Context: an optimization exercise on an open-source flow, tuned for a short achievable clock period and few clock cycles. The choices shown serve that exercise and are no tape-out recipe.
RTL that was checked went through simulation tests only; none was proved equivalent to the original.
Some runs may be left out. An edit can pass the tests and still lose a function that they never use.
No functional check of the RTL was part of run 2.
Power is estimated from default activity; no workload was simulated.

### Signal wires on met1, run 1

Bar = 200 um. Supply wires on this layer in gray.
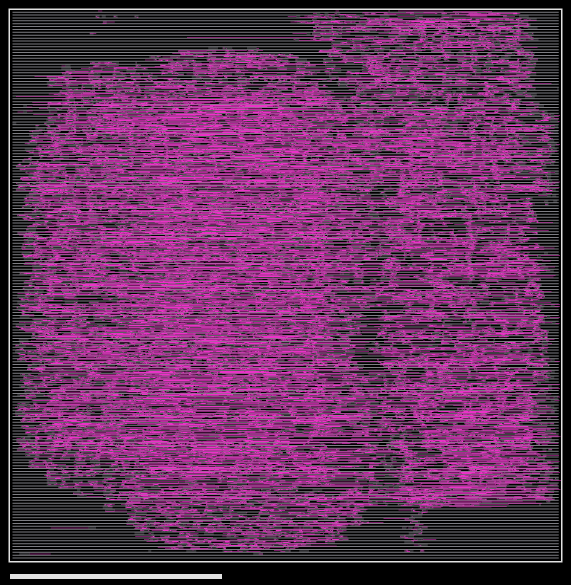
### Clock nets, run 1

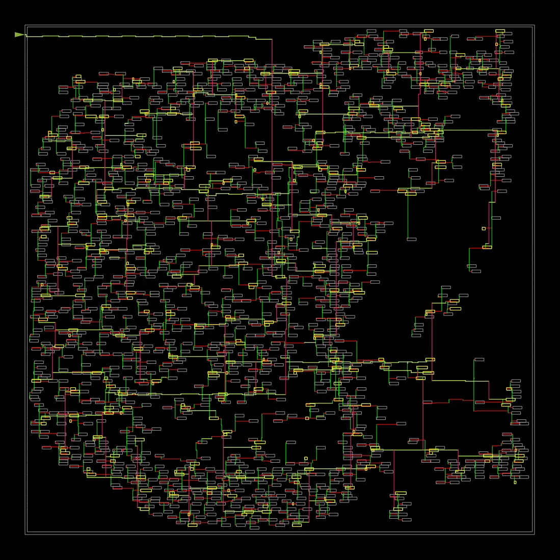
### Where the registers sit, run 1

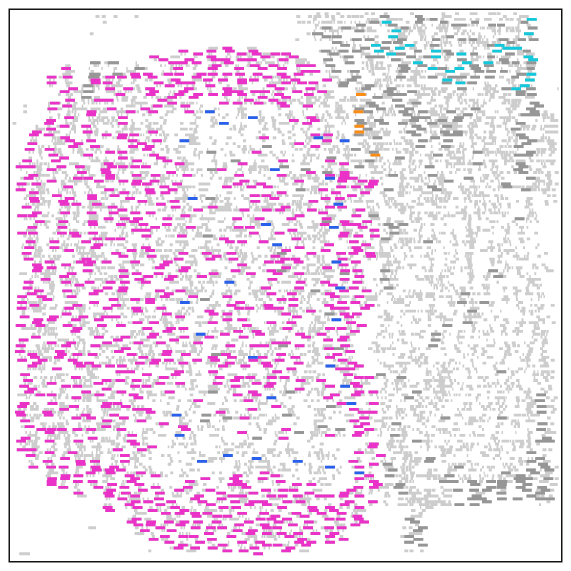
==> design/flow/design.v <==
`timescale 1ns / 1ps
module adder(
    input [31:0] data_a_i,
    input [31:0] data_b_i,
    output [31:0] data_o
    );
assign data_o = data_a_i + data_b_i;
endmodule
`timescale 1ns / 1ps
module mux2(
    input [31:0] data_a_i,
    input [31:0] data_b_i,
    output [31:0] data_o,
    input sel_i
    );
assign data_o = (~sel_i) ? data_a_i : data_b_i;
endmodule
`timescale 1ns / 1ps
module mux4(
    input [31:0] data_a_i,
    input [31:0] data_b_i,
    input [31:0] data_c_i,
    input [31:0] data_d_i,
    output [31:0] data_o,
    input [1:0] sel_i
    );
assign data_o = (sel_i == 2'b00) ? data_a_i : ((sel_i == 2'b01) ? data_b_i : ((sel_i == 2'b10) ? data_c_i : data_d_i));
endmodule
`timescale 1ns / 1ps
module register #( parameter WIDTH = 32 )
    (
    input clk,
    input rst_n,
    input wr,
    input [WIDTH - 1:0] data_i,
    output reg [WIDTH - 1:0] data_o
    );
always @(posedge clk) begin
    if (~rst_n) begin
        data_o <= {WIDTH{1'b0}};
    end else begin
        if (wr) begin
            data_o <= data_i;
        end else begin
            data_o <= data_o;
        end
    end   
end
endmodule
`timescale 1ns / 1ps
module reg_file(
    input clk,
    input rst_n,
    input [4:0] rs1_addr_i,
    input [4:0] rs2_addr_i,
    input [4:0] rd_addr_i,
    input [31:0] rd_data_i,
    input rd_wr_en_i,
    output [31:0] r1_data_o,
    output [31:0] r2_data_o
    );
reg [31:0] regs[31:0];  
integer i;
assign r1_data_o = (rd_wr_en_i && rd_addr_i != 0 && rd_addr_i == rs1_addr_i) ? rd_data_i : regs[rs1_addr_i];
assign r2_data_o = (rd_wr_en_i && rd_addr_i != 0 && rd_addr_i == rs2_addr_i) ? rd_data_i : regs[rs2_addr_i];
always @(posedge clk or negedge rst_n) begin
    if (~rst_n) begin
        for (i = 0; i < 32; i = i + 1) begin
            regs[i] <= 0;   
        end 
    end else begin
        if (rd_wr_en_i == 1 && rd_addr_i != 0) begin  
            regs[rd_addr_i] <= rd_data_i;
        end else begin
            for (i = 0; i < 32; i = i + 1) begin
                regs[i] <= regs[i];   
            end 
        end
    end
end 
endmodule
`timescale 1ns / 1ps
module imm_gen(
    input [31:0] inst_i,
    input [4:0] type_i,
    output reg signed [31:0] imm_val_o
    );
wire [31:0] I = inst_i;
always @*
begin
    casex (type_i)  
        5'b1xxxx:  
            imm_val_o = {{21{I[31]}},I[30:20]};   
        5'b01xxx:  
            imm_val_o = {{21{I[31]}},I[30:25],I[11:7]}; 
        5'b001xx:  
            imm_val_o = {{20{I[31]}},I[7],I[30:25],I[11:8],1'b0}; 
        5'b0001x:  
            imm_val_o = {{12{I[31]}},I[19:12],I[20],I[30:21],1'b0}; 
        5'b00001:  
            imm_val_o = {I[31:12],12'b0}; 
        default:
            imm_val_o = 32'd0;
    endcase
end
endmodule
`timescale 1ns / 1ps
module main_ctrl(
    input [6:0] opcode_i,
    input [2:0] funct3_i,
    input [6:0] funct7_i,
    input stall_i,
    output reg mem_read_o,
    output reg mem_to_reg_o,
    output reg mem_sign_extend_o,
    output reg [1:0] mem_trim_o,
    output [1:0] alu_op_o,
    output [4:0] imm_gen_type_o,
    output reg [3:0] mem_write_o,
    output reg [1:0] alu_a_src_o,
    output reg [1:0] alu_b_src_o,
    output reg unc_branch_o,
    output reg pc_adder_src_o,
    output reg reg_write_o
    );
wire R_TYPE        = ( opcode_i == 7'b0110011      );     
wire I_TYPE_LOAD   = ( opcode_i == 7'b0000011 );
wire I_TYPE_ARITH  = ( opcode_i == 7'b0010011);
wire I_TYPE_JUMP   = ( opcode_i == 7'b1100111 );
wire I_TYPE_CSR    = ( opcode_i == 7'b1110011  );
wire S_TYPE        = ( opcode_i == 7'b0100011      );
wire B_TYPE        = ( opcode_i == 7'b1100011      );
wire J_TYPE        = ( opcode_i == 7'b1101111      );
wire U_TYPE_LOAD   = ( opcode_i == 7'b0110111 );
wire U_TYPE_AUIPC  = ( opcode_i == 7'b0010111);
wire I_TYPE = I_TYPE_LOAD || I_TYPE_ARITH || I_TYPE_JUMP || I_TYPE_CSR;
wire U_TYPE = U_TYPE_LOAD || U_TYPE_AUIPC;
wire B_TYPE_BEQ = ( funct3_i == 'b000);
wire B_TYPE_BNQ = ( funct3_i == 'b001);
wire B_TYPE_BLT = ( funct3_i == 'b100);
wire B_TYPE_BGE = ( funct3_i == 'b101);
wire B_TYPE_BLTU = ( funct3_i == 'b110);
wire B_TYPE_BGEU = ( funct3_i == 'b111);
reg alu_op1;
reg alu_op0;
assign imm_gen_type_o = {I_TYPE,S_TYPE,B_TYPE,J_TYPE,U_TYPE};
assign alu_op_o = {alu_op1,alu_op0};
always @*
begin
    if (stall_i) begin
        mem_read_o     = 1'b0;
        mem_to_reg_o   = 1'b0;
        alu_op1        = 1'b0;
        alu_op0        = 1'b0;
        mem_write_o    = 4'b0;
        alu_a_src_o    = 2'b00;
        alu_b_src_o    = 2'b00;
        unc_branch_o   = 1'b0;
        pc_adder_src_o = 1'b0;
        reg_write_o    = 1'b0;    
        mem_sign_extend_o = 1'b0; 
        mem_trim_o     = 2'b00;  
    end else begin
        case (opcode_i)
            7'b0110011 :  
            begin
                mem_read_o     = 1'b0;
                mem_to_reg_o   = 1'b0;
                alu_op1        = 1'b1;
                alu_op0        = 1'b0;
                mem_write_o    = 4'b0;
                alu_a_src_o    = 2'b00;  
                alu_b_src_o    = 2'b00;  
                unc_branch_o   = 1'b0;
                pc_adder_src_o = 1'b0;
                reg_write_o    = 1'b1;    
                mem_sign_extend_o = 1'b0;
                mem_trim_o     = 2'b00;        
            end
            7'b0000011 :  
            begin
                mem_read_o     = 1'b1;
                mem_to_reg_o   = 1'b1;
                alu_op1        = 1'b0;
                alu_op0        = 1'b0;
                mem_write_o    = 4'b0;
                alu_a_src_o    = 2'b00;  
                alu_b_src_o    = 2'b01;  
                unc_branch_o   = 1'b0;
                pc_adder_src_o = 1'b0;
                reg_write_o    = 1'b1; 
                if (funct3_i[1]) begin  
                    mem_sign_extend_o = 1'b1; 
                    mem_trim_o        = 2'b00;                     
                end else begin
                    if (funct3_i[2]) begin  
                        mem_sign_extend_o = 1'b0; 
                    end else begin  
                        mem_sign_extend_o = 1'b1; 
                    end                
                    if (funct3_i[0]) begin  
                        mem_trim_o  = 2'b01; 
                    end else begin  
                        mem_trim_o  = 2'b10;                       
                    end
                end                          
            end
            7'b0010011 :  
            begin
                mem_read_o     = 1'b0;
                mem_to_reg_o   = 1'b0;
                alu_op1        = 1'b1;
                alu_op0        = 1'b1;
                mem_write_o    = 4'b0;
                alu_a_src_o    = 2'b00;  
                alu_b_src_o    = 2'b01;  
                unc_branch_o   = 1'b0;
                pc_adder_src_o = 1'b0;
                reg_write_o    = 1'b1;  
                mem_sign_extend_o = 1'b0; 
                mem_trim_o     = 2'b00;         
            end        
            7'b0100011 :  
            begin
                mem_read_o     = 1'b0;
                mem_to_reg_o   = 1'b0;
                alu_op1        = 1'b0;
                alu_op0        = 1'b0;
                if (funct3_i[1] == 1'b1) begin  
                    mem_write_o = 4'b1111; 
                end else if (funct3_i[0] == 1'b1) begin   
                    mem_write_o = 4'b0011; 
                end else begin 
                    mem_write_o = 4'b0001;  
                end                
                alu_a_src_o    = 2'b00;  
                alu_b_src_o    = 2'b01;  
                unc_branch_o   = 1'b0;
                pc_adder_src_o = 1'b0;
                reg_write_o    = 1'b0;
                mem_sign_extend_o = 1'b0; 
                mem_trim_o     = 2'b00; 
            end
            7'b1100011 :  
            begin
                mem_read_o     = 1'b0;
                mem_to_reg_o   = 1'b0;
                alu_op1        = 1'b0;
                alu_op0        = 1'b1;
                mem_write_o    = 4'b0;
                alu_a_src_o    = 2'b00;  
                alu_b_src_o    = 2'b00;  
                unc_branch_o   = 1'b0;
                pc_adder_src_o = 1'b0;
                reg_write_o    = 1'b0;
                mem_sign_extend_o = 1'b0;
                mem_trim_o     = 2'b00; 
            end
            7'b1101111 :  
            begin
                mem_read_o     = 1'b0;
                mem_to_reg_o   = 1'b0;
                alu_op1        = 1'b0;
                alu_op0        = 1'b0;
                mem_write_o    = 4'b0;
                alu_a_src_o    = 2'b01;  
                alu_b_src_o    = 2'b10;  
                unc_branch_o   = 1'b1;
                pc_adder_src_o = 1'b0;
                reg_write_o    = 1'b1;  
                mem_sign_extend_o = 1'b0;
                mem_trim_o     = 2'b00;                        
            end 
            7'b1100111 :  
            begin
                mem_read_o     = 1'b0;
                mem_to_reg_o   = 1'b0;
                alu_op1        = 1'b0;
                alu_op0        = 1'b0;
                mem_write_o    = 4'b0;
                alu_a_src_o    = 2'b01;  
                alu_b_src_o    = 2'b10;  
                unc_branch_o   = 1'b1;
                pc_adder_src_o = 1'b1;
                reg_write_o    = 1'b1;
                mem_sign_extend_o = 1'b0; 
                mem_trim_o     = 2'b0;                               
            end 
            7'b0110111 :  
            begin
                mem_read_o     = 1'b0;
                mem_to_reg_o   = 1'b0;
                alu_op1        = 1'b0;
                alu_op0        = 1'b0;
                mem_write_o    = 4'b0;
                alu_a_src_o    = 2'b10;  
                alu_b_src_o    = 2'b01;  
                unc_branch_o   = 1'b0;
                pc_adder_src_o = 1'b0;
                reg_write_o    = 1'b1;
                mem_sign_extend_o = 1'b0; 
                mem_trim_o     = 2'b00;                               
            end  
            7'b0010111 :  
            begin
                mem_read_o     = 1'b0;
                mem_to_reg_o   = 1'b0;
                alu_op1        = 1'b0;
                alu_op0        = 1'b0;
                mem_write_o    = 4'b0;
                alu_a_src_o    = 2'b01;  
                alu_b_src_o    = 2'b01;  
                unc_branch_o   = 1'b0;
                pc_adder_src_o = 1'b0;
                reg_write_o    = 1'b1;  
                mem_sign_extend_o = 1'b0;      
                mem_trim_o     = 2'b00;                        
            end                                                       
            default:
            begin
                mem_read_o     = 1'b0;
                mem_to_reg_o   = 1'b0;
                alu_op1        = 1'b0;
                alu_op0        = 1'b0;
                mem_write_o    = 4'b0;
                alu_a_src_o    = 2'b00;
                alu_b_src_o    = 2'b00;
                unc_branch_o   = 1'b0;
                pc_adder_src_o = 1'b0;
                reg_write_o    = 1'b0;  
                mem_sign_extend_o = 1'b0; 
                mem_trim_o     = 2'b00; 
            end
        endcase
    end
end
endmodule
`timescale 1ns / 1ps
module alu_ctrl(
    input [2:0] funct3_i,
    input [6:0] funct7_i,
    input [1:0] alu_op_i,
    output reg [3:0] alu_ctrl_o
    );
always @*
begin
    casex (alu_op_i)
        2'b00: alu_ctrl_o = 4'b0010;  
        2'b01:  
            begin
                case(funct3_i)
                    3'b000: alu_ctrl_o = 4'b1010;  
                    3'b001: alu_ctrl_o = 4'b1011;  
                    3'b100: alu_ctrl_o = 4'b1100;  
                    3'b101: alu_ctrl_o = 4'b1101;  
                    3'b110: alu_ctrl_o = 4'b1110;  
                    3'b111: alu_ctrl_o = 4'b1111;  
                    default: alu_ctrl_o = 4'b0000;
                endcase
            end
        2'b10:  
            case(funct7_i[5])
                1'b0:
                    case(funct3_i)
                        3'b000: alu_ctrl_o =    4'b0010;  
                        3'b001: alu_ctrl_o =    4'b0100;  
                        3'b010: alu_ctrl_o =    4'b1000;  
                        3'b011: alu_ctrl_o =    4'b1001;  
                        3'b100: alu_ctrl_o =    4'b0011;  
                        3'b101: alu_ctrl_o =    4'b0101;  
                        3'b110: alu_ctrl_o =    4'b0001;  
                        3'b111: alu_ctrl_o =    4'b0000;  
                        default: alu_ctrl_o =   4'b0000; 
                    endcase
                7'b1:
                    case(funct3_i[2])
                        1'b0: alu_ctrl_o =    4'b0110;  
                        1'b1: alu_ctrl_o =    4'b0111;  
                        default: alu_ctrl_o =   4'b0000; 
                    endcase
                default: alu_ctrl_o =   4'b0000;                    
            endcase
        2'b11:  
                case(funct3_i)
                    3'b000: alu_ctrl_o =    4'b0010;  
                    3'b001: alu_ctrl_o =    4'b0100;  
                    3'b010: alu_ctrl_o =    4'b1000;  
                    3'b011: alu_ctrl_o =    4'b1001;  
                    3'b100: alu_ctrl_o =    4'b0011;  
                    3'b101: 
                    begin
                        case(funct7_i[5])
                            1'b0: alu_ctrl_o =    4'b0101;  
                            1'b1: alu_ctrl_o =    4'b0111;  
                            default: alu_ctrl_o =   4'b0000; 
                        endcase     
                    end
                    3'b110: alu_ctrl_o =    4'b0001;  
                    3'b111: alu_ctrl_o =    4'b0000;  
                    default: alu_ctrl_o =   4'b0000; 
                endcase
        default: alu_ctrl_o =   4'b0000;
    endcase
end
endmodule
`timescale 1ns / 1ps
module alu(
    input [31:0] op_a_i,
    input [31:0] op_b_i,
    input [3:0] op_code_i,
    output reg [31:0] result_o,
    output reg branch_o
    );
wire signed [31:0] op_a_signed = op_a_i;
wire signed [31:0] op_b_signed = op_b_i;
always @*
begin
    case (op_code_i)
        4'b0101: begin
            result_o = op_a_i >> op_b_i[4:0]; branch_o = 1'b0; end   
        4'b0100: begin
            result_o = op_a_i << op_b_i[4:0]; branch_o = 1'b0; end   
        4'b0011: begin
            result_o = op_a_i ^ op_b_i; branch_o = 1'b0; end    
        4'b0000: begin
            result_o = op_a_i & op_b_i; branch_o = 1'b0; end           
        4'b0001: begin
            result_o = op_a_i | op_b_i; branch_o = 1'b0; end   
        4'b0010: begin
            result_o = op_a_i + op_b_i; branch_o = 1'b0; end   
        4'b0110: begin
            result_o = op_a_i - op_b_i; branch_o = 1'b0; end   
        4'b0111: begin
            result_o = op_a_signed >>> op_b_i[4:0]; branch_o = 1'b0; end   
        4'b1000: begin
            result_o = (op_a_signed < op_b_signed ? 32'b1 : 32'b0); branch_o = 1'b0; end    
        4'b1001: begin
            result_o = (op_a_i < op_b_i ? 32'b1 : 32'b0); branch_o = 1'b0; end     
        4'b1010: begin
            result_o = 32'b0; branch_o = (op_a_i == op_b_i) ? 1 : 0; end   
        4'b1011: begin
            result_o = 32'b0; branch_o = (op_a_i != op_b_i) ? 1 : 0; end           
        4'b1100: begin
            result_o = 32'b0; branch_o = (op_a_signed < op_b_signed) ? 1 : 0; end           
        4'b1101: begin
            result_o = 32'b0; branch_o = (op_a_signed >= op_b_signed) ? 1 : 0; end           
        4'b1110: begin
            result_o = 32'b0; branch_o = (op_a_i < op_b_i) ? 1 : 0; end           
        4'b1111: begin 
            result_o = 32'b0; branch_o = (op_a_i >= op_b_i) ? 1 : 0; end                 
        default: begin
            result_o = 32'd0; branch_o = 1'b0; end
    endcase
end
endmodule
`timescale 1ns / 1ps
module forwarding_unit(
    input [4:0] ID_EX_REG_RS1_ADD,
    input [4:0] ID_EX_REG_RS2_ADD,
    input [4:0] EX_MEM_REG_RD_ADD,
    input [4:0] MEM_WB_REG_RD_ADD,
    input EX_MEM_REG_WB_CTRL_RegWrite,
    input MEM_WB_REG_WB_CTRL_RegWrite,
    output [1:0] ForwardA,
    output [1:0] ForwardB
    );
assign ForwardA = (EX_MEM_REG_WB_CTRL_RegWrite && EX_MEM_REG_RD_ADD != 5'b0 && EX_MEM_REG_RD_ADD == ID_EX_REG_RS1_ADD) ? 2'b10 : 
                  ((MEM_WB_REG_WB_CTRL_RegWrite && MEM_WB_REG_RD_ADD != 5'b0 && MEM_WB_REG_RD_ADD == ID_EX_REG_RS1_ADD) ? 2'b01 : 2'b00);
assign ForwardB = (EX_MEM_REG_WB_CTRL_RegWrite && EX_MEM_REG_RD_ADD != 5'b0 && EX_MEM_REG_RD_ADD == ID_EX_REG_RS2_ADD) ? 2'b10 : 
                  ((MEM_WB_REG_WB_CTRL_RegWrite && MEM_WB_REG_RD_ADD != 5'b0 && MEM_WB_REG_RD_ADD == ID_EX_REG_RS2_ADD) ? 2'b01 : 2'b00);
endmodule
`timescale 1ns / 1ps
module hazard_detection_unit(
    input ID_EX_REG_MEM_CTRL_MemRead,
    input [4:0] ID_EX_REG_RD_ADD,
    input [4:0] IF_ID_REG_RS1_ADD,
    input [4:0] IF_ID_REG_RS2_ADD,
    output stall
    );
assign stall = (ID_EX_REG_MEM_CTRL_MemRead && (ID_EX_REG_RD_ADD == IF_ID_REG_RS1_ADD || ID_EX_REG_RD_ADD == IF_ID_REG_RS2_ADD)) ? 1'b1 : 1'b0;
endmodule
`timescale 1ns / 1ps
module sign_trim_ctrl(
    input sign_extend_i,
    input [1:0] trim_i,
    input [31:0] data_i,
    output [31:0] data_o
    );
wire [31:0] data_byte = {{24{data_i[7] && sign_extend_i}}, (data_i[7:0])};
wire [31:0] data_half = {{16{data_i[15] && sign_extend_i}}, (data_i[15:0])};
wire [31:0] data_word = data_i;
assign data_o = (trim_i == 2'b00) ? data_word : ((trim_i == 2'b01) ? data_half : ((trim_i == 2'b10) ? data_byte : data_word));
endmodule
`timescale 1ns / 1ps
module if_stage(
    input clk,
    input rst_n,
    input id_stage_stall,
    input ex_stage_flush,
    input ex_stage_branch,
    input [31:0] ex_stage_branch_address,
    input [31:0] inst_mem_data_i,
    output [31:0] inst_mem_addr_o,
    output reg [31:0] if_id_reg_pc,
    output reg [31:0] if_id_reg_inst
    );
wire        mux_pc_in_sel = ex_stage_branch;
wire [31:0] mux_pc_in_a;   
wire [31:0] mux_pc_in_b = ex_stage_branch_address; 
wire [31:0] pc_in;
wire [31:0] pc_out;
wire        pc_wr = ~id_stage_stall;
assign inst_mem_addr_o = pc_out;
always @(posedge clk, negedge rst_n)
begin
    if (~rst_n) begin
        if_id_reg_pc <= 32'b0;
        if_id_reg_inst <= 32'b0;        
    end else begin
        if (id_stage_stall) begin
            if_id_reg_pc <= if_id_reg_pc;
            if_id_reg_inst <= if_id_reg_inst;
        end else if (ex_stage_flush) begin
            if_id_reg_pc <= pc_out;
            if_id_reg_inst <= 32'h00000013;         
        end else begin
            if_id_reg_pc <= pc_out;
            if_id_reg_inst <= inst_mem_data_i;        
        end
    end
end
register #(.WIDTH(32)) pc_ins
(
	.clk(clk),
	.rst_n(rst_n),
	.data_i(pc_in),
	.data_o(pc_out),
	.wr(pc_wr)
);
mux2 mux2_pc_in(
   .data_a_i(mux_pc_in_a),
   .data_b_i(mux_pc_in_b),
   .data_o(pc_in),
   .sel_i(mux_pc_in_sel)
); 
adder adder_mux_pc_in_a(
    .data_a_i(pc_out),
    .data_b_i(32'd4),
    .data_o(mux_pc_in_a)
    );  
endmodule
`timescale 1ns / 1ps
module id_stage(
    input clk,
    input rst_n,
    input [31:0] if_id_reg_pc,
    input [31:0] if_id_reg_inst,
    output reg [31:0] id_ex_reg_rs1_data,
    output reg [31:0] id_ex_reg_rs2_data,
    output reg [31:0] id_ex_reg_imm_out,
    output reg [31:0] id_ex_reg_pc,
    output reg [4:0]  id_ex_reg_rs1_adr,
    output reg [4:0]  id_ex_reg_rs2_adr,
    output reg [4:0]  id_ex_reg_rd_adr,
    output reg [6:0]  id_ex_reg_funct7,
    output reg [2:0]  id_ex_reg_funct3,
    output reg        id_ex_reg_wb_ctrl_RegWrite,
    output reg        id_ex_reg_wb_ctrl_MemtoReg,
    output reg        id_ex_reg_wb_ctrl_MemSign,
    output reg [1:0]  id_ex_reg_wb_ctrl_MemTrim,
    output reg        id_ex_reg_mem_ctrl_MemRead,    
    output reg [3:0]  id_ex_reg_mem_ctrl_MemWrite,
    output reg [1:0]  id_ex_reg_ex_ctrl_ALU_A_Src,
    output reg [1:0]  id_ex_reg_ex_ctrl_ALU_B_Src,
    output reg [1:0]  id_ex_reg_ex_ctrl_ALUOp,
    output reg        id_ex_reg_ex_ctrl_uncBranch,
    output reg        id_ex_reg_ex_ctrl_PCAdderSrc,
    output            id_stage_stall,
    input             ex_stage_flush,
    input             wb_stage_wb_ctrl_RegWrite,
    input      [4:0]  wb_stage_rd_adr,
    input      [31:0] wb_stage_reg_file_wr_data
    );
wire [31:0] inst = ex_stage_flush ? 32'h00000013 : if_id_reg_inst;
wire [6:0] OPCODE   = inst[6:0];
wire [6:0] FUNCT7   = inst[31:25];
wire [2:0] FUNCT3   = inst[14:12];
wire [4:0] RS1_ADR   = inst[19:15];
wire [4:0] RS2_ADR   = inst[24:20];
wire [4:0] RD_ADR   = inst[11:7];
wire [4:0]  reg_file_rs1_addr_in = RS1_ADR; 
wire [4:0]  reg_file_rs2_addr_in = RS2_ADR;
wire [4:0]  reg_file_rd_addr_in  = wb_stage_rd_adr;
wire [31:0] reg_file_rd_in = wb_stage_reg_file_wr_data;
wire        reg_file_rd_wr_en_in = wb_stage_wb_ctrl_RegWrite;
wire [31:0] reg_file_rs1_out;
wire [31:0] reg_file_rs2_out;
wire [31:0] imm_gen_inst_in = inst;
wire [4:0]  imm_gen_type; 
wire [31:0] imm_out;
wire        main_ctrl_RegWrite;
wire        main_ctrl_MemtoReg;
wire        main_ctrl_MemSign;
wire [1:0]  main_ctrl_MemTrim;
wire        main_ctrl_MemRead;
wire [3:0]  main_ctrl_MemWrite;
wire [1:0]  main_ctrl_ALU_A_Src;
wire [1:0]  main_ctrl_ALU_B_Src;
wire [1:0]  main_ctrl_ALUOp;
wire        main_ctrl_uncBranch; 
wire        main_ctrl_PCAdderSrc; 
wire        hazard_stall_out;
assign id_stage_stall = hazard_stall_out;
always @(posedge clk, negedge rst_n)
begin
    if (~rst_n) begin
        id_ex_reg_rs1_data <= 32'b0;
        id_ex_reg_rs2_data <= 32'b0;
        id_ex_reg_imm_out <= 32'b0;
        id_ex_reg_pc <= 32'b0;
        id_ex_reg_rs1_adr <= 5'b0;
        id_ex_reg_rs2_adr <= 5'b0;
        id_ex_reg_rd_adr <= 5'b0;
        id_ex_reg_funct7 <= 7'b0;
        id_ex_reg_funct3 <= 3'b0;
        id_ex_reg_wb_ctrl_RegWrite <= 1'b0;
        id_ex_reg_wb_ctrl_MemtoReg <= 1'b0;
        id_ex_reg_wb_ctrl_MemSign <= 1'b0;
        id_ex_reg_wb_ctrl_MemTrim <= 2'b00;
        id_ex_reg_mem_ctrl_MemRead <= 1'b0;    
        id_ex_reg_mem_ctrl_MemWrite <= 4'b0;
        id_ex_reg_ex_ctrl_ALU_A_Src <= 2'b0;
        id_ex_reg_ex_ctrl_ALU_B_Src <= 2'b0;
        id_ex_reg_ex_ctrl_ALUOp <= 2'b0;    
        id_ex_reg_ex_ctrl_uncBranch <= 1'b0;
        id_ex_reg_ex_ctrl_PCAdderSrc <= 1'b0;
    end else begin
        id_ex_reg_rs1_data <= reg_file_rs1_out;
        id_ex_reg_rs2_data <= reg_file_rs2_out;
        id_ex_reg_imm_out <= imm_out;
        id_ex_reg_pc <= if_id_reg_pc;
        id_ex_reg_rs1_adr <= RS1_ADR;
        id_ex_reg_rs2_adr <= RS2_ADR;
        id_ex_reg_rd_adr <= RD_ADR;
        id_ex_reg_funct7 <= FUNCT7;
        id_ex_reg_funct3 <= FUNCT3;
        id_ex_reg_wb_ctrl_RegWrite <= main_ctrl_RegWrite;
        id_ex_reg_wb_ctrl_MemtoReg <= main_ctrl_MemtoReg;
        id_ex_reg_wb_ctrl_MemSign <= main_ctrl_MemSign;
        id_ex_reg_wb_ctrl_MemTrim <= main_ctrl_MemTrim;
        id_ex_reg_mem_ctrl_MemRead <= main_ctrl_MemRead;    
        id_ex_reg_mem_ctrl_MemWrite <= main_ctrl_MemWrite;
        id_ex_reg_ex_ctrl_ALU_A_Src <= main_ctrl_ALU_A_Src;
        id_ex_reg_ex_ctrl_ALU_B_Src <= main_ctrl_ALU_B_Src;
        id_ex_reg_ex_ctrl_ALUOp <= main_ctrl_ALUOp;
        id_ex_reg_ex_ctrl_uncBranch <= main_ctrl_uncBranch;
        id_ex_reg_ex_ctrl_PCAdderSrc <= main_ctrl_PCAdderSrc;
    end
end
reg_file reg_file_ins(
    .clk(clk),
    .rst_n(rst_n),
    .rs1_addr_i(reg_file_rs1_addr_in),
    .rs2_addr_i(reg_file_rs2_addr_in),
    .rd_addr_i(reg_file_rd_addr_in),
    .rd_data_i(reg_file_rd_in),
    .rd_wr_en_i(reg_file_rd_wr_en_in),
    .r1_data_o(reg_file_rs1_out),
    .r2_data_o(reg_file_rs2_out)
    );
imm_gen imm_gen_ins
(
	.inst_i(imm_gen_inst_in),
	.type_i(imm_gen_type),
	.imm_val_o(imm_out)
);
main_ctrl main_ctrl_ins(
    .opcode_i(OPCODE),
    .funct3_i(FUNCT3),
    .funct7_i(FUNCT7),
    .stall_i(hazard_stall_out),
    .mem_read_o(main_ctrl_MemRead),
    .mem_to_reg_o(main_ctrl_MemtoReg),
    .mem_sign_extend_o(main_ctrl_MemSign),
    .mem_trim_o(main_ctrl_MemTrim),
    .alu_op_o(main_ctrl_ALUOp),
    .imm_gen_type_o(imm_gen_type),
    .mem_write_o(main_ctrl_MemWrite),
    .alu_a_src_o(main_ctrl_ALU_A_Src),
    .alu_b_src_o(main_ctrl_ALU_B_Src),
    .unc_branch_o(main_ctrl_uncBranch),
    .pc_adder_src_o(main_ctrl_PCAdderSrc),
    .reg_write_o(main_ctrl_RegWrite)
    );   
hazard_detection_unit hazard_i(
    .ID_EX_REG_MEM_CTRL_MemRead(id_ex_reg_mem_ctrl_MemRead),
    .ID_EX_REG_RD_ADD(id_ex_reg_rd_adr),
    .IF_ID_REG_RS1_ADD(RS1_ADR),
    .IF_ID_REG_RS2_ADD(RS2_ADR),
    .stall(hazard_stall_out)
    );
endmodule
`timescale 1ns / 1ps
module ex_stage(
    input clk,
    input rst_n,
    input [31:0] id_ex_reg_rs1_data,
    input [31:0] id_ex_reg_rs2_data,
    input [31:0] id_ex_reg_imm_out,
    input [31:0] id_ex_reg_pc,
    input [4:0]  id_ex_reg_rs1_adr,
    input [4:0]  id_ex_reg_rs2_adr,
    input [4:0]  id_ex_reg_rd_adr,
    input [6:0]  id_ex_reg_funct7,
    input [2:0]  id_ex_reg_funct3,
    input        id_ex_reg_wb_ctrl_RegWrite,
    input        id_ex_reg_wb_ctrl_MemtoReg,
    input        id_ex_reg_wb_ctrl_MemSign,
    input [1:0]  id_ex_reg_wb_ctrl_MemTrim,
    input        id_ex_reg_mem_ctrl_MemRead,    
    input [3:0]  id_ex_reg_mem_ctrl_MemWrite,
    input [1:0]  id_ex_reg_ex_ctrl_ALU_A_Src,
    input [1:0]  id_ex_reg_ex_ctrl_ALU_B_Src,
    input [1:0]  id_ex_reg_ex_ctrl_ALUOp,
    input        id_ex_reg_ex_ctrl_PCAdderSrc,
    input        id_ex_reg_ex_ctrl_uncBranch,
    input [4:0]  mem_wb_reg_rd_adr,
    input        mem_wb_reg_wb_ctrl_RegWrite,
    output reg [31:0] ex_mem_reg_alu_result,
    output reg [31:0] ex_mem_reg_rs2_data,
    output reg [4:0]  ex_mem_reg_rd_adr,
    output reg        ex_mem_reg_wb_ctrl_RegWrite,
    output reg        ex_mem_reg_wb_ctrl_MemtoReg,
    output reg        ex_mem_reg_wb_ctrl_MemSign,
    output reg [1:0]  ex_mem_reg_wb_ctrl_MemTrim,
    output reg        ex_mem_reg_mem_ctrl_MemRead,    
    output reg [3:0]  ex_mem_reg_mem_ctrl_MemWrite,
    output            ex_stage_flush,
    output            ex_stage_branch,
    output     [31:0] ex_stage_branch_address,
    input      [31:0] wb_stage_reg_file_wr_data,
    input      [31:0] mem_stage_alu_result 
    );
wire [2:0] alu_ctrl_funct3 = id_ex_reg_funct3;
wire [6:0] alu_ctrl_funct7 = id_ex_reg_funct7;
wire [1:0] alu_ctrl_op = id_ex_reg_ex_ctrl_ALUOp;
wire [3:0] alu_ctrl_out; 
wire [31:0] mux4_level_2_alu_op_a_in_a = id_ex_reg_rs1_data;
wire [31:0] mux4_level_2_alu_op_a_in_b = wb_stage_reg_file_wr_data;
wire [31:0] mux4_level_2_alu_op_a_in_c = mem_stage_alu_result;
wire [31:0] mux4_level_2_alu_op_a_in_d = 32'b0;
wire [31:0] mux4_level_2_alu_op_a_out;
wire [1:0]  mux4_level_2_alu_op_a_sel;
wire [31:0] mux4_level_2_alu_op_b_in_a = id_ex_reg_rs2_data;
wire [31:0] mux4_level_2_alu_op_b_in_b = wb_stage_reg_file_wr_data;
wire [31:0] mux4_level_2_alu_op_b_in_c = mem_stage_alu_result;
wire [31:0] mux4_level_2_alu_op_b_in_d = 32'b0;
wire [31:0] mux4_level_2_alu_op_b_out;
wire [1:0]  mux4_level_2_alu_op_b_sel;
wire [31:0] mux4_level_1_alu_op_a_in_a = mux4_level_2_alu_op_a_out;
wire [31:0] mux4_level_1_alu_op_a_in_b = id_ex_reg_pc;
wire [31:0] mux4_level_1_alu_op_a_in_c = 32'b0;
wire [31:0] mux4_level_1_alu_op_a_in_d = 32'b0;  
wire [1:0]  mux4_level_1_alu_op_a_sel = id_ex_reg_ex_ctrl_ALU_A_Src;
wire [31:0] mux4_level_1_alu_op_a_out;
wire [31:0] mux4_level_1_alu_op_b_in_a = mux4_level_2_alu_op_b_out;
wire [31:0] mux4_level_1_alu_op_b_in_b = id_ex_reg_imm_out;
wire [31:0] mux4_level_1_alu_op_b_in_c = 32'd4;
wire [31:0] mux4_level_1_alu_op_b_in_d = 32'd0;  
wire [1:0]  mux4_level_1_alu_op_b_sel = id_ex_reg_ex_ctrl_ALU_B_Src;
wire [31:0] mux4_level_1_alu_op_b_out;
wire [31:0] alu_op_a_in = mux4_level_1_alu_op_a_out;
wire [31:0] alu_op_b_in = mux4_level_1_alu_op_b_out;
wire [31:0] alu_result;
wire con_branch;
wire [31:0] mux2_level_1_adder_pc_sum_in_a_a = id_ex_reg_pc;
wire [31:0] mux2_level_1_adder_pc_sum_in_a_b = mux4_level_2_alu_op_a_out;
wire [31:0] mux2_level_1_adder_pc_sum_in_a_out;
wire        mux2_level_1_adder_pc_sum_in_a_sel = id_ex_reg_ex_ctrl_PCAdderSrc;
wire [31:0] adder_pc_sum_in_a = mux2_level_1_adder_pc_sum_in_a_out;
wire [31:0] adder_pc_sum_in_b = id_ex_reg_imm_out;
wire [31:0] adder_pc_sum_out;
assign ex_stage_branch_address = {adder_pc_sum_out[31:1], 1'b0};
assign ex_stage_branch = con_branch || id_ex_reg_ex_ctrl_uncBranch;
assign ex_stage_flush = ex_stage_branch;
always @(posedge clk, negedge rst_n)
begin
    if (~rst_n) begin
        ex_mem_reg_alu_result <= 32'b0;
        ex_mem_reg_rs2_data <= 32'b0;    
        ex_mem_reg_rd_adr <= 5'b0;
        ex_mem_reg_wb_ctrl_RegWrite <= 1'b0;
        ex_mem_reg_wb_ctrl_MemtoReg <= 1'b0;
        ex_mem_reg_wb_ctrl_MemSign <= 1'b0;
        ex_mem_reg_wb_ctrl_MemTrim <= 2'b00;
        ex_mem_reg_mem_ctrl_MemRead <= 1'b0;    
        ex_mem_reg_mem_ctrl_MemWrite <= 1'b0;     
    end else begin
        ex_mem_reg_alu_result <= alu_result;
        ex_mem_reg_rs2_data <= mux4_level_2_alu_op_b_out;    
        ex_mem_reg_rd_adr <= id_ex_reg_rd_adr;
        ex_mem_reg_wb_ctrl_RegWrite <= id_ex_reg_wb_ctrl_RegWrite;
        ex_mem_reg_wb_ctrl_MemtoReg <= id_ex_reg_wb_ctrl_MemtoReg;
        ex_mem_reg_wb_ctrl_MemSign <= id_ex_reg_wb_ctrl_MemSign;
        ex_mem_reg_wb_ctrl_MemTrim <= id_ex_reg_wb_ctrl_MemTrim;
        ex_mem_reg_mem_ctrl_MemRead <= id_ex_reg_mem_ctrl_MemRead;    
        ex_mem_reg_mem_ctrl_MemWrite <= id_ex_reg_mem_ctrl_MemWrite; 
    end
end
alu_ctrl alu_ctrl_ins(
    .funct3_i(alu_ctrl_funct3),
    .funct7_i(alu_ctrl_funct7),
    .alu_op_i(alu_ctrl_op),
    .alu_ctrl_o(alu_ctrl_out)
    );
alu alu_ins(
    .op_a_i(alu_op_a_in),
    .op_b_i(alu_op_b_in),
    .op_code_i(alu_ctrl_out),    
    .result_o(alu_result),
    .branch_o(con_branch)
);
mux4 mux_alu_op_a_level_1(
   .data_a_i(mux4_level_1_alu_op_a_in_a),
   .data_b_i(mux4_level_1_alu_op_a_in_b),
   .data_c_i(mux4_level_1_alu_op_a_in_c),
   .data_d_i(mux4_level_1_alu_op_a_in_d),
   .data_o(mux4_level_1_alu_op_a_out),
   .sel_i(mux4_level_1_alu_op_a_sel)
); 
mux4 mux_alu_op_b_level_1(
   .data_a_i(mux4_level_1_alu_op_b_in_a),
   .data_b_i(mux4_level_1_alu_op_b_in_b),
   .data_c_i(mux4_level_1_alu_op_b_in_c),
   .data_d_i(mux4_level_1_alu_op_b_in_d),
   .data_o(mux4_level_1_alu_op_b_out),
   .sel_i(mux4_level_1_alu_op_b_sel)
); 
mux4 mux_alu_op_a_level_2(
   .data_a_i(mux4_level_2_alu_op_a_in_a),
   .data_b_i(mux4_level_2_alu_op_a_in_b),
   .data_c_i(mux4_level_2_alu_op_a_in_c),
   .data_d_i(mux4_level_2_alu_op_a_in_d),
   .data_o(mux4_level_2_alu_op_a_out),
   .sel_i(mux4_level_2_alu_op_a_sel)
); 
mux4 mux_alu_op_b_level_2(
   .data_a_i(mux4_level_2_alu_op_b_in_a),
   .data_b_i(mux4_level_2_alu_op_b_in_b),
   .data_c_i(mux4_level_2_alu_op_b_in_c),
   .data_d_i(mux4_level_2_alu_op_b_in_d),
   .data_o(mux4_level_2_alu_op_b_out),
   .sel_i(mux4_level_2_alu_op_b_sel)
); 
forwarding_unit forwarding_i(
    .ID_EX_REG_RS1_ADD(id_ex_reg_rs1_adr),
    .ID_EX_REG_RS2_ADD(id_ex_reg_rs2_adr),
    .EX_MEM_REG_RD_ADD(ex_mem_reg_rd_adr),
    .MEM_WB_REG_RD_ADD(mem_wb_reg_rd_adr),
    .EX_MEM_REG_WB_CTRL_RegWrite(ex_mem_reg_wb_ctrl_RegWrite),
    .MEM_WB_REG_WB_CTRL_RegWrite(mem_wb_reg_wb_ctrl_RegWrite),
    .ForwardA(mux4_level_2_alu_op_a_sel),
    .ForwardB(mux4_level_2_alu_op_b_sel)
    );
adder adder_pc(
    .data_a_i(mux2_level_1_adder_pc_sum_in_a_out),
    .data_b_i(adder_pc_sum_in_b),
    .data_o(adder_pc_sum_out)
    );
mux2 mux_adder_pc_a_level_1(
   .data_a_i(mux2_level_1_adder_pc_sum_in_a_a),
   .data_b_i(mux2_level_1_adder_pc_sum_in_a_b),
   .data_o(mux2_level_1_adder_pc_sum_in_a_out),
   .sel_i(mux2_level_1_adder_pc_sum_in_a_sel)
);
endmodule
`timescale 1ns / 1ps
module mem_stage(
    input clk,
    input rst_n,
    output [31:0] data_mem_data_o,
    input  [31:0] data_mem_data_i,
    output [31:0] data_mem_addr_i,
    output data_mem_we_i,
    output [3:0] data_mem_wstrb_i,
    output data_mem_re_i,
    input [31:0] ex_mem_reg_alu_result,
    input [31:0] ex_mem_reg_rs2_data,
    input [4:0] ex_mem_reg_rd_adr,
    input ex_mem_reg_wb_ctrl_RegWrite,
    input ex_mem_reg_wb_ctrl_MemtoReg,
    input ex_mem_reg_wb_ctrl_MemSign,
    input [1:0] ex_mem_reg_wb_ctrl_MemTrim,
    input ex_mem_reg_mem_ctrl_MemRead,    
    input [3:0] ex_mem_reg_mem_ctrl_MemWrite,
    output reg [31:0] mem_wb_reg_alu_result,
    output reg [31:0] mem_wb_reg_data_mem_out, 
    output reg [4:0]  mem_wb_reg_rd_adr,
    output reg        mem_wb_reg_wb_ctrl_RegWrite,
    output reg        mem_wb_reg_wb_ctrl_MemtoReg,
    output reg        mem_wb_reg_wb_ctrl_MemSign,
    output reg [1:0]  mem_wb_reg_wb_ctrl_MemTrim,
    output     [31:0] mem_stage_alu_result  
    );
assign mem_stage_alu_result = ex_mem_reg_alu_result;
assign data_mem_we_i = ex_mem_reg_mem_ctrl_MemWrite[3] || ex_mem_reg_mem_ctrl_MemWrite[2] || ex_mem_reg_mem_ctrl_MemWrite[1] || ex_mem_reg_mem_ctrl_MemWrite[0];
assign data_mem_wstrb_i = ex_mem_reg_mem_ctrl_MemWrite << ex_mem_reg_alu_result[1:0];
assign data_mem_re_i = ex_mem_reg_mem_ctrl_MemRead;
assign data_mem_addr_i = ex_mem_reg_alu_result;
assign data_mem_data_o = ex_mem_reg_rs2_data << {ex_mem_reg_alu_result[1:0], 3'b000};
always @(posedge clk, negedge rst_n)
begin
    if (~rst_n) begin
        mem_wb_reg_rd_adr <= 5'b0;
        mem_wb_reg_data_mem_out <= 32'b0;
        mem_wb_reg_alu_result <= 32'b0;
        mem_wb_reg_wb_ctrl_RegWrite <= 1'b0;
        mem_wb_reg_wb_ctrl_MemtoReg <= 1'b0; 
        mem_wb_reg_wb_ctrl_MemSign <= 1'b0;  
        mem_wb_reg_wb_ctrl_MemTrim <= 2'b00;      
    end else begin
        mem_wb_reg_rd_adr <= ex_mem_reg_rd_adr;
        mem_wb_reg_data_mem_out <= data_mem_data_i;
        mem_wb_reg_alu_result <= ex_mem_reg_alu_result;
        mem_wb_reg_wb_ctrl_RegWrite <= ex_mem_reg_wb_ctrl_RegWrite;
        mem_wb_reg_wb_ctrl_MemtoReg <= ex_mem_reg_wb_ctrl_MemtoReg;  
        mem_wb_reg_wb_ctrl_MemSign <= ex_mem_reg_wb_ctrl_MemSign;
        mem_wb_reg_wb_ctrl_MemTrim <= ex_mem_reg_wb_ctrl_MemTrim;
    end
end
endmodule
`timescale 1ns / 1ps
module wb_stage(
    input clk,
    input rst_n,
    input [31:0] mem_wb_reg_alu_result,
    input [31:0] mem_wb_reg_data_mem_out, 
    input [4:0]  mem_wb_reg_rd_adr,
    input        mem_wb_reg_wb_ctrl_RegWrite,
    input        mem_wb_reg_wb_ctrl_MemtoReg,  
    input        mem_wb_reg_wb_ctrl_MemSign,
    input [1:0]  mem_wb_reg_wb_ctrl_MemTrim,
    output             wb_stage_wb_ctrl_RegWrite,
    output      [4:0]  wb_stage_rd_adr,
    output      [31:0] wb_stage_reg_file_wr_data
    );
wire [31:0] sign_trim_data_mem_out; 
wire [31:0] mux_reg_file_wr_data_in_a = mem_wb_reg_alu_result;
wire [31:0] mux_reg_file_wr_data_in_b = sign_trim_data_mem_out;
wire [31:0] mux_reg_file_wr_data_out; 
wire mux_reg_file_wr_data_sel = mem_wb_reg_wb_ctrl_MemtoReg; 
assign wb_stage_wb_ctrl_RegWrite = mem_wb_reg_wb_ctrl_RegWrite;
assign wb_stage_rd_adr = mem_wb_reg_rd_adr;
assign wb_stage_reg_file_wr_data = mux_reg_file_wr_data_out;
mux2 mux_reg_file_wr_data(
   .data_a_i(mux_reg_file_wr_data_in_a),
   .data_b_i(mux_reg_file_wr_data_in_b),
   .data_o(mux_reg_file_wr_data_out),
   .sel_i(mux_reg_file_wr_data_sel)
);
sign_trim_ctrl sign_trim_ctrl_i(
    .sign_extend_i(mem_wb_reg_wb_ctrl_MemSign),
    .trim_i(mem_wb_reg_wb_ctrl_MemTrim),
    .data_i(mem_wb_reg_data_mem_out >> {mem_wb_reg_alu_result[1:0], 3'b000}),
    .data_o(sign_trim_data_mem_out)
);
endmodule
`timescale 1ns / 1ps
module cpu_top
    (
    input clk,
    input rst_n,
    input [31:0] inst_mem_data_i,
    output [31:0] inst_mem_addr_o,
    output [31:0] data_mem_data_o,
    input [31:0] data_mem_data_i,
    output [31:0] data_mem_addr_i,
    output data_mem_we_i,
    output [3:0] data_mem_wstrb_i,
    output data_mem_re_i
    );
wire [31:0] if_id_reg_pc;
wire [31:0] if_id_reg_inst;
wire [31:0] id_stage_pc_sum;
wire        id_stage_PCSrc;
wire [31:0] id_ex_reg_pc;
wire [31:0] id_ex_reg_rs1_data;
wire [31:0] id_ex_reg_rs2_data;
wire [31:0] id_ex_reg_imm_out;
wire [31:0] id_ex_reg_pc_sum;
wire [4:0]  id_ex_reg_rs1_adr;
wire [4:0]  id_ex_reg_rs2_adr;
wire [4:0]  id_ex_reg_rd_adr;
wire [6:0]  id_ex_reg_funct7;
wire [2:0]  id_ex_reg_funct3;
wire        id_ex_reg_wb_ctrl_RegWrite;
wire        id_ex_reg_wb_ctrl_MemtoReg;
wire        id_ex_reg_wb_ctrl_MemSign;
wire [1:0]  id_ex_reg_wb_ctrl_MemTrim;
wire [5:0]  id_ex_reg_mem_ctrl_Branch;
wire        id_ex_reg_mem_ctrl_MemRead;    
wire [3:0]  id_ex_reg_mem_ctrl_MemWrite;
wire [1:0]  id_ex_reg_ex_ctrl_ALU_A_Src;
wire [1:0]  id_ex_reg_ex_ctrl_ALU_B_Src;
wire        id_ex_reg_ex_ctrl_PCAdderSrc;
wire        id_ex_reg_ex_ctrl_uncBranch;
wire [1:0]  id_ex_reg_ex_ctrl_ALUOp;
wire        wb_stage_wb_ctrl_RegWrite;
wire [4:0]  wb_stage_rd_adr;
wire [31:0] wb_stage_reg_file_wr_data;
wire [31:0] ex_mem_reg_pc_imm_sum;
wire [31:0] ex_mem_reg_alu_result;
wire        ex_mem_reg_alu_equal;
wire        ex_mem_reg_alu_lessthan;
wire        ex_mem_reg_alu_lessthanu;
wire [31:0] ex_mem_reg_rs2_data;
wire [4:0]  ex_mem_reg_rd_adr;
wire        ex_mem_reg_wb_ctrl_RegWrite;
wire        ex_mem_reg_wb_ctrl_MemtoReg;
wire        ex_mem_reg_wb_ctrl_MemSign;
wire [1:0]  ex_mem_reg_wb_ctrl_MemTrim;
wire [5:0]  ex_mem_reg_mem_ctrl_Branch;
wire        ex_mem_reg_mem_ctrl_MemRead;    
wire [3:0]  ex_mem_reg_mem_ctrl_MemWrite;
wire        ex_stage_branch;
wire [31:0] ex_stage_branch_address;
wire        ex_stage_flush;
wire [31:0] mem_wb_reg_alu_result;
wire [31:0] mem_wb_reg_data_mem_out; 
wire [4:0]  mem_wb_reg_rd_adr;
wire        mem_wb_reg_wb_ctrl_RegWrite;
wire        mem_wb_reg_wb_ctrl_MemtoReg; 
wire        mem_wb_reg_wb_ctrl_MemSign; 
wire [1:0]  mem_wb_reg_wb_ctrl_MemTrim; 
wire [31:0] mem_stage_alu_result;
wire id_stage_stall;
wire id_stage_flush;
if_stage if_stage_i(
    .clk(clk),
    .rst_n(rst_n),
    .id_stage_stall(id_stage_stall),
    .ex_stage_flush(ex_stage_flush),
    .ex_stage_branch(ex_stage_branch),
    .ex_stage_branch_address(ex_stage_branch_address),
    .inst_mem_data_i(inst_mem_data_i),
    .inst_mem_addr_o(inst_mem_addr_o),
    .if_id_reg_pc(if_id_reg_pc),
    .if_id_reg_inst(if_id_reg_inst)
    );
id_stage id_stage_i(
    .clk(clk),
    .rst_n(rst_n),
    .if_id_reg_pc(if_id_reg_pc),
    .if_id_reg_inst(if_id_reg_inst),
    .id_ex_reg_rs1_data(id_ex_reg_rs1_data),
    .id_ex_reg_rs2_data(id_ex_reg_rs2_data),
    .id_ex_reg_imm_out(id_ex_reg_imm_out),
    .id_ex_reg_pc(id_ex_reg_pc),
    .id_ex_reg_rs1_adr(id_ex_reg_rs1_adr),
    .id_ex_reg_rs2_adr(id_ex_reg_rs2_adr),
    .id_ex_reg_rd_adr(id_ex_reg_rd_adr),
    .id_ex_reg_funct7(id_ex_reg_funct7),
    .id_ex_reg_funct3(id_ex_reg_funct3),
    .id_ex_reg_wb_ctrl_RegWrite(id_ex_reg_wb_ctrl_RegWrite),
    .id_ex_reg_wb_ctrl_MemtoReg(id_ex_reg_wb_ctrl_MemtoReg),
    .id_ex_reg_wb_ctrl_MemSign(id_ex_reg_wb_ctrl_MemSign),
    .id_ex_reg_wb_ctrl_MemTrim(id_ex_reg_wb_ctrl_MemTrim),
    .id_ex_reg_mem_ctrl_MemRead(id_ex_reg_mem_ctrl_MemRead),    
    .id_ex_reg_mem_ctrl_MemWrite(id_ex_reg_mem_ctrl_MemWrite),
    .id_ex_reg_ex_ctrl_ALU_A_Src(id_ex_reg_ex_ctrl_ALU_A_Src),
    .id_ex_reg_ex_ctrl_ALU_B_Src(id_ex_reg_ex_ctrl_ALU_B_Src),
    .id_ex_reg_ex_ctrl_ALUOp(id_ex_reg_ex_ctrl_ALUOp),
    .id_ex_reg_ex_ctrl_PCAdderSrc(id_ex_reg_ex_ctrl_PCAdderSrc),
    .id_ex_reg_ex_ctrl_uncBranch(id_ex_reg_ex_ctrl_uncBranch),
    .id_stage_stall(id_stage_stall),
    .ex_stage_flush(ex_stage_flush),
    .wb_stage_wb_ctrl_RegWrite(wb_stage_wb_ctrl_RegWrite),
    .wb_stage_rd_adr(wb_stage_rd_adr),
    .wb_stage_reg_file_wr_data(wb_stage_reg_file_wr_data)    
    );
ex_stage ex_stage_i(
    .clk(clk),
    .rst_n(rst_n),
    .id_ex_reg_rs1_data(id_ex_reg_rs1_data),
    .id_ex_reg_rs2_data(id_ex_reg_rs2_data),
    .id_ex_reg_imm_out(id_ex_reg_imm_out),
    .id_ex_reg_pc(id_ex_reg_pc),
    .id_ex_reg_rs1_adr(id_ex_reg_rs1_adr),
    .id_ex_reg_rs2_adr(id_ex_reg_rs2_adr),
    .id_ex_reg_rd_adr(id_ex_reg_rd_adr),
    .id_ex_reg_funct7(id_ex_reg_funct7),
    .id_ex_reg_funct3(id_ex_reg_funct3),
    .id_ex_reg_wb_ctrl_RegWrite(id_ex_reg_wb_ctrl_RegWrite),
    .id_ex_reg_wb_ctrl_MemtoReg(id_ex_reg_wb_ctrl_MemtoReg),
    .id_ex_reg_wb_ctrl_MemSign(id_ex_reg_wb_ctrl_MemSign),
    .id_ex_reg_wb_ctrl_MemTrim(id_ex_reg_wb_ctrl_MemTrim),
    .id_ex_reg_mem_ctrl_MemRead(id_ex_reg_mem_ctrl_MemRead),    
    .id_ex_reg_mem_ctrl_MemWrite(id_ex_reg_mem_ctrl_MemWrite),
    .id_ex_reg_ex_ctrl_ALU_A_Src(id_ex_reg_ex_ctrl_ALU_A_Src),
    .id_ex_reg_ex_ctrl_ALU_B_Src(id_ex_reg_ex_ctrl_ALU_B_Src),
    .id_ex_reg_ex_ctrl_ALUOp(id_ex_reg_ex_ctrl_ALUOp),
    .id_ex_reg_ex_ctrl_PCAdderSrc(id_ex_reg_ex_ctrl_PCAdderSrc),
    .id_ex_reg_ex_ctrl_uncBranch(id_ex_reg_ex_ctrl_uncBranch),
    .mem_wb_reg_rd_adr(mem_wb_reg_rd_adr),
    .mem_wb_reg_wb_ctrl_RegWrite(mem_wb_reg_wb_ctrl_RegWrite),
    .ex_mem_reg_alu_result(ex_mem_reg_alu_result),
    .ex_mem_reg_rs2_data(ex_mem_reg_rs2_data),
    .ex_mem_reg_rd_adr(ex_mem_reg_rd_adr),
    .ex_mem_reg_wb_ctrl_RegWrite(ex_mem_reg_wb_ctrl_RegWrite),
    .ex_mem_reg_wb_ctrl_MemtoReg(ex_mem_reg_wb_ctrl_MemtoReg),
    .ex_mem_reg_wb_ctrl_MemSign(ex_mem_reg_wb_ctrl_MemSign),
    .ex_mem_reg_wb_ctrl_MemTrim(ex_mem_reg_wb_ctrl_MemTrim),
    .ex_mem_reg_mem_ctrl_MemRead(ex_mem_reg_mem_ctrl_MemRead),    
    .ex_mem_reg_mem_ctrl_MemWrite(ex_mem_reg_mem_ctrl_MemWrite),
    .ex_stage_branch(ex_stage_branch),
    .ex_stage_branch_address(ex_stage_branch_address),
    .ex_stage_flush(ex_stage_flush),
    .wb_stage_reg_file_wr_data(wb_stage_reg_file_wr_data), 
    .mem_stage_alu_result(mem_stage_alu_result)
    );
mem_stage mem_stage_i(
    .clk(clk),
    .rst_n(rst_n),
    .data_mem_data_o(data_mem_data_o),
    .data_mem_data_i(data_mem_data_i),
    .data_mem_addr_i(data_mem_addr_i),
    .data_mem_we_i(data_mem_we_i),
    .data_mem_wstrb_i(data_mem_wstrb_i),
    .data_mem_re_i(data_mem_re_i),
    .ex_mem_reg_alu_result(ex_mem_reg_alu_result),
    .ex_mem_reg_rs2_data(ex_mem_reg_rs2_data),
    .ex_mem_reg_rd_adr(ex_mem_reg_rd_adr),
    .ex_mem_reg_wb_ctrl_RegWrite(ex_mem_reg_wb_ctrl_RegWrite),
    .ex_mem_reg_wb_ctrl_MemtoReg(ex_mem_reg_wb_ctrl_MemtoReg),
    .ex_mem_reg_wb_ctrl_MemSign(ex_mem_reg_wb_ctrl_MemSign),
    .ex_mem_reg_wb_ctrl_MemTrim(ex_mem_reg_wb_ctrl_MemTrim),
    .ex_mem_reg_mem_ctrl_MemRead(ex_mem_reg_mem_ctrl_MemRead),    
    .ex_mem_reg_mem_ctrl_MemWrite(ex_mem_reg_mem_ctrl_MemWrite),
    .mem_wb_reg_alu_result(mem_wb_reg_alu_result),
    .mem_wb_reg_data_mem_out(mem_wb_reg_data_mem_out), 
    .mem_wb_reg_rd_adr(mem_wb_reg_rd_adr),
    .mem_wb_reg_wb_ctrl_RegWrite(mem_wb_reg_wb_ctrl_RegWrite),
    .mem_wb_reg_wb_ctrl_MemtoReg(mem_wb_reg_wb_ctrl_MemtoReg),
    .mem_wb_reg_wb_ctrl_MemSign(mem_wb_reg_wb_ctrl_MemSign),
    .mem_wb_reg_wb_ctrl_MemTrim(mem_wb_reg_wb_ctrl_MemTrim),
    .mem_stage_alu_result(mem_stage_alu_result)
    );
wb_stage wb_stage_i(
    .clk(clk),
    .rst_n(rst_n),
    .mem_wb_reg_alu_result(mem_wb_reg_alu_result),
    .mem_wb_reg_data_mem_out(mem_wb_reg_data_mem_out), 
    .mem_wb_reg_rd_adr(mem_wb_reg_rd_adr),
    .mem_wb_reg_wb_ctrl_RegWrite(mem_wb_reg_wb_ctrl_RegWrite),
    .mem_wb_reg_wb_ctrl_MemtoReg(mem_wb_reg_wb_ctrl_MemtoReg),  
    .mem_wb_reg_wb_ctrl_MemSign(mem_wb_reg_wb_ctrl_MemSign),
    .mem_wb_reg_wb_ctrl_MemTrim(mem_wb_reg_wb_ctrl_MemTrim),
    .wb_stage_wb_ctrl_RegWrite(wb_stage_wb_ctrl_RegWrite),
    .wb_stage_rd_adr(wb_stage_rd_adr),
    .wb_stage_reg_file_wr_data(wb_stage_reg_file_wr_data)
    );
endmodule
==> design/flow/run.sh <==
#!/bin/bash
# synth_recipe.tcl (not shown) runs the flow's synth.tcl, then flattens the netlist and writes it again
# the make line also repeats each setting of config.mk as NAME=value (left out here)
make -C /OpenROAD-flow-scripts/flow DESIGN_CONFIG=/design/flow/config.mk WORK_HOME=/design/flow/orfs CLKGATE_MAP_FILE= SYNTH_SCRIPT=/design/flow/synth_recipe.tcl finish
==> design/flow/config.mk <==
export PLATFORM = sky130hd
export DESIGN_NAME = cpu_top
export DESIGN_NICKNAME = cpu_top
export VERILOG_FILES = /design/flow/design.v
export SDC_FILE = /design/flow/constraint.sdc
export NUM_CORES = 4
export LEC_CHECK = 0
export CAP_MARGIN = 20
export CORE_MARGIN = 2
export CORE_UTILIZATION = 30
export PLACE_DENSITY = 0.45
export SLEW_MARGIN = 20
==> design/flow/constraint.sdc <==
create_clock -name core_clock -period 12.0 [get_ports {clk}]
set_input_delay 2.4000 -clock core_clock [delete_from_list [all_inputs] [get_ports {clk}]]
set_output_delay 2.4000 -clock core_clock [all_outputs]
set_load 0.01 [all_outputs]
==> impl_metrics.toml, run 1 <==
[power_and_ir_drop]
power_mw = 16.34
switching_share_pct = 39.50
power_frac_seq_pct = 37.8
irDropWorstVdd_mv = 0.1551
switchingPower_mw = 6.457

[floorplanning]
nWellTaps = 3533
start_util_pct = 30.07
die_x_um = 518.8
rows = 189
die_height_um = 518.8
ios = 168
core_mm2 = 0.2644

[cts]
clock_path_buffers = 3
ctsHtreeMaxLevel = 4
clk_pin_slew_ns = 0.06
cts_buffers = 179
cts_tree = "built"
postCtsSetupBuffers = 0
cts_resized = 0
cts_sinks = 1430

[worst_hold_path]
min_from = "id_stage_i.id_ex_reg_wb_ctrl_RegWrite"
worstHoldPathCells = 0
holdPathEnd = "ex_stage_i.ex_mem_reg_wb_ctrl_RegWrite"

[synthesis]
synthTopCellsByCount = "nand2_1, dfrtp_1, o21ai_0, clkbuf_1, nor2_1"
netlist.area_leader.share_pct = 44.03
synth_area_leaders = "dfrtp_1, o21ai_0, nand2_1"
synth_seq_cells = 1430
yosys.area_share.simple_pct = 15.73
netlist_instances = 9097
ys_async_sr_fraction_pct = 97.83
synth_largest_area_cell = "dfrtp_1"
avgSynthCellArea_um2 = 8.740
yosysMostFrequentCell = "nand2_1"

[worst_setup_path]
crit_cells = 26
endpoint = "id_stage_i.id_ex_reg_rs2_data[12]"
critPathLaunch = "mem_stage_i.mem_wb_reg_alu_result[0]"
reg2reg_to = "id_stage_i.id_ex_reg_rs2_data[12]"
worstPathArrival_ns = 10.98
rrSetupSlack_ns = 1.77
cp_top_family = "compound AO/OA/AOI/OAI gates"
cpPeakStageDelay_ns = 0.88
cp_slowest_cell = "dfrtp_2"
r2r_start = "mem_stage_i.mem_wb_reg_alu_result[0]"
cp-end-kind = "flop"
required_ns = 12.75
crit_fanout = 37

[layout]
largest_reg_flops = 1024
final_cell_mix = "nand2_1, dfrtp_1, o21ai_0"
largest_class = "multi-input combinational cells"
nNonClkInverters = 192
multi_input_area_mm2 = 0.04054
top_register = "id_stage_i.reg_file_ins.regs"
nets = 9184
multi_input_cells = 6659
final_util_pct = 34.90
flops_and_latches = 1430
signal_buffers = 525
syn_to_final_growth_pct = 16.06
clockNetworkAreaShare_pct = 6.698
multi_input_area_share_pct = 43.93
buf_share_pct = 5.039
finalInstanceArea_mm2 = 0.09228
sh_seq_area_pct = 38.65
layout-drive-gt1-share_pct = 11.28

[timing]
post-route-period-util_pct = 85.27
setup_viol = 0
slew_viol_final = 0
min_period_ns = 10.23
rsz0062_at_grt = "no"
holdWs_ns = 0.3463
fmax_mhz = 97.73
finalHoldViolCount = 0
setup_slack_ns = 1.767

[placement]
place_area_mm2 = 0.08593
post-place-cells = 12335
pre_cts_ws_ns = 2.186
io_buffers = 166
dp_hpwl_um = 362900

[routing]
met3_length_um = 52850
m1WireLength_um = 198800
highest-signal-layer = "met5"
drt_iter0_drc = 11615
ant_nets = 0
wl_per_cell_um = 40.83

[global_routing]
grt_pass1_wl_um = 693700
antenna_found_initial = 52
grt.met2_usage_pct = 56.46
grt-ovfl-total = 0
grt.total_usage_pct = 37.39

[run_status]
status = "timing/DRC/antenna clean"
Testbench counts for the RTL of run 1, summed over its fixed seeds: cycles 34,955.
About 'Signal wires on met1':
- nets with wire on the layer: 8647
- share of all routed wire: 38%
WL final: 518800 um
met1 usage: 46.30%

About 'Clock nets':
Final Skew: 0.08058 ns
clock buf count: 257

About 'Where the registers sit':
- magenta: `id_stage_i.reg_file_ins.regs` (placed flops 1024)
- blue: `id_stage_i.id_ex_reg_rs2_data` (placed flops 32)
- orange: `ex_stage_i.ex_mem_reg_rd_adr` (placed flops 5)
- cyan: `if_stage_i.if_id_reg_pc` (placed flops 31; where north-east)
- not colored: 338
Reg area: 0.03566 mm^2
P_seq: 6.18 mW

### Clock wires, drivers and flops, run 1

Bar = 200 um.
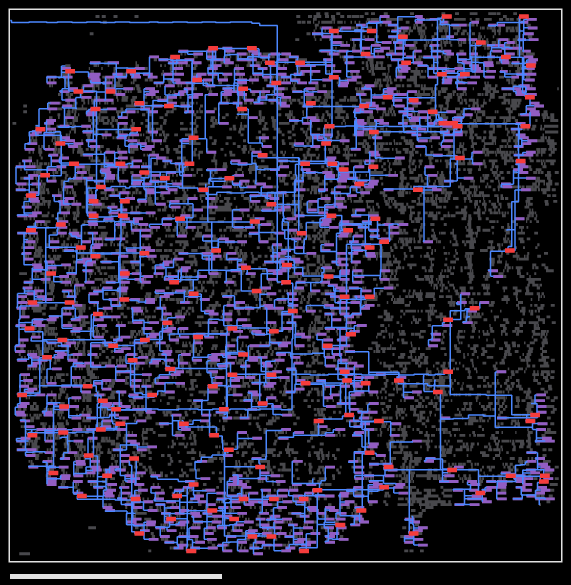

--- run 2 (changed files replaced; the others as in run 1) ---
==> design/flow/design.v <==
`timescale 1ns / 1ps
module cpu_top
    (
    input clk,
    input rst_n,
    input [31:0] inst_mem_data_i,
    output [31:0] inst_mem_addr_o,
    output [31:0] data_mem_data_o,
    input [31:0] data_mem_data_i,
    output [31:0] data_mem_addr_i,
    output data_mem_we_i,
    output [3:0] data_mem_wstrb_i,
    output data_mem_re_i
    );
reg [31:2] pc_f;
reg        d_valid;
reg [31:0] d_inst;
reg [31:2] d_pc;
reg        e_rw, e_load, e_store, e_jalr;
reg        e_c_eq, e_c_ne, e_c_lt, e_c_ge, e_c_ltu, e_c_geu;
reg        e_s_add, e_s_sub, e_s_slt, e_s_sltu, e_s_xor, e_s_or, e_s_and,
           e_s_sll, e_s_srl, e_s_sra, e_s_link;
reg        e_fa_e, e_fa_m, e_fa_w;
reg        e_fb_e, e_fb_m, e_fb_w, e_fb_i;
reg        e_fs_e, e_fs_m, e_fs_w;
reg [31:0] e_rs1v, e_rs2v, e_imm, e_link;
reg [4:0]  e_rd;
reg [2:0]  e_f3;
reg        m_rw, m_load, m_we;
reg [31:0] m_res, m_wdata;
reg [3:0]  m_wstrb;
reg [4:0]  m_rd;
reg [2:0]  m_f3;
reg        w_rw;
reg [31:0] w_res;
reg [4:0]  w_rd;
reg [31:0] regs [1:31];
wire [31:0] inst = d_inst;
wire [4:0]  op   = inst[6:2];
wire [4:0]  rd   = inst[11:7];
wire [2:0]  f3   = inst[14:12];
wire [4:0]  rs1  = inst[19:15];
wire [4:0]  rs2  = inst[24:20];
wire        f7b5 = inst[30];
wire is_lui   = (op == 5'b01101);
wire is_auipc = (op == 5'b00101);
wire is_jal   = (op == 5'b11011);
wire is_jalr  = (op == 5'b11001);
wire is_br    = (op == 5'b11000);
wire is_load  = (op == 5'b00000);
wire is_store = (op == 5'b01000);
wire is_opimm = (op == 5'b00100);
wire is_op    = (op == 5'b01100);
wire [31:0] imm_i = {{20{inst[31]}}, inst[31:20]};
wire [31:0] imm_s = {{20{inst[31]}}, inst[31:25], inst[11:7]};
wire [31:0] imm_b = {{20{inst[31]}}, inst[7], inst[30:25], inst[11:8], 1'b0};
wire [31:0] imm_u = {inst[31:12], 12'b0};
wire [31:0] imm_j = {{12{inst[31]}}, inst[19:12], inst[20], inst[30:21], 1'b0};
wire uses_rs1 = is_jalr | is_br | is_load | is_store | is_opimm | is_op;
wire uses_rs2 = is_br | is_store | is_op;
wire rd_nz    = (rd != 5'd0);
wire d_rw     = (is_lui | is_auipc | is_jal | is_jalr | is_load | is_opimm | is_op) & rd_nz;
wire same_rs   = (rs1 == rs2);
wire br_eqtype = (f3 == 3'b000) | (f3 == 3'b101) | (f3 == 3'b111);  
wire br_off4   = (imm_b == 32'd4);
wire jal_off4  = (imm_j == 32'd4);
wire br_known  = same_rs | br_off4;                  
wire br_known_taken = same_rs & br_eqtype & ~br_off4;
wire br_pred_taken  = br_known ? br_known_taken : imm_b[31];
wire br_check  = is_br & ~br_known;                  
wire [31:2] pc_plus4_d = d_pc + 30'd1;
wire [31:0] d_tgt = {d_pc, 2'b00} + (is_jal ? imm_j : imm_b);
wire d_redirect_raw = (is_jal & ~jal_off4) | (is_br & br_pred_taken);
wire [31:0] auipc_v = {d_pc[31:12] + inst[31:12], d_pc[11:2], 2'b00};
wire [31:0] link_v  = is_lui   ? imm_u :
                      is_auipc ? auipc_v :
                      is_br    ? (br_pred_taken ? {pc_plus4_d, 2'b00} : d_tgt) :
                                 {pc_plus4_d, 2'b00};
wire stall = d_valid & e_load & ((uses_rs1 & (e_rd == rs1)) | (uses_rs2 & (e_rd == rs2)));
wire a_from_e = e_rw & (e_rd == rs1);
wire a_from_m = m_rw & (m_rd == rs1);
wire b_from_e = e_rw & (e_rd == rs2);
wire b_from_m = m_rw & (m_rd == rs2);
wire a_nz = uses_rs1 & (rs1 != 5'd0);
wire b_nz = uses_rs2 & (rs2 != 5'd0);
wire fa_m = a_nz & a_from_e;
wire fa_w = a_nz & ~a_from_e & a_from_m;
wire fa_e = a_nz & ~a_from_e & ~a_from_m;
wire fs_m = b_nz & b_from_e;
wire fs_w = b_nz & ~b_from_e & b_from_m;
wire fs_e = b_nz & ~b_from_e & ~b_from_m;
wire b_imm = is_opimm | is_load | is_store | is_jalr;
wire [31:0] rf1 = (w_rw & (w_rd == rs1)) ? w_res : regs[rs1];
wire [31:0] rf2 = (w_rw & (w_rd == rs2)) ? w_res : regs[rs2];
wire alu_r  = is_op;
wire alu_i  = is_opimm;
wire alu_ri = alu_r | alu_i;
wire s_add  = (alu_ri & (f3 == 3'b000) & ~(alu_r & f7b5)) | is_load | is_store;
wire s_sub  = alu_r & (f3 == 3'b000) & f7b5;
wire s_sll  = alu_ri & (f3 == 3'b001);
wire s_slt  = alu_ri & (f3 == 3'b010);
wire s_sltu = alu_ri & (f3 == 3'b011);
wire s_xor  = alu_ri & (f3 == 3'b100);
wire s_srl  = alu_ri & (f3 == 3'b101) & ~f7b5;
wire s_sra  = alu_ri & (f3 == 3'b101) & f7b5;
wire s_or   = alu_ri & (f3 == 3'b110);
wire s_and  = alu_ri & (f3 == 3'b111);
wire s_link = is_lui | is_auipc | is_jal | is_jalr;
wire [2:0] bf = f3;
wire c_eq  = br_check & ((bf == 3'b000) ? ~br_pred_taken : (bf == 3'b001) ?  br_pred_taken : 1'b0);
wire c_ne  = br_check & ((bf == 3'b001) ? ~br_pred_taken : (bf == 3'b000) ?  br_pred_taken : 1'b0);
wire c_lt  = br_check & ((bf == 3'b100) ? ~br_pred_taken : (bf == 3'b101) ?  br_pred_taken : 1'b0);
wire c_ge  = br_check & ((bf == 3'b101) ? ~br_pred_taken : (bf == 3'b100) ?  br_pred_taken : 1'b0);
wire c_ltu = br_check & ((bf == 3'b110) ? ~br_pred_taken : (bf == 3'b111) ?  br_pred_taken : 1'b0);
wire c_geu = br_check & ((bf == 3'b111) ? ~br_pred_taken : (bf == 3'b110) ?  br_pred_taken : 1'b0);
wire [31:0] m_fwd = m_res;
wire [31:0] w_fwd = w_res;
wire [31:0] opa = ({32{e_fa_e}} & e_rs1v) | ({32{e_fa_m}} & m_fwd) | ({32{e_fa_w}} & w_fwd);
wire [31:0] opb = ({32{e_fb_e}} & e_rs2v) | ({32{e_fb_m}} & m_fwd) | ({32{e_fb_w}} & w_fwd) |
                  ({32{e_fb_i}} & e_imm);
wire [31:0] sdat = ({32{e_fs_e}} & e_rs2v) | ({32{e_fs_m}} & m_fwd) | ({32{e_fs_w}} & w_fwd);
wire [31:0] sum  = opa + opb;
wire [31:0] diff = opa - opb;
wire        eq   = (opa == opb);
wire        ltu  = (opa < opb);
wire        lt   = ($signed(opa) < $signed(opb));
wire [31:0] sll  = opa << opb[4:0];
wire [31:0] srl  = opa >> opb[4:0];
wire [31:0] sra  = $signed(opa) >>> opb[4:0];
wire [31:0] alu_res =
      ({32{e_s_add}}  & sum)
    | ({32{e_s_sub}}  & diff)
    | ({32{e_s_slt}}  & {31'b0, lt})
    | ({32{e_s_sltu}} & {31'b0, ltu})
    | ({32{e_s_xor}}  & (opa ^ opb))
    | ({32{e_s_or}}   & (opa | opb))
    | ({32{e_s_and}}  & (opa & opb))
    | ({32{e_s_sll}}  & sll)
    | ({32{e_s_srl}}  & srl)
    | ({32{e_s_sra}}  & sra)
    | ({32{e_s_link}} & e_link);
wire ex_redirect = e_jalr | (e_c_eq & eq) | (e_c_ne & ~eq) | (e_c_lt & lt) | (e_c_ge & ~lt) |
                   (e_c_ltu & ltu) | (e_c_geu & ~ltu);
wire [31:2] ex_tgt = e_jalr ? sum[31:2] : e_link[31:2];
wire [1:0]  alo = opa[1:0] + e_imm[1:0];
wire [3:0]  smask = (e_f3[1:0] == 2'b00) ? 4'b0001 : (e_f3[1:0] == 2'b01) ? 4'b0011 : 4'b1111;
wire [3:0]  st_strb = smask << alo;
wire [31:0] st_data = sdat << {alo, 3'b000};
assign data_mem_addr_i  = m_res;
assign data_mem_data_o  = m_wdata;
assign data_mem_we_i    = m_we;
assign data_mem_wstrb_i = m_wstrb;
assign data_mem_re_i    = m_load;
wire [31:0] ld_sh = data_mem_data_i >> {m_res[1:0], 3'b000};
wire [31:0] ld_v  = (m_f3[1:0] == 2'b00) ? {{24{ld_sh[7]  & ~m_f3[2]}}, ld_sh[7:0]} :
                    (m_f3[1:0] == 2'b01) ? {{16{ld_sh[15] & ~m_f3[2]}}, ld_sh[15:0]} :
                                           ld_sh;
wire [31:0] m_final = m_load ? ld_v : m_res;
assign inst_mem_addr_o = {pc_f, 2'b00};
wire d_redirect = d_valid & d_redirect_raw & ~stall;
wire d_go = d_valid & ~stall & ~ex_redirect;    
always @(posedge clk or negedge rst_n) begin
    if (~rst_n) begin
        pc_f    <= 30'd0;
        d_valid <= 1'b0;
    end else begin
        if (ex_redirect) begin
            pc_f    <= ex_tgt;
            d_valid <= 1'b0;
        end else if (!stall) begin
            if (d_redirect) begin
                pc_f    <= d_tgt[31:2];
                d_valid <= 1'b0;
            end else begin
                pc_f    <= pc_f + 30'd1;
                d_valid <= 1'b1;
            end
        end
    end
end
always @(posedge clk) begin
    if (!stall) begin
        d_inst <= inst_mem_data_i;
        d_pc   <= pc_f;
    end
end
always @(posedge clk or negedge rst_n) begin
    if (~rst_n) begin
        e_rw <= 1'b0; e_load <= 1'b0; e_store <= 1'b0; e_jalr <= 1'b0;
        e_c_eq <= 1'b0; e_c_ne <= 1'b0; e_c_lt <= 1'b0; e_c_ge <= 1'b0; e_c_ltu <= 1'b0; e_c_geu <= 1'b0;
    end else begin
        e_rw    <= d_go & d_rw;
        e_load  <= d_go & is_load;
        e_store <= d_go & is_store;
        e_jalr  <= d_go & is_jalr;
        e_c_eq  <= d_go & c_eq;
        e_c_ne  <= d_go & c_ne;
        e_c_lt  <= d_go & c_lt;
        e_c_ge  <= d_go & c_ge;
        e_c_ltu <= d_go & c_ltu;
        e_c_geu <= d_go & c_geu;
    end
end
always @(posedge clk) begin
    e_s_add <= s_add; e_s_sub <= s_sub; e_s_slt <= s_slt; e_s_sltu <= s_sltu;
    e_s_xor <= s_xor; e_s_or <= s_or; e_s_and <= s_and;
    e_s_sll <= s_sll; e_s_srl <= s_srl; e_s_sra <= s_sra; e_s_link <= s_link;
    e_fa_e <= fa_e; e_fa_m <= fa_m; e_fa_w <= fa_w;
    e_fb_e <= fs_e & ~b_imm; e_fb_m <= fs_m & ~b_imm; e_fb_w <= fs_w & ~b_imm; e_fb_i <= b_imm;
    e_fs_e <= fs_e; e_fs_m <= fs_m; e_fs_w <= fs_w;
    e_rs1v <= rf1;
    e_rs2v <= rf2;
    e_imm  <= is_store ? imm_s : imm_i;
    e_link <= link_v;
    e_rd   <= rd;
    e_f3   <= f3;
end
always @(posedge clk or negedge rst_n) begin
    if (~rst_n) begin
        m_rw <= 1'b0; m_load <= 1'b0; m_we <= 1'b0;
    end else begin
        m_rw   <= e_rw;
        m_load <= e_load;
        m_we   <= e_store;
    end
end
always @(posedge clk) begin
    m_res   <= alu_res;
    m_wdata <= st_data;
    m_wstrb <= st_strb;
    m_rd    <= e_rd;
    m_f3    <= e_f3;
end
always @(posedge clk or negedge rst_n) begin
    if (~rst_n) w_rw <= 1'b0;
    else        w_rw <= m_rw;
end
always @(posedge clk) begin
    w_res <= m_final;
    w_rd  <= m_rd;
end
always @(posedge clk) begin
    if (w_rw) regs[w_rd] <= w_res;
end
endmodule
==> design/flow/config.mk <==
export PLATFORM = sky130hd
export DESIGN_NAME = cpu_top
export DESIGN_NICKNAME = cpu_top
export VERILOG_FILES = /design/flow/design.v
export SDC_FILE = /design/flow/constraint.sdc
export NUM_CORES = 4
export LEC_CHECK = 0
export ABC_CLOCK_PERIOD_IN_PS = 4000
export CAP_MARGIN = 20
export CORE_MARGIN = 2
export CORE_UTILIZATION = 30
export PLACE_DENSITY = 0.45
export SETUP_SLACK_MARGIN = 5
export SLEW_MARGIN = 20
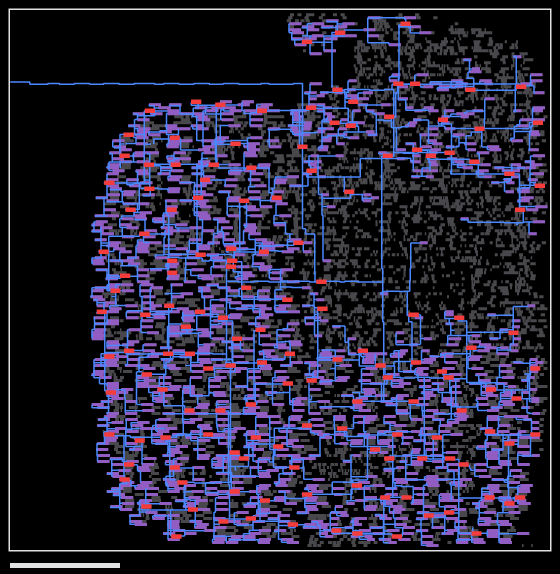
*Clock wires, drivers and flops, run 2*
Bar = 100 um.
- red: clock drivers (count 150)
- purple: flip-flops (count 1292)
- blue: clock wires (length 18600 um)
- routed clock nets: 151
clock power share: 36.7%
Final Skew: 0.06319 ns

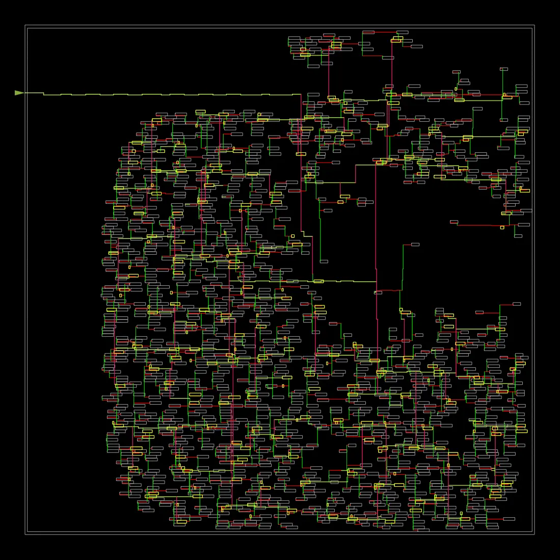
*Clock nets, run 2*
Sink Count: 1292
clock insertion delay at the later pin of the skew report: 0.85 ns
clock network power: 4.86 mW
Num CTS Buffers: 150
FFs & Latches: 1292

==> run 2 against run 1 <==
Synthesized area decreased by 11%. Via count fell by 33%. Hold slack gained 0.050 ns. Utilization is 0.36 points higher. Clock power fell by 16%. First-iteration DRC count shrank 42%. Fmax grew 48%. Synthesized cell count down 39%. Die area shrank 11%. Setup slack better by 3.3 ns. Critical path type unchanged. Largest power group unchanged.
==> impl_metrics.toml, run 2 <==
[worst_hold_path]
min_from = "e_rd[2]"
worstHoldPathCells = 0
holdPathEnd = "m_rd[2]"

[timing]
min_period_ns = 6.911
setup_slack_ns = 5.089
rsz0062_at_grt = "yes"
slew_viol_final = 0
post-route-period-util_pct = 57.59
finalHoldViolCount = 0
setup_viol = 0
slew_headroom_pct = 22.37
holdWs_ns = 0.3964
fmax_mhz = 144.7

[placement]
post-place-cells = 8661
place.gp.congestion = 1.002
io_buffers = 163
place_area_mm2 = 0.07649

[routing]
ant_nets = 0
drt_iter0_drc = 6790
routed_wl_um = 309300
wl_per_cell_um = 34.42
met3_length_um = 25540
highest-signal-layer = "met5"
m1WireLength_um = 126400

[synthesis]
synth-adder-area-share_pct = 2.763
synth_largest_area_cell = "edfxtp_1"
yosysMostFrequentCell = "edfxtp_1"
netlist_instances = 5564
netlist.area_leader.share_pct = 44.60
yosys.area_share.simple_pct = 7.800
avgSynthCellArea_um2 = 12.73
synthTopCellsByCount = "edfxtp_1, mux2i_1, nor2_1, mux4_2, nand2_1"
synth_area_leaders = "edfxtp_1, mux4_2, mux2i_1"
ys_async_sr_fraction_pct = 3.483
muxShareOfSynthArea_pct = 20.85
syn_area_mm2 = 0.07083
synth_seq_cells = 1292

[global_routing]
grt_pass1_wl_um = 423800
antenna_found_initial = 11
grt_use_met1_pct = 32.96
grt.met2_usage_pct = 39.48
grt.total_usage_pct = 24.93

[layout]
multi_input_area_mm2 = 0.03250
nNonClkInverters = 132
syn_to_final_growth_pct = 16.98
largest_reg_flops = 992
buf_share_pct = 4.864
layout-drive-gt1-share_pct = 18.37
sh_seq_area_pct = 44.26
multi_input_cells = 3728
regArea_mm2 = 0.03667
final_cell_mix = "edfxtp_1, mux2i_1, mux4_2"
top_register = "regs"
multi_input_area_share_pct = 39.22
nets = 5923
signal_buffers = 399
largest_class = "flip-flops and latches"
clockBufferCount = 192

[worst_setup_path]
cpPeakStageDelay_ns = 0.72
reg2reg_to = "pc_f[17]"
rrSetupSlack_ns = 5.09
cp-end-kind = "flop"
crit_fanout = 34
endpoint = "pc_f[17]"
crit_cells = 17
cp_slowest_cell = "ha_2"
required_ns = 12.68
cp_top_family = "compound AO/OA/AOI/OAI gates"

[floorplanning]
die_x_um = 489.9
die_height_um = 489.9
start_util_pct = 30.15
nWellTaps = 3150
ios = 168
rows = 178
core_mm2 = 0.2350

[power_and_ir_drop]
irDropWorstVdd_mv = 0.1478
switchingPower_mw = 4.138
power_mw = 13.23
power_frac_seq_pct = 42.9
switching_share_pct = 31.27
powerSeq_mw = 5.68

[run_status]
status = "timing/DRC/antenna clean"

[cts]
cts_tree = "built"
postCtsSetupBuffers = 24
cts_resized = 78
clk_pin_slew_ns = 0.06
ctsHtreeMaxLevel = 4
clock_path_buffers = 3
### Signal wires on met1, run 2

Bar = 100 um. Supply wires on this layer in gray.
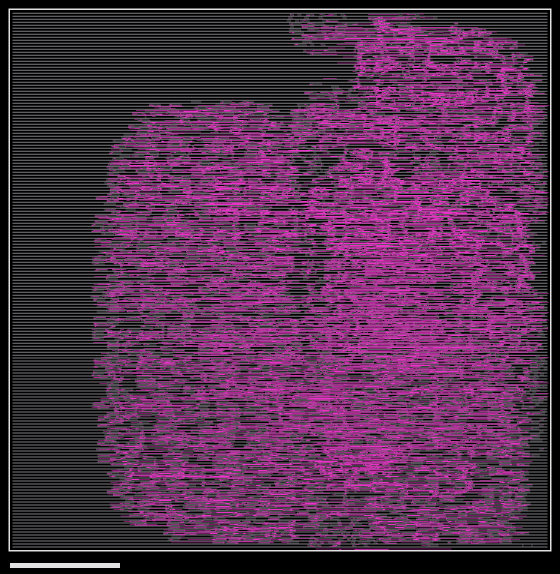

==> run 3, diff against run 2 <==
--- a/design/flow/design.v
+++ b/design/flow/design.v
@@ -34,7 +34,18 @@
 reg        w_rw;
 reg [31:0] w_res;
 reg [4:0]  w_rd;
-reg [31:0] regs [1:31];
+wire [31:0] regs [0:31];
+assign regs[0] = 32'd0;
+genvar gi;
+generate
+    for (gi = 1; gi < 32; gi = gi + 1) begin : rf
+        reg [31:0] q;
+        always @(posedge clk) begin
+            if (w_rw && (w_rd == gi)) q <= w_res;
+        end
+        assign regs[gi] = q;
+    end
+endgenerate
 wire [31:0] inst = d_inst;
 wire [4:0]  op   = inst[6:2];
 wire [4:0]  rd   = inst[11:7];
@@ -123,10 +134,12 @@
 wire [31:0] diff = opa - opb;
 wire        eq   = (opa == opb);
 wire        ltu  = (opa < opb);
-wire        lt   = ($signed(opa) < $signed(opb));
+wire signed [31:0] opa_s = opa;
+wire signed [31:0] opb_s = opb;
+wire        lt   = (opa_s < opb_s);
 wire [31:0] sll  = opa << opb[4:0];
 wire [31:0] srl  = opa >> opb[4:0];
-wire [31:0] sra  = $signed(opa) >>> opb[4:0];
+wire [31:0] sra  = opa_s >>> opb[4:0];
 wire [31:0] alu_res =
       ({32{e_s_add}}  & sum)
     | ({32{e_s_sub}}  & diff)
@@ -239,7 +252,4 @@
     w_res <= m_final;
     w_rd  <= m_rd;
 end
-always @(posedge clk) begin
-    if (w_rw) regs[w_rd] <= w_res;
-end
 endmodule
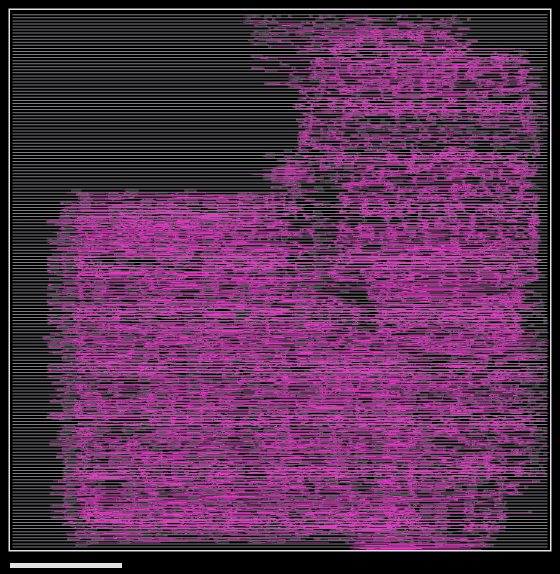
*Signal wires on met1, run 3*
Bar = 100 um. Supply wires on this layer in gray.
WL final: 379600 um
met1 usage: 39.98%
via count: 61.68k

==> run 3 against run 2 <==
Synthesized cell count grew 8.5%. Still clean on timing, DRC and antenna. Design area shrank 4.0%. Critical endpoint is now pc_f[7]. Synthesized area decreased by 3.9%. Combinational power decreased by 2%. Sequential share of layout area increased by 3.2 points. Fmax increased by 14%. First-iteration DRC count is 83% higher.
==> impl_metrics.toml, run 3 <==
[worst_hold_path]
min_from = "e_store"
holdPathEnd = "m_we"
min_path_type = "reg -> reg"
worstHoldPathCells = 0

[timing]
worst_slew_pin_slew_ns = 1.268
min_period_ns = 6.084
setup_viol = 0
finClkSkew_ns = 0.06814
final.setup.tns_ns = 0
fmax_mhz = 164.4
rsz0062_at_grt = "no"
finalHoldViolCount = 0
setup_slack_ns = 5.916
holdWs_ns = 0.3587
slew_viol_final = 0
post-route-period-util_pct = 50.70
slew_headroom_pct = 14.85

[routing]
ant_nets = 0
vias_per_cell = 6.645
routed-wl-met2_um = 162600
met3_length_um = 48690
drt_iter0_drc = 12435
m1WireLength_um = 142500
wl_per_cell_um = 40.90
highest-signal-layer = "met5"
first_pass_iters = 9
drc = 0

[flow_run]
drv_cap = 0

[floorplanning]
start_util_pct = 30.23
rows = 174
nWellTaps = 2992
ios = 168
dieArea_mm2 = 0.2306
core_mm2 = 0.2251
die_x_um = 480.2
die_height_um = 480.2

[cts]
clk_latency_ns = 0.85
cts_hold_buf = 0
cts_sinks = 1346
root_buffer = "clkbuf_16"
cts_tree = "built"
cts_resized = 0
clock_path_buffers = 3
ctsHtreeMaxLevel = 4
postCtsSetupBuffers = 0
clk_pin_slew_ns = 0.06
cts_buffers = 152

[worst_setup_path]
required_ns = 12.70
cp_slowest_cell = "or2_2"
worstPathArrival_ns = 6.78
rr_worst_depth = 14
rrSetupSlack_ns = 5.92
crit_path_cell_trace = "buf_4 -> nand2_1 -> buf_4 -> nand4_1 -> ha_1 -> nor4_2 -> nand3_1 -> nor3_1 -> nand2_1 -> o211ai_2 -> nor2_1 -> o211ai_1 -> or2_2 -> mux2_2"
crit_cells = 14
path_buf_inv = 2
critPathLaunch = "e_fb_i"
reg2reg_to = "pc_f[7]"
crit_fanout = 31
endpoint = "pc_f[7]"
r2r_start = "e_fb_i"
cp-end-kind = "flop"
cpPeakStageDelay_ns = 0.83
crit_type = "reg -> reg"
start_kind = "flop"
cp_top_family = "simple AND/OR/NAND/NOR gates"

[power_and_ir_drop]
switchingPower_mw = 4.231
leakagePower_nw = 27.03
largestPowerGroup = "sequential cells"
comb-power_mw = 2.65
switching_share_pct = 31.58
power_mw = 13.40
cellPowerDensity_mw_per_mm2 = 168.5
irDropWorstVdd_mv = 0.1560
intPower_mw = 9.168
pg_clk_mw = 4.91
p_clk_share_pct = 36.7
pwr-share-comb_pct = 19.7
power_frac_seq_pct = 43.6

[synthesis]
synth_cell_types = 99
synthTopCellsByCount = "edfxtp_1, nand2_1, a22oi_1, nor2_1, clkbuf_1"
synth_flop_cell = "edfxtp_1"
synth_largest_area_cell = "edfxtp_1"
synth_edf_count = 1052
synth_xor_area_share_pct = 1.694
synth-adder-area-share_pct = 2.876
netlist.area_leader.share_pct = 46.43
yosysMostFrequentCell = "edfxtp_1"
synth_compound_area_share_pct = 22.81
netlist_instances = 6038
synth_seq_cells = 1346
syn_area_mm2 = 0.06804
synth_area_leaders = "edfxtp_1, dfxtp_1, a22oi_1"
yosysSeqAreaShare_pct = 55.41
avgSynthCellArea_um2 = 11.27
yosysWarnings = 1
ys_async_sr_fraction_pct = 3.343
synth_top_family_by_area = "compound AO/OA/AOI/OAI gates"
yosys.area_share.simple_pct = 10.58
muxShareOfSynthArea_pct = 3.191

[placement]
post-place-cells = 8986
place.gp.congestion = 1.005
place_area_mm2 = 0.07424
io_buffers = 163
pre_cts_ws_ns = 6.055
dp_hpwl_um = 227400

[layout]
clockNetworkAreaShare_pct = 6.512
finalInstanceArea_mm2 = 0.07953
final_cell_mix = "edfxtp_1, nand2_1, a22oi_1"
buf_share_pct = 4.426
fin_cells = 9282
multi_input_cells = 4103
syn_to_final_growth_pct = 16.88
nets = 6371
sh_seq_area_pct = 47.42
antenna_cells = 13
nFillCells = 22331
nNonClkInverters = 133
final_common_cell = "edfxtp_1"
multi_input_area_share_pct = 36.27
clockBufferCount = 203
flops_and_latches = 1346
top_register = "rf.q"
regArea_mm2 = 0.03771
layout-drive-gt1-share_pct = 11.04
signal_buffers = 415
largest_class = "flip-flops and latches"
multi_input_area_mm2 = 0.02884
largest_reg_flops = 992

[global_routing]
busiest_layer = "met2"
grt_max_degree = 68
grt.total_usage_pct = 31.64
grt-ovfl-total = 0
grt_pass1_vias = 57555
grt.met2_usage_pct = 47.27
grtUsageMet3_pct = 10.54
grt_pass1_wl_um = 504400
antenna_found_initial = 27

[run_status]
status = "timing/DRC/antenna clean"
Testbench counts for the RTL of run 3, summed over its fixed seeds: cycles 33,149.
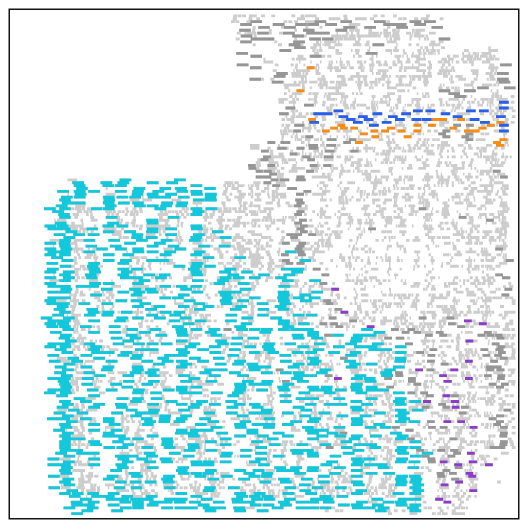
*Where the registers sit, run 3*
P_seq: 5.84 mW
Util after Layout: 35.33%

### Clock wires, drivers and flops, run 3

Bar = 100 um.
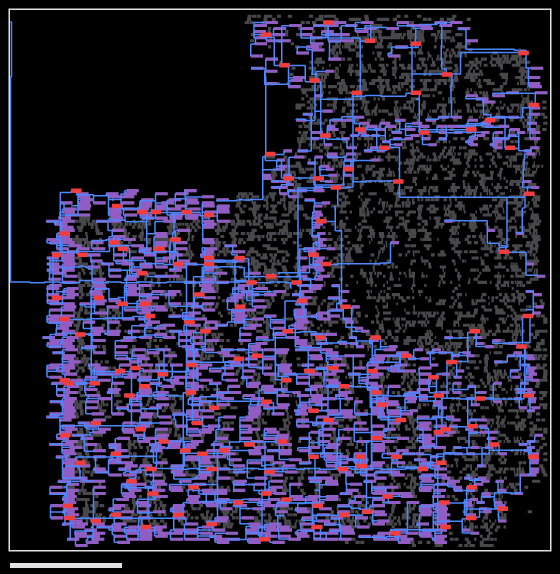

==> run 4, diff against run 3 <==
==> design/flow/flow/run.sh (new file) <==
#!/bin/bash
set -euo pipefail
bash standard.sh SETUP_SLACK_MARGIN=8 finish > standard_flow.log 2>&1
==> design/flow/standard.sh (new file) <==
#!/bin/bash
# synth_recipe.tcl (not shown) runs the flow's synth.tcl, then flattens the netlist and writes it again
# the make line also repeats each setting of config.mk as NAME=value (left out here)
make -C /OpenROAD-flow-scripts/flow DESIGN_CONFIG=/design/flow/config.mk WORK_HOME=/design/flow/orfs CLKGATE_MAP_FILE= SYNTH_SCRIPT=/design/flow/synth_recipe.tcl "${@:-finish}"
==> design/flow/config.mk (replaced) <==
export PLATFORM = sky130hd
export DESIGN_NAME = cpu_top
export DESIGN_NICKNAME = cpu_top
export VERILOG_FILES = /design/flow/design.v
export SDC_FILE = /design/flow/constraint.sdc
export NUM_CORES = 4
export LEC_CHECK = 0
export ABC_CLOCK_PERIOD_IN_PS = 3500
export CAP_MARGIN = 20
export CORE_MARGIN = 2
export CORE_UTILIZATION = 40
export PLACE_DENSITY = 0.6
export SLEW_MARGIN = 20
removed: design/flow/run.sh
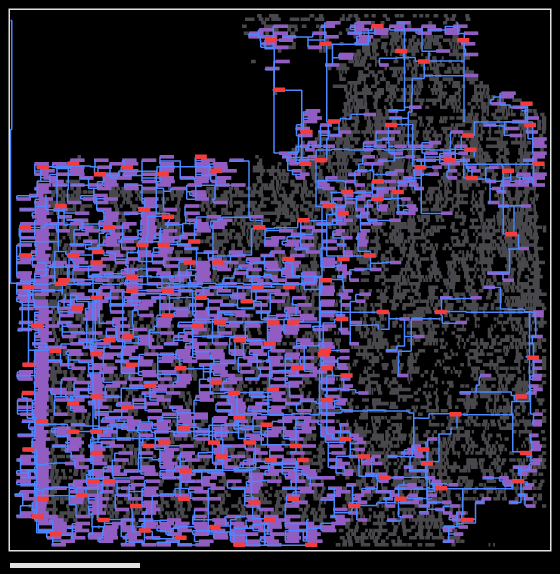
*Clock wires, drivers and flops, run 4*
Bar = 100 um.
- blue: clock wires (length 17500 um)
- red: clock drivers (count 147)
- purple: flip-flops (count 1346)
- flops lie: all over the die
clock insertion delay at the later pin of the skew report: 0.88 ns
clock power share: 34.6%

==> run 4 against run 3 <==
Synthesized area unchanged. Die area decreased by 25%. Fmax up 38%. Non-clock buffer count increased by 259. Utilization up 14 points. Hold slack hardly changed. Clock skew increased by 0.021 ns. Largest power group unchanged.
==> impl_metrics.toml, run 4 <==
[run_status]
status = "timing/DRC/antenna clean"

[power_and_ir_drop]
switchingPower_mw = 4.392
comb-power_mw = 3.05
power_mw = 13.62
cellPowerDensity_mw_per_mm2 = 164.3
pg_clk_mw = 4.71
power_frac_seq_pct = 43.0
switching_share_pct = 32.24
leakagePower_nw = 28.97
largestPowerGroup = "sequential cells"
irDropWorstVdd_mv = 0.1468

[worst_setup_path]
cp-end-kind = "flop"
cpPeakStageDelay_ns = 0.48
crit_fanout = 5
worstPathArrival_ns = 5.13
rr_worst_depth = 17
crit_type = "reg -> reg"
critPathLaunch = "e_fa_m"
required_ns = 12.73
r2r_start = "e_fa_m"
start_kind = "flop"
path_buf_inv = 6
cp_top_family = "compound AO/OA/AOI/OAI gates"
endpoint = "pc_f[31]"

[cts]
cts_resized = 499
root_buffer = "clkbuf_16"
postCtsSetupBuffers = 175

[flow_run]
drv_cap = 0

[routing]
m1WireLength_um = 119000
highest-signal-layer = "met5"
first_pass_iters = 11
routed_wl_um = 364100
vias = 64870
met3_length_um = 57440

[timing]
post-route-period-util_pct = 36.70
setup_slack_ns = 7.596
finalHoldViolCount = 0
setup_viol = 0
rsz0062_at_grt = "yes"
final.setup.tns_ns = 0
slew_headroom_pct = 11.26

[synthesis]
yosysMostFrequentCell = "edfxtp_1"
synth_top_family_by_area = "compound AO/OA/AOI/OAI gates"
yosysSeqAreaShare_pct = 55.41
synthTopCellsByCount = "edfxtp_1, nand2_1, a22oi_1, nor2_1, clkbuf_1"
netlist_instances = 6038
syn_area_mm2 = 0.06804
synth_xor_area_share_pct = 1.694
synth_flop_cell = "edfxtp_1"
synth_compound_area_share_pct = 22.81
synth_cell_types = 99

[worst_hold_path]
worstHoldPathCells = 0
holdPathEnd = "m_we"
min_from = "e_store"

[global_routing]
grt_use_met1_pct = 46.77
grt_pass1_vias = 60413
grt.met2_usage_pct = 57.51
grt_pass1_wl_um = 488400
grt.total_usage_pct = 40.42
antenna_found_initial = 26
grtUsageMet3_pct = 17.59

[floorplanning]
ios = 168
die_x_um = 416.4
die_height_um = 416.4
dieArea_mm2 = 0.1734
start_util_pct = 40.24

[layout]
buf_share_pct = 7.528
signal_buffers = 674
largest_class = "flip-flops and latches"
largest_reg_flops = 992
flops_and_latches = 1346
layout-drive-gt1-share_pct = 18.87
nets = 6625
multi_input_area_share_pct = 36.82
nFillCells = 15052

[placement]
place_area_mm2 = 0.07315
dp_hpwl_um = 207500
place.gp.congestion = 1.057
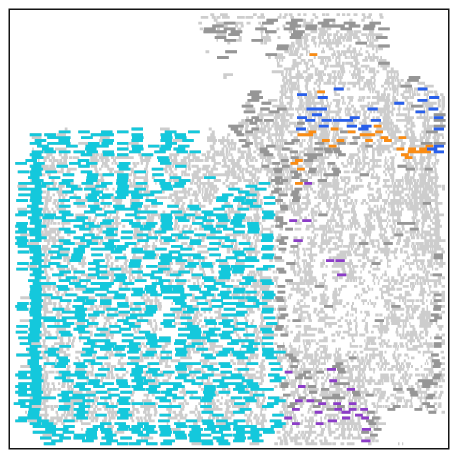
*Where the registers sit, run 4*
- purple: `w_res` (placed flops 32)
- blue: `pc_f` (placed flops 30; where north-east)
- orange: `e_link` (placed flops 31)
- cyan: `rf.q` (placed flops 992)
- not colored: 261
Util after Layout: 49.04%
Reg area: 0.03788 mm^2
Seq area share: 45.68%
P_seq: 5.86 mW

### Clock nets, run 4

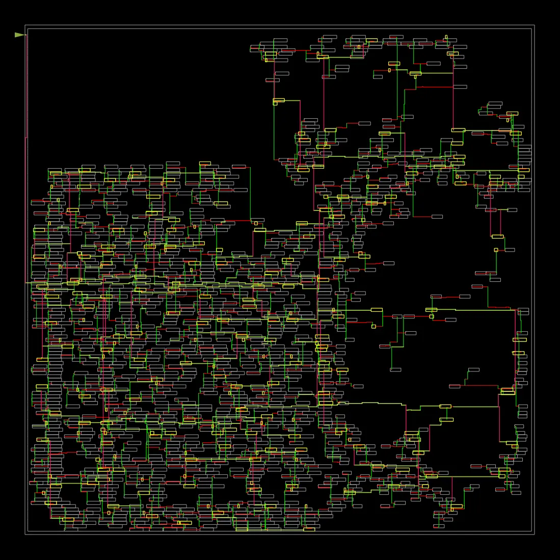

--- run 5 (changed files replaced; the others as in run 4) ---
==> design/flow/design.v <==
`timescale 1ns / 1ps
module cpu_top
    (
    input clk,
    input rst_n,
    input [31:0] inst_mem_data_i,
    output [31:0] inst_mem_addr_o,
    output [31:0] data_mem_data_o,
    input [31:0] data_mem_data_i,
    output [31:0] data_mem_addr_i,
    output data_mem_we_i,
    output [3:0] data_mem_wstrb_i,
    output data_mem_re_i
    );
reg [31:2] pc_f;
reg        d_valid;
reg        d_btb;       
reg [31:0] d_inst;
reg [31:2] d_pc;
reg        x_kill;      
reg        e_rw, e_load, e_store, e_jalr;
reg        e_c_eq, e_c_ne, e_c_lt, e_c_ge, e_c_ltu, e_c_geu;
reg        e_s_add, e_s_sub, e_s_slt, e_s_sltu, e_s_xor, e_s_or, e_s_and,
           e_s_sll, e_s_srl, e_s_sra, e_s_link;
reg        e_fa_m, e_fb_m;
reg        e_p_ee, e_p_em, e_p_me;
reg        e_bad;       
reg [31:2] e_tgt;       
reg [31:0] e_rs1v, e_rs2v, e_imm, e_link;    
reg [4:0]  e_rd;
reg [2:0]  e_f3;
reg        m_rw, m_load, m_we, m_jalr;
reg [31:0] m_res, m_addr, m_wdata;
reg [31:2] m_jtgt;
reg [3:0]  m_wstrb;
reg [4:0]  m_rd;
reg [2:0]  m_f3;
reg        w_rw;
reg [31:0] w_res;
reg [4:0]  w_rd;
wire [31:0] regs [0:31];
assign regs[0] = 32'd0;
genvar gi;
generate
    for (gi = 1; gi < 32; gi = gi + 1) begin : rf
        reg [31:0] q;
        always @(posedge clk) begin
            if (w_rw && (w_rd == gi)) q <= w_res;
        end
        assign regs[gi] = q;
    end
endgenerate
wire m_redirect = m_jalr;                  
wire e_ok = ~x_kill & ~m_redirect;         
wire ex_redirect;                          
wire e_bad_v = e_bad & e_ok;               
wire [31:0] inst = d_inst;
wire [4:0]  op   = inst[6:2];
wire [4:0]  rd   = inst[11:7];
wire [2:0]  f3   = inst[14:12];
wire [4:0]  rs1  = inst[19:15];
wire [4:0]  rs2  = inst[24:20];
wire        f7b5 = inst[30];
wire is_lui   = (op == 5'b01101);
wire is_auipc = (op == 5'b00101);
wire is_jal   = (op == 5'b11011);
wire is_jalr  = (op == 5'b11001);
wire is_br    = (op == 5'b11000);
wire is_load  = (op == 5'b00000);
wire is_store = (op == 5'b01000);
wire is_opimm = (op == 5'b00100);
wire is_op    = (op == 5'b01100);
wire [31:0] imm_i = {{20{inst[31]}}, inst[31:20]};
wire [31:0] imm_s = {{20{inst[31]}}, inst[31:25], inst[11:7]};
wire [31:0] imm_b = {{20{inst[31]}}, inst[7], inst[30:25], inst[11:8], 1'b0};
wire [31:0] imm_u = {inst[31:12], 12'b0};
wire [31:0] imm_j = {{12{inst[31]}}, inst[19:12], inst[20], inst[30:21], 1'b0};
wire uses_rs1 = is_jalr | is_br | is_load | is_store | is_opimm | is_op;
wire uses_rs2 = is_br | is_store | is_op;
wire rd_nz    = (rd != 5'd0);
wire d_rw     = (is_lui | is_auipc | is_jal | is_jalr | is_load | is_opimm | is_op) & rd_nz;
wire e_rw_v   = e_rw & e_ok;
wire e_load_v = e_load & e_ok;
wire same_rs   = (rs1 == rs2);
wire br_eqtype = (f3 == 3'b000) | (f3 == 3'b101) | (f3 == 3'b111);  
wire br_off4   = (imm_b == 32'd4);
wire jal_off4  = (imm_j == 32'd4);
wire br_known  = same_rs | br_off4;                  
wire br_known_taken = same_rs & br_eqtype & ~br_off4;
wire br_pred_taken  = br_known ? br_known_taken : imm_b[31];
wire br_check  = is_br & ~br_known;                  
wire [31:2] pc_plus4_d = d_pc + 30'd1;
wire jalr_x0    = (rs1 == 5'd0);
wire jalr_fuse  = is_jalr & (jalr_x0 | (e_rw_v & e_s_link & (e_rd == rs1)));
wire jalr_late  = is_jalr & ~jalr_fuse;
wire [31:0] tgt_j  = {d_pc, 2'b00} + imm_j;
wire [31:0] tgt_b  = {d_pc, 2'b00} + imm_b;
wire [31:0] tgt_r  = (jalr_x0 ? 32'd0 : e_link) + imm_i;
wire [31:0] d_tgt  = is_jal ? tgt_j : is_br ? tgt_b : {tgt_r[31:1], 1'b0};
wire d_taken = (is_jal & ~jal_off4) | (is_br & br_pred_taken) | jalr_fuse;
wire [31:0] auipc_v = {d_pc[31:12] + inst[31:12], d_pc[11:2], 2'b00};
wire [31:0] link_v  = is_lui   ? imm_u :
                      is_auipc ? auipc_v :
                      is_br    ? (br_pred_taken ? {pc_plus4_d, 2'b00} : tgt_b) :
                                 {pc_plus4_d, 2'b00};
wire stall = d_valid & e_load_v & ((uses_rs1 & (e_rd == rs1)) | (uses_rs2 & (e_rd == rs2)));
wire a_from_e = e_rw_v & (e_rd == rs1);
wire a_from_m = m_rw & (m_rd == rs1);
wire a_from_w = w_rw & (w_rd == rs1);
wire b_from_e = e_rw_v & (e_rd == rs2);
wire b_from_m = m_rw & (m_rd == rs2);
wire b_from_w = w_rw & (w_rd == rs2);
wire fa_m = a_from_e;
wire fb_m = uses_rs2 & b_from_e;
wire [31:0] m_final;
wire [31:0] byp1 = a_from_m ? m_final : w_res;
wire [31:0] byp2 = is_opimm ? imm_i : b_from_m ? m_final : w_res;
wire [31:0] rf1  = (a_from_m | a_from_w) ? byp1 : regs[rs1];
wire [31:0] rf2  = (is_opimm | b_from_m | b_from_w) ? byp2 : regs[rs2];
wire alu_r  = is_op;
wire alu_i  = is_opimm;
wire alu_ri = alu_r | alu_i;
wire s_add  = alu_ri & (f3 == 3'b000) & ~(alu_r & f7b5);
wire s_sub  = alu_r & (f3 == 3'b000) & f7b5;
wire s_sll  = alu_ri & (f3 == 3'b001);
wire s_slt  = alu_ri & (f3 == 3'b010);
wire s_sltu = alu_ri & (f3 == 3'b011);
wire s_xor  = alu_ri & (f3 == 3'b100);
wire s_srl  = alu_ri & (f3 == 3'b101) & ~f7b5;
wire s_sra  = alu_ri & (f3 == 3'b101) & f7b5;
wire s_or   = alu_ri & (f3 == 3'b110);
wire s_and  = alu_ri & (f3 == 3'b111);
wire s_link = is_lui | is_auipc | is_jal | is_jalr;
wire [2:0] bf = f3;
wire c_eq  = br_check & ((bf == 3'b000) ? ~br_pred_taken : (bf == 3'b001) ?  br_pred_taken : 1'b0);
wire c_ne  = br_check & ((bf == 3'b001) ? ~br_pred_taken : (bf == 3'b000) ?  br_pred_taken : 1'b0);
wire c_lt  = br_check & ((bf == 3'b100) ? ~br_pred_taken : (bf == 3'b101) ?  br_pred_taken : 1'b0);
wire c_ge  = br_check & ((bf == 3'b101) ? ~br_pred_taken : (bf == 3'b100) ?  br_pred_taken : 1'b0);
wire c_ltu = br_check & ((bf == 3'b110) ? ~br_pred_taken : (bf == 3'b111) ?  br_pred_taken : 1'b0);
wire c_geu = br_check & ((bf == 3'b111) ? ~br_pred_taken : (bf == 3'b110) ?  br_pred_taken : 1'b0);
wire [31:0] opa  = e_fa_m ? m_res : e_rs1v;
wire [31:0] opb  = e_fb_m ? m_res : e_rs2v;
wire [31:0] sdat = opb;
wire [31:0] addr = opa + e_imm;       
wire signed [31:0] opa_s = opa;
wire signed [31:0] opb_s = opb;
wire [31:0] sum  = opa + opb;
wire [31:0] diff = opa - opb;
wire        ltu  = (opa < opb);
wire        lt   = (opa_s < opb_s);
wire [31:0] sll  = opa << opb[4:0];
wire [31:0] srl  = opa >> opb[4:0];
wire [31:0] sra  = opa_s >>> opb[4:0];
wire [31:0] alu_res =
      ({32{e_s_add}}  & sum)
    | ({32{e_s_sub}}  & diff)
    | ({32{e_s_slt}}  & {31'b0, lt})
    | ({32{e_s_sltu}} & {31'b0, ltu})
    | ({32{e_s_xor}}  & (opa ^ opb))
    | ({32{e_s_or}}   & (opa | opb))
    | ({32{e_s_and}}  & (opa & opb))
    | ({32{e_s_sll}}  & sll)
    | ({32{e_s_srl}}  & srl)
    | ({32{e_s_sra}}  & sra)
    | ({32{e_s_link}} & e_link);
wire signed [31:0] e_rs1v_s = e_rs1v;
wire signed [31:0] e_rs2v_s = e_rs2v;
wire signed [31:0] m_res_s  = m_res;
wire eq_ee = (e_rs1v == e_rs2v), lt_ee = (e_rs1v_s < e_rs2v_s), ltu_ee = (e_rs1v < e_rs2v);
wire eq_em = (e_rs1v == m_res),  lt_em = (e_rs1v_s < m_res_s),  ltu_em = (e_rs1v < m_res);
wire eq_me = (m_res == e_rs2v),  lt_me = (m_res_s < e_rs2v_s),  ltu_me = (m_res < e_rs2v);
wire b_eq  = (e_p_ee & eq_ee) | (e_p_em & eq_em) | (e_p_me & eq_me);
wire b_lt  = (e_p_ee & lt_ee) | (e_p_em & lt_em) | (e_p_me & lt_me);
wire b_ltu = (e_p_ee & ltu_ee) | (e_p_em & ltu_em) | (e_p_me & ltu_me);
wire k_eq = e_c_eq & e_ok, k_ne = e_c_ne & e_ok, k_lt = e_c_lt & e_ok, k_ge = e_c_ge & e_ok,
     k_ltu = e_c_ltu & e_ok, k_geu = e_c_geu & e_ok;
assign ex_redirect = (k_eq & b_eq) | (k_ne & ~b_eq) | (k_lt & b_lt) | (k_ge & ~b_lt) |
                     (k_ltu & b_ltu) | (k_geu & ~b_ltu);
wire [1:0]  alo = addr[1:0];
wire [3:0]  smask = (e_f3[1:0] == 2'b00) ? 4'b0001 : (e_f3[1:0] == 2'b01) ? 4'b0011 : 4'b1111;
wire [3:0]  st_strb = smask << alo;
wire [31:0] st_data = sdat << {alo, 3'b000};
assign data_mem_addr_i  = m_addr;
assign data_mem_data_o  = m_wdata;
assign data_mem_we_i    = m_we;
assign data_mem_wstrb_i = m_wstrb;
assign data_mem_re_i    = m_load;
wire [31:0] ld_sh = data_mem_data_i >> {m_addr[1:0], 3'b000};
wire [31:0] ld_v  = (m_f3[1:0] == 2'b00) ? {{24{ld_sh[7]  & ~m_f3[2]}}, ld_sh[7:0]} :
                    (m_f3[1:0] == 2'b01) ? {{16{ld_sh[15] & ~m_f3[2]}}, ld_sh[15:0]} :
                                           ld_sh;
assign m_final = m_load ? ld_v : m_res;
assign inst_mem_addr_o = {pc_f, 2'b00};
localparam BTB_N = 16;
reg [BTB_N-1:0] btb_v;
reg [13:6]      btb_tag [0:BTB_N-1];
reg [15:2]      btb_tgt [0:BTB_N-1];    
wire [3:0]  f_idx  = pc_f[5:2];
wire        f_hit  = btb_v[f_idx] & (btb_tag[f_idx] == pc_f[13:6]);
wire [31:2] f_tgt  = {pc_f[31:16], btb_tgt[f_idx]};
wire d_fix = d_btb ? (~d_taken & ~jalr_late) : d_taken;
wire d_bad = d_btb & d_taken & (pc_f != d_tgt[31:2]);
wire d_redirect = d_valid & d_fix & ~stall;
wire [31:2] d_next = d_taken ? d_tgt[31:2] : pc_plus4_d;
wire [3:0]  d_idx  = d_pc[5:2];
wire d_go = d_valid & ~stall;    
always @(posedge clk or negedge rst_n) begin
    if (~rst_n) begin
        pc_f    <= 30'd0;
        d_valid <= 1'b0;
        d_btb   <= 1'b0;
    end else begin
        if (m_redirect) begin
            pc_f    <= m_jtgt;
            d_valid <= 1'b0;
        end else if (ex_redirect) begin
            pc_f    <= e_link[31:2];
            d_valid <= 1'b0;
        end else if (e_bad_v) begin
            pc_f    <= e_tgt;
            d_valid <= 1'b0;
        end else if (!stall) begin
            if (d_redirect) begin
                pc_f    <= d_next;
                d_valid <= 1'b0;
            end else begin
                pc_f    <= f_hit ? f_tgt : pc_f + 30'd1;
                d_valid <= 1'b1;
            end
        end
        if (!stall) d_btb <= f_hit;
    end
end
always @(posedge clk or negedge rst_n) begin
    if (~rst_n) begin
        btb_v <= {BTB_N{1'b0}};
    end else begin
        if (d_valid & ~jalr_late)
            btb_v[d_idx] <= d_taken ? 1'b1 : (d_btb ? 1'b0 : btb_v[d_idx]);
    end
end
always @(posedge clk) begin
    if (d_valid & d_taken) begin
        btb_tag[d_idx] <= d_pc[13:6];
        btb_tgt[d_idx] <= d_tgt[15:2];
    end
end
always @(posedge clk) begin
    if (!stall) begin
        d_inst <= inst_mem_data_i;
        d_pc   <= pc_f;
    end
end
always @(posedge clk or negedge rst_n) begin
    if (~rst_n) begin
        x_kill <= 1'b0;
        e_bad  <= 1'b0;
        e_rw <= 1'b0; e_load <= 1'b0; e_store <= 1'b0; e_jalr <= 1'b0;
        e_c_eq <= 1'b0; e_c_ne <= 1'b0; e_c_lt <= 1'b0; e_c_ge <= 1'b0; e_c_ltu <= 1'b0; e_c_geu <= 1'b0;
    end else begin
        x_kill  <= ex_redirect | m_redirect | e_bad_v;
        e_bad   <= d_go & d_bad;
        e_rw    <= d_go & d_rw;
        e_load  <= d_go & is_load;
        e_store <= d_go & is_store;
        e_jalr  <= d_go & jalr_late;
        e_c_eq  <= d_go & c_eq;
        e_c_ne  <= d_go & c_ne;
        e_c_lt  <= d_go & c_lt;
        e_c_ge  <= d_go & c_ge;
        e_c_ltu <= d_go & c_ltu;
        e_c_geu <= d_go & c_geu;
    end
end
always @(posedge clk) begin
    e_s_add <= s_add; e_s_sub <= s_sub; e_s_slt <= s_slt; e_s_sltu <= s_sltu;
    e_s_xor <= s_xor; e_s_or <= s_or; e_s_and <= s_and;
    e_s_sll <= s_sll; e_s_srl <= s_srl; e_s_sra <= s_sra; e_s_link <= s_link;
    e_fa_m <= fa_m; e_fb_m <= fb_m;
    e_p_ee <= is_br & ~fa_m & ~fb_m; e_p_em <= is_br & ~fa_m & fb_m; e_p_me <= is_br & fa_m & ~fb_m;
    e_rs1v <= rf1;
    e_rs2v <= rf2;
    e_imm  <= is_store ? imm_s : imm_i;
    e_link <= link_v;
    e_tgt  <= d_tgt[31:2];
    e_rd   <= rd;
    e_f3   <= f3;
end
always @(posedge clk or negedge rst_n) begin
    if (~rst_n) begin
        m_rw <= 1'b0; m_load <= 1'b0; m_we <= 1'b0; m_jalr <= 1'b0;
    end else begin
        m_rw   <= e_rw & e_ok;
        m_load <= e_load & e_ok;
        m_we   <= e_store & e_ok;
        m_jalr <= e_jalr & e_ok;
    end
end
always @(posedge clk) begin
    m_res   <= alu_res;
    m_addr  <= addr;
    m_jtgt  <= addr[31:2];
    m_wdata <= st_data;
    m_wstrb <= st_strb;
    m_rd    <= e_rd;
    m_f3    <= e_f3;
end
always @(posedge clk or negedge rst_n) begin
    if (~rst_n) w_rw <= 1'b0;
    else        w_rw <= m_rw;
end
always @(posedge clk) begin
    w_res <= m_final;
    w_rd  <= m_rd;
end
endmodule
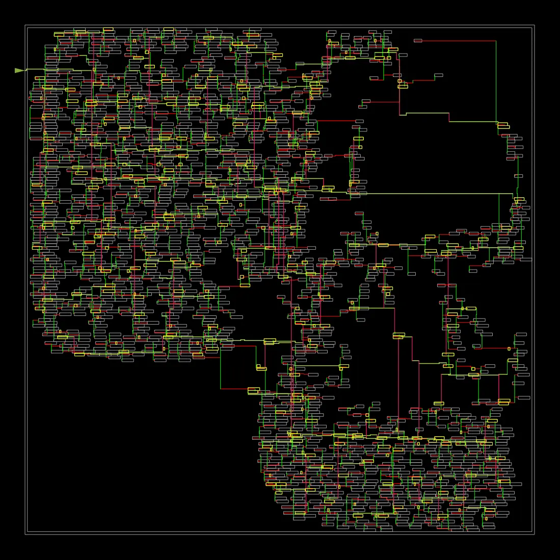
*Clock nets, run 5*
Num CTS Buffers: 188
clock insertion delay at the later pin of the skew report: 0.91 ns
clock buf count: 222

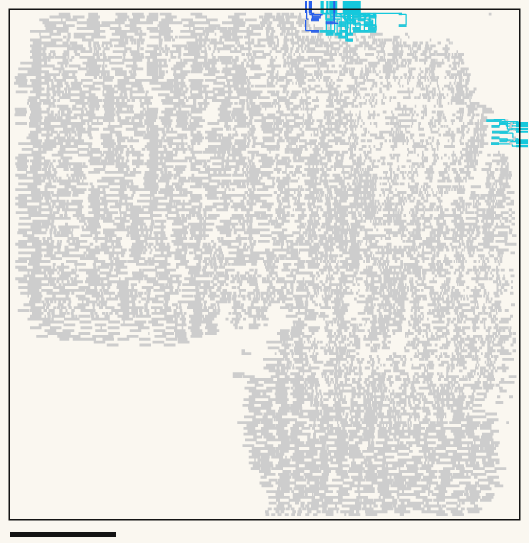
*I/O nets highlighted, run 5*
Bar = 100 um.
- cyan: `data_mem_data_o` (direction output; edge 23 north, 9 east; end cells 32; buffers 32; wire 885 um)
- blue: `data_mem_wstrb_i` (direction output; edge north; end cells 4; buffers 4; wire 87.4 um)
io pins: 168
port bufs: 163

==> run 5 against run 4 <==
Hold slack got worse by 0.030 ns. Synthesized area is 34% higher. Non-clock buffer count increased by 18. Cell count grew 32%. Register-to-register slack worse by 0.46 ns. Wire length up 19%. Clock power increased by 29%. Setup slack worse by 0.46 ns. Clock skew is 0.018 ns higher. Clock-buffer cell count rose by 30. Critical path type unchanged.
==> impl_metrics.toml, run 5 <==
[placement]
place_area_mm2 = 0.09741
pre_cts_ws_ns = 5.557
post-place-cells = 10858
dp_hpwl_um = 257800

[synthesis]
synth_area_leaders = "edfxtp_1, dfxtp_1, ha_1"
synth_flop_cell = "edfxtp_1"
synth_compound_area_share_pct = 20.18
synth_largest_area_cell = "edfxtp_1"
avgSynthCellArea_um2 = 11.44
ys_async_sr_fraction_pct = 3.662
yosysSeqAreaShare_pct = 54.77
synth_cell_types = 94
muxShareOfSynthArea_pct = 4.698
syn_area_mm2 = 0.09113
synth_seq_cells = 1775
synth-adder-area-share_pct = 4.438
synth_xor_area_share_pct = 2.320
synthTopCellsByCount = "edfxtp_1, nor2_1, nand2_1, a22oi_1, clkbuf_1"
netlist.area_leader.share_pct = 46.27

[timing]
min_period_ns = 4.860
slew_headroom_pct = 14.26
setup_viol = 0
final.setup.tns_ns = 0
post-route-period-util_pct = 40.50
slew_viol_final = 0

[worst_setup_path]
path_buf_inv = 2
crit_path_cell_trace = "buf_8 -> and3b_2 -> nand2_2 -> buf_4 -> o221ai_1 -> a221o_4 -> or2_0 -> a21oi_1 -> nand4_1 -> or4_4 -> nor4_4 -> nand4_1 -> nor3_4 -> nor4b_1"
cp_slowest_cell = "or4_4"
required_ns = 12.69
worstPathArrival_ns = 5.55
critPathLaunch = "d_inst[5]"
start_kind = "flop"
crit_fanout = 46
reg2reg_to = "e_bad"
rrSetupSlack_ns = 7.14
r2r_start = "d_inst[5]"
endpoint = "e_bad"

[routing]
m1WireLength_um = 151800
vias = 81699
drt_iter0_drc = 16157
routed_wl_um = 431900
met3_length_um = 64940
first_pass_iters = 11

[cts]
cts_tree = "built"
postCtsSetupBuffers = 169
ctsHtreeMaxLevel = 4
cts_resized = 705
clk_pin_slew_ns = 0.06
clock_path_buffers = 3
root_buffer = "clkbuf_16"

[power_and_ir_drop]
power_mw = 23.01
cellPowerDensity_mw_per_mm2 = 208.9
powerSeq_mw = 8.45
switching_share_pct = 37.89
power_frac_seq_pct = 36.7
pwr-share-comb_pct = 36.9
p_clk_share_pct = 26.3

[global_routing]
grt_pass1_vias = 75985
grt-ovfl-total = 0
grtUsageMet3_pct = 13.11
grt_use_met1_pct = 44.71
grt.met2_usage_pct = 50.79
grt_max_degree = 66
antenna_found_initial = 34

[layout]
antenna_cells = 25
multi_input_area_share_pct = 38.18
nNonClkInverters = 245
largest_class = "flip-flops and latches"
syn_to_final_growth_pct = 20.84
multi_input_area_mm2 = 0.04205
buf_share_pct = 6.112
sh_seq_area_pct = 45.51
largest_reg_flops = 992
nFillCells = 20105
top_register = "rf.q"
clockNetworkAreaShare_pct = 5.832
signal_buffers = 692

[floorplanning]
dieArea_mm2 = 0.2317
start_util_pct = 40.17
nWellTaps = 3009
rows = 175

[worst_hold_path]
holdPathEnd = "m_f3[2]"
min_from = "e_f3[2]"

[run_status]
status = "timing/DRC/antenna clean"

[flow_run]
drv_cap = 0
Testbench counts for the RTL of run 5, summed over its fixed seeds: cycles 31,675.
### Signal wires on met1, run 5

Bar = 100 um. Supply wires on this layer in gray.
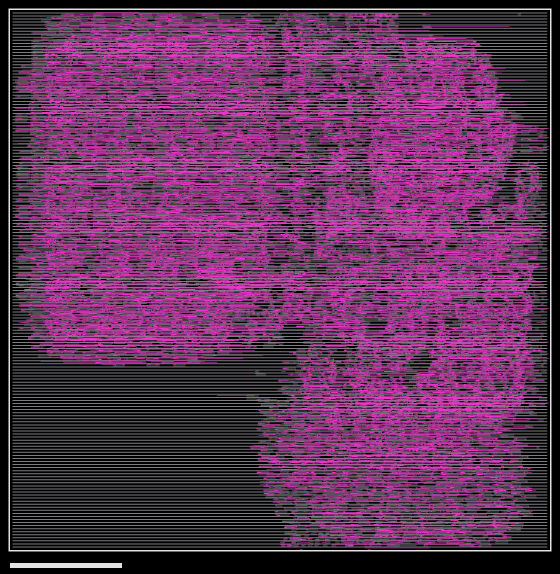

==> run 6, diff against run 5 <==
==> design/flow/flow/run.sh (replaced) <==
#!/bin/bash
set -euo pipefail
bash standard.sh SETUP_SLACK_MARGIN=8.7 finish > standard_flow.log 2>&1
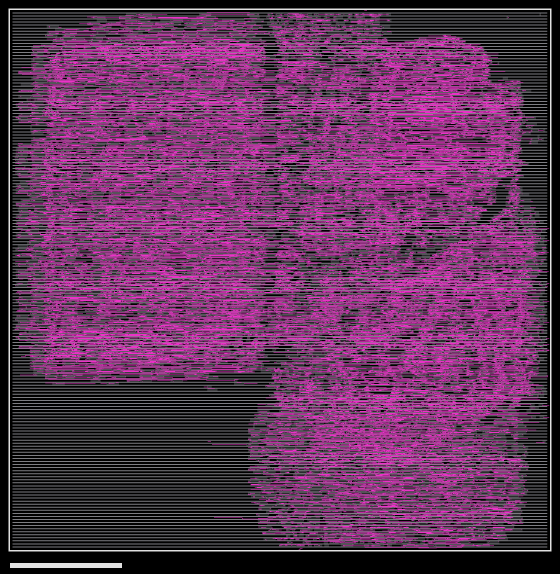
*Signal wires on met1, run 6*
Bar = 100 um. Supply wires on this layer in gray.
- longest straight run: 113 um
- main direction: horizontal
- share of all routed wire: 34%
- nets with wire on the layer: 8583
WL final: 461100 um
via count: 84.36k
met1 usage: 45.80%

==> run 6 against run 5 <==
Still clean on timing, DRC and antenna. Synthesized cell count unchanged. Setup slack better by 0.044 ns. Sequential cell count unchanged. Wire length up 6.8%. Total power up 6.3%. Hold slack better by 0.072 ns. Non-clock buffer count up 356. Register-to-register slack better by 0.04 ns. Design area up 7.1%. Clock-buffer cell count up 6. Sequential share of layout area down 2.9 points. Highest routed layer unchanged.
==> impl_metrics.toml, run 6 <==
[worst_setup_path]
endpoint = "e_bad"
required_ns = 12.70
crit_fanout = 7
rrSetupSlack_ns = 7.18
critPathLaunch = "d_inst[18]"
worstPathArrival_ns = 5.51
crit_type = "reg -> reg"
rr_worst_depth = 18
cp-end-kind = "flop"
cpPeakStageDelay_ns = 0.48

[floorplanning]
start_util_pct = 40.17
nWellTaps = 3009
core_mm2 = 0.2268
dieArea_mm2 = 0.2317

[routing]
first_pass_iters = 11
drt_iter0_drc = 15763
routed-wl-met2_um = 188500
ant_nets = 0
m1WireLength_um = 156600
highest-signal-layer = "met5"
met3_length_um = 69970
vias_per_cell = 7.096
drc = 0

[timing]
slew_viol_final = 0
fmax_mhz = 207.7
setup_slack_ns = 7.184
slew_headroom_pct = 18.49
setup_viol = 0
rsz0062_at_grt = "yes"
post-route-period-util_pct = 40.13
finalHoldViolCount = 0
final.setup.tns_ns = 0
holdWs_ns = 0.4006

[power_and_ir_drop]
pwr-share-comb_pct = 40.2
power_mw = 24.46
switching_share_pct = 38.12
intPower_mw = 15.13
leakagePower_nw = 41.34
comb-power_mw = 9.82
switchingPower_mw = 9.323

[layout]
multi_input_area_mm2 = 0.04527
finalInstanceArea_mm2 = 0.1179
clockBufferCount = 228
syn_to_final_growth_pct = 29.42
clockNetworkAreaShare_pct = 5.506
buf_share_pct = 9.424
final_util_pct = 51.99
largest_reg_flops = 992
layout-drive-gt1-share_pct = 29.26
regArea_mm2 = 0.05023
nNonClkInverters = 245
nets = 9091
antenna_cells = 13

[cts]
ctsHtreeMaxLevel = 4
postCtsSetupBuffers = 430
cts_tree = "built"
cts_sinks = 1775
cts_hold_buf = 0
root_buffer = "clkbuf_16"
clock_path_buffers = 3
clk_latency_ns = 0.89
cts_buffers = 187
clk_pin_slew_ns = 0.06

[synthesis]
synth_area_leaders = "edfxtp_1, dfxtp_1, ha_1"
synth_edf_count = 1404
synth_flop_cell = "edfxtp_1"
yosysWarnings = 1
synth-adder-area-share_pct = 4.438
syn_area_mm2 = 0.09113
yosys.area_share.simple_pct = 10.30
synth_largest_area_cell = "edfxtp_1"
synth_top_family_by_area = "compound AO/OA/AOI/OAI gates"
avgSynthCellArea_um2 = 11.44
synth_xor_area_share_pct = 2.320
synth_cell_types = 94

[global_routing]
grt-ovfl-total = 0
grt.total_usage_pct = 37.81
grt.met2_usage_pct = 54.18
busiest_layer = "met2"
grt_pass1_wl_um = 616900
antenna_found_initial = 26

[worst_hold_path]
min_path_type = "reg -> reg"
min_from = "m_rd[4]"
worstHoldPathCells = 0

[placement]
post-place-cells = 10851
dp_hpwl_um = 264300
io_buffers = 163

[run_status]
status = "timing/DRC/antenna clean"
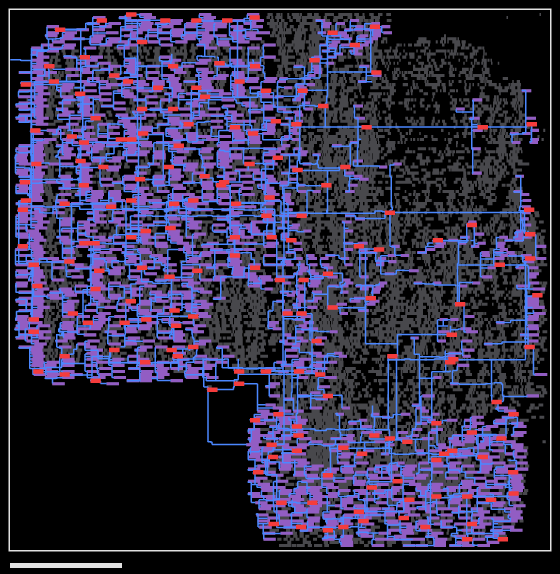
*Clock wires, drivers and flops, run 6*
Bar = 100 um.
clock power share: 25.3%
clock network power: 6.18 mW
Final Skew: 0.1069 ns


## Gallery

Where the registers sit.
image #1
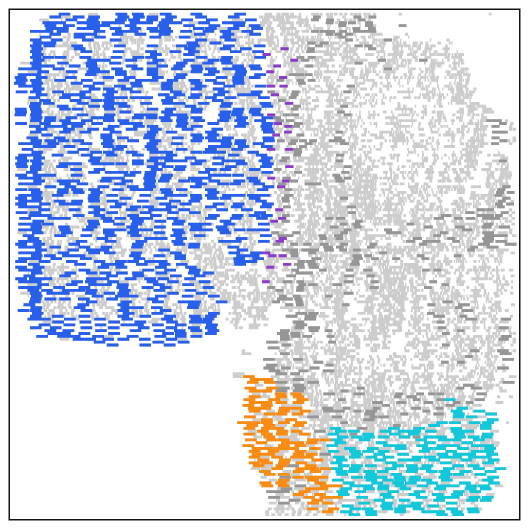
image #2
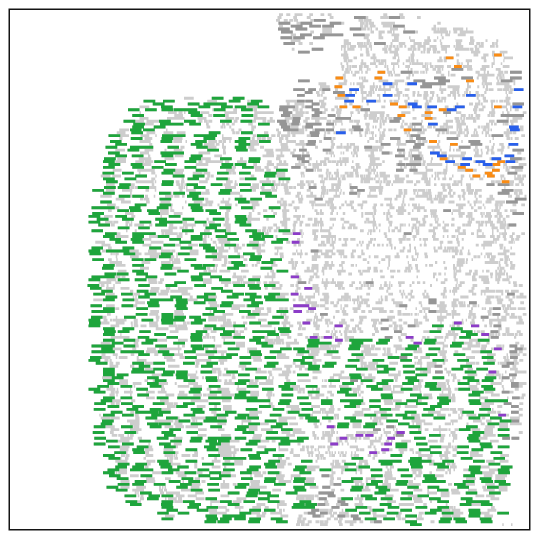
Run 2 is image #2.
Run 5 is image #1.
The one with the most cells is image #1.

Key to image #1:
- purple: `w_res` (placed flops 32)
- orange: `btb_tag` (placed flops 128; where south)
- cyan: `btb_tgt` (placed flops 224; where south-east)
- blue: `rf.q` (placed flops 992)
- not colored: 399


## Gallery

I/O nets highlighted.
(a)
Bar = 100 um.
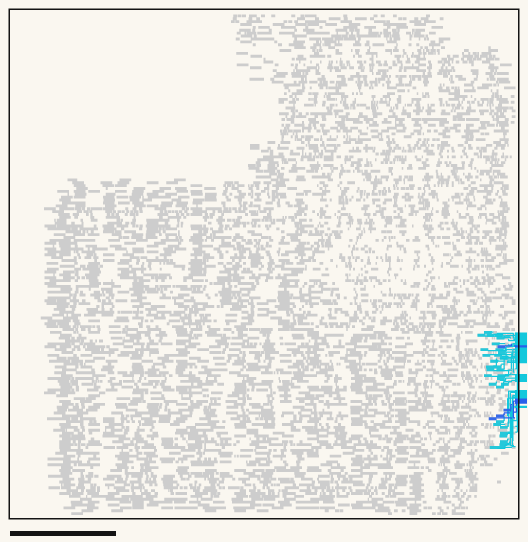
(b)
Bar = 200 um.
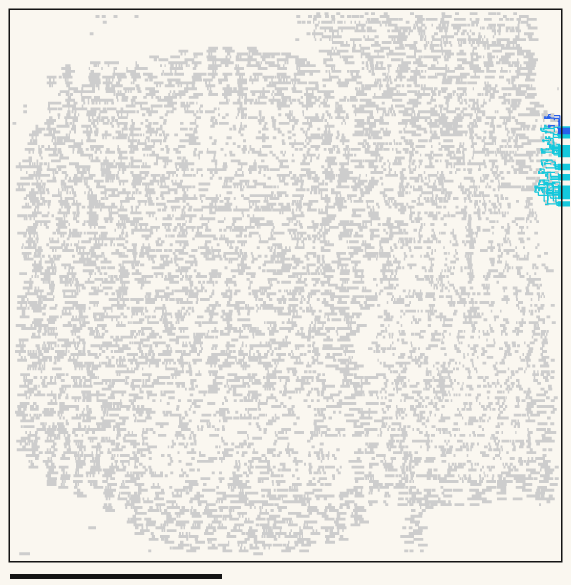
(c)
Bar = 100 um.
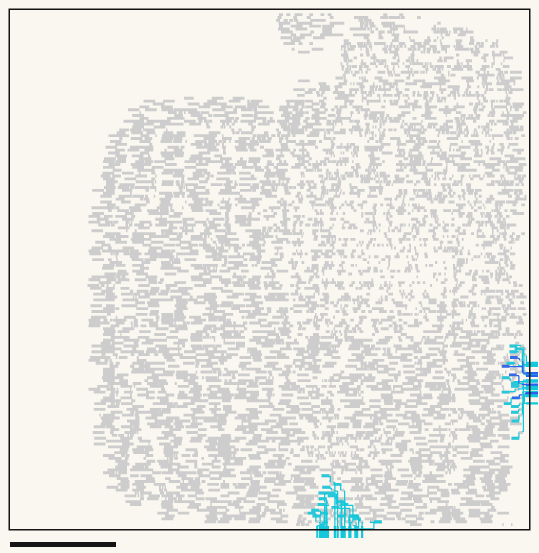
(d)
Bar = 100 um.
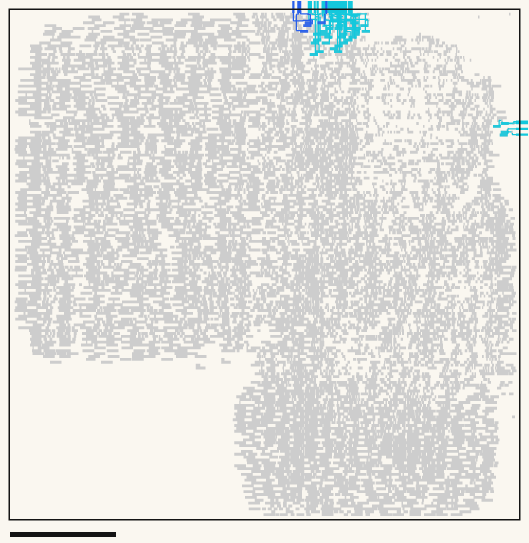
(c): run 2
(a): run 3
(d): run 6
(b): run 1

Key to (c):
- blue: `data_mem_wstrb_i` (direction output; edge east; end cells 4; buffers 4; wire 66.3 um)
- cyan: `data_mem_data_o` (direction output; edge 19 south, 13 east; end cells 32; buffers 32; wire 819 um)

[static timing again, ports no longer ideal]
The flow's constraints put no driver on any port. The routed layouts listed below were extracted and timed again, unchanged, in two steps.
Step 1, drivers: a clkbuf_16 drives clk and a buf_2 each remaining input, both assumed.
Step 2 adds t to the input delays and takes it off the output delays; t is the mean of the earliest and latest rising clock arrival at the registers after step 1. Input paths then give back, and output paths get back, about the clock's delay inside the block.
Three values: ideal ports, drivers, drivers and shift; two values: the first two.
| run | t, ns | setup WS [ns] | hold slack, ns | latest minus earliest clock arrival (ns) |
|---|---|---|---|---|
| run 1 | 0.927 | 1.767 / 1.767 / 1.767 | 0.346 / 0.346 / 0.346 | 0.082 / 0.081 |
| run 2 | 0.907 | 5.089 / 5.089 / 5.089 | 0.396 / 0.396 / 0.396 | 0.063 / 0.063 |
| run 3 | 0.909 | 5.916 / 5.916 / 5.916 | 0.359 / 0.359 / 0.359 | 0.072 / 0.072 |
| run 4 | 0.917 | 7.596 / 7.596 / 7.296 | 0.359 / 0.359 / 0.359 | 0.099 / 0.099 |
| run 5 | 0.958 | 7.140 / 7.140 / 7.140 | 0.329 / 0.329 / 0.329 | 0.128 / 0.128 |
| run 6 | 0.952 | 7.184 / 7.184 / 7.184 | 0.401 / 0.401 / 0.401 | 0.110 / 0.110 |
After both steps setup and hold are still met in every run listed. The setup slack of run 4, which loses most, moves by 0.000 ns with the drivers and by -0.300 ns with both steps.
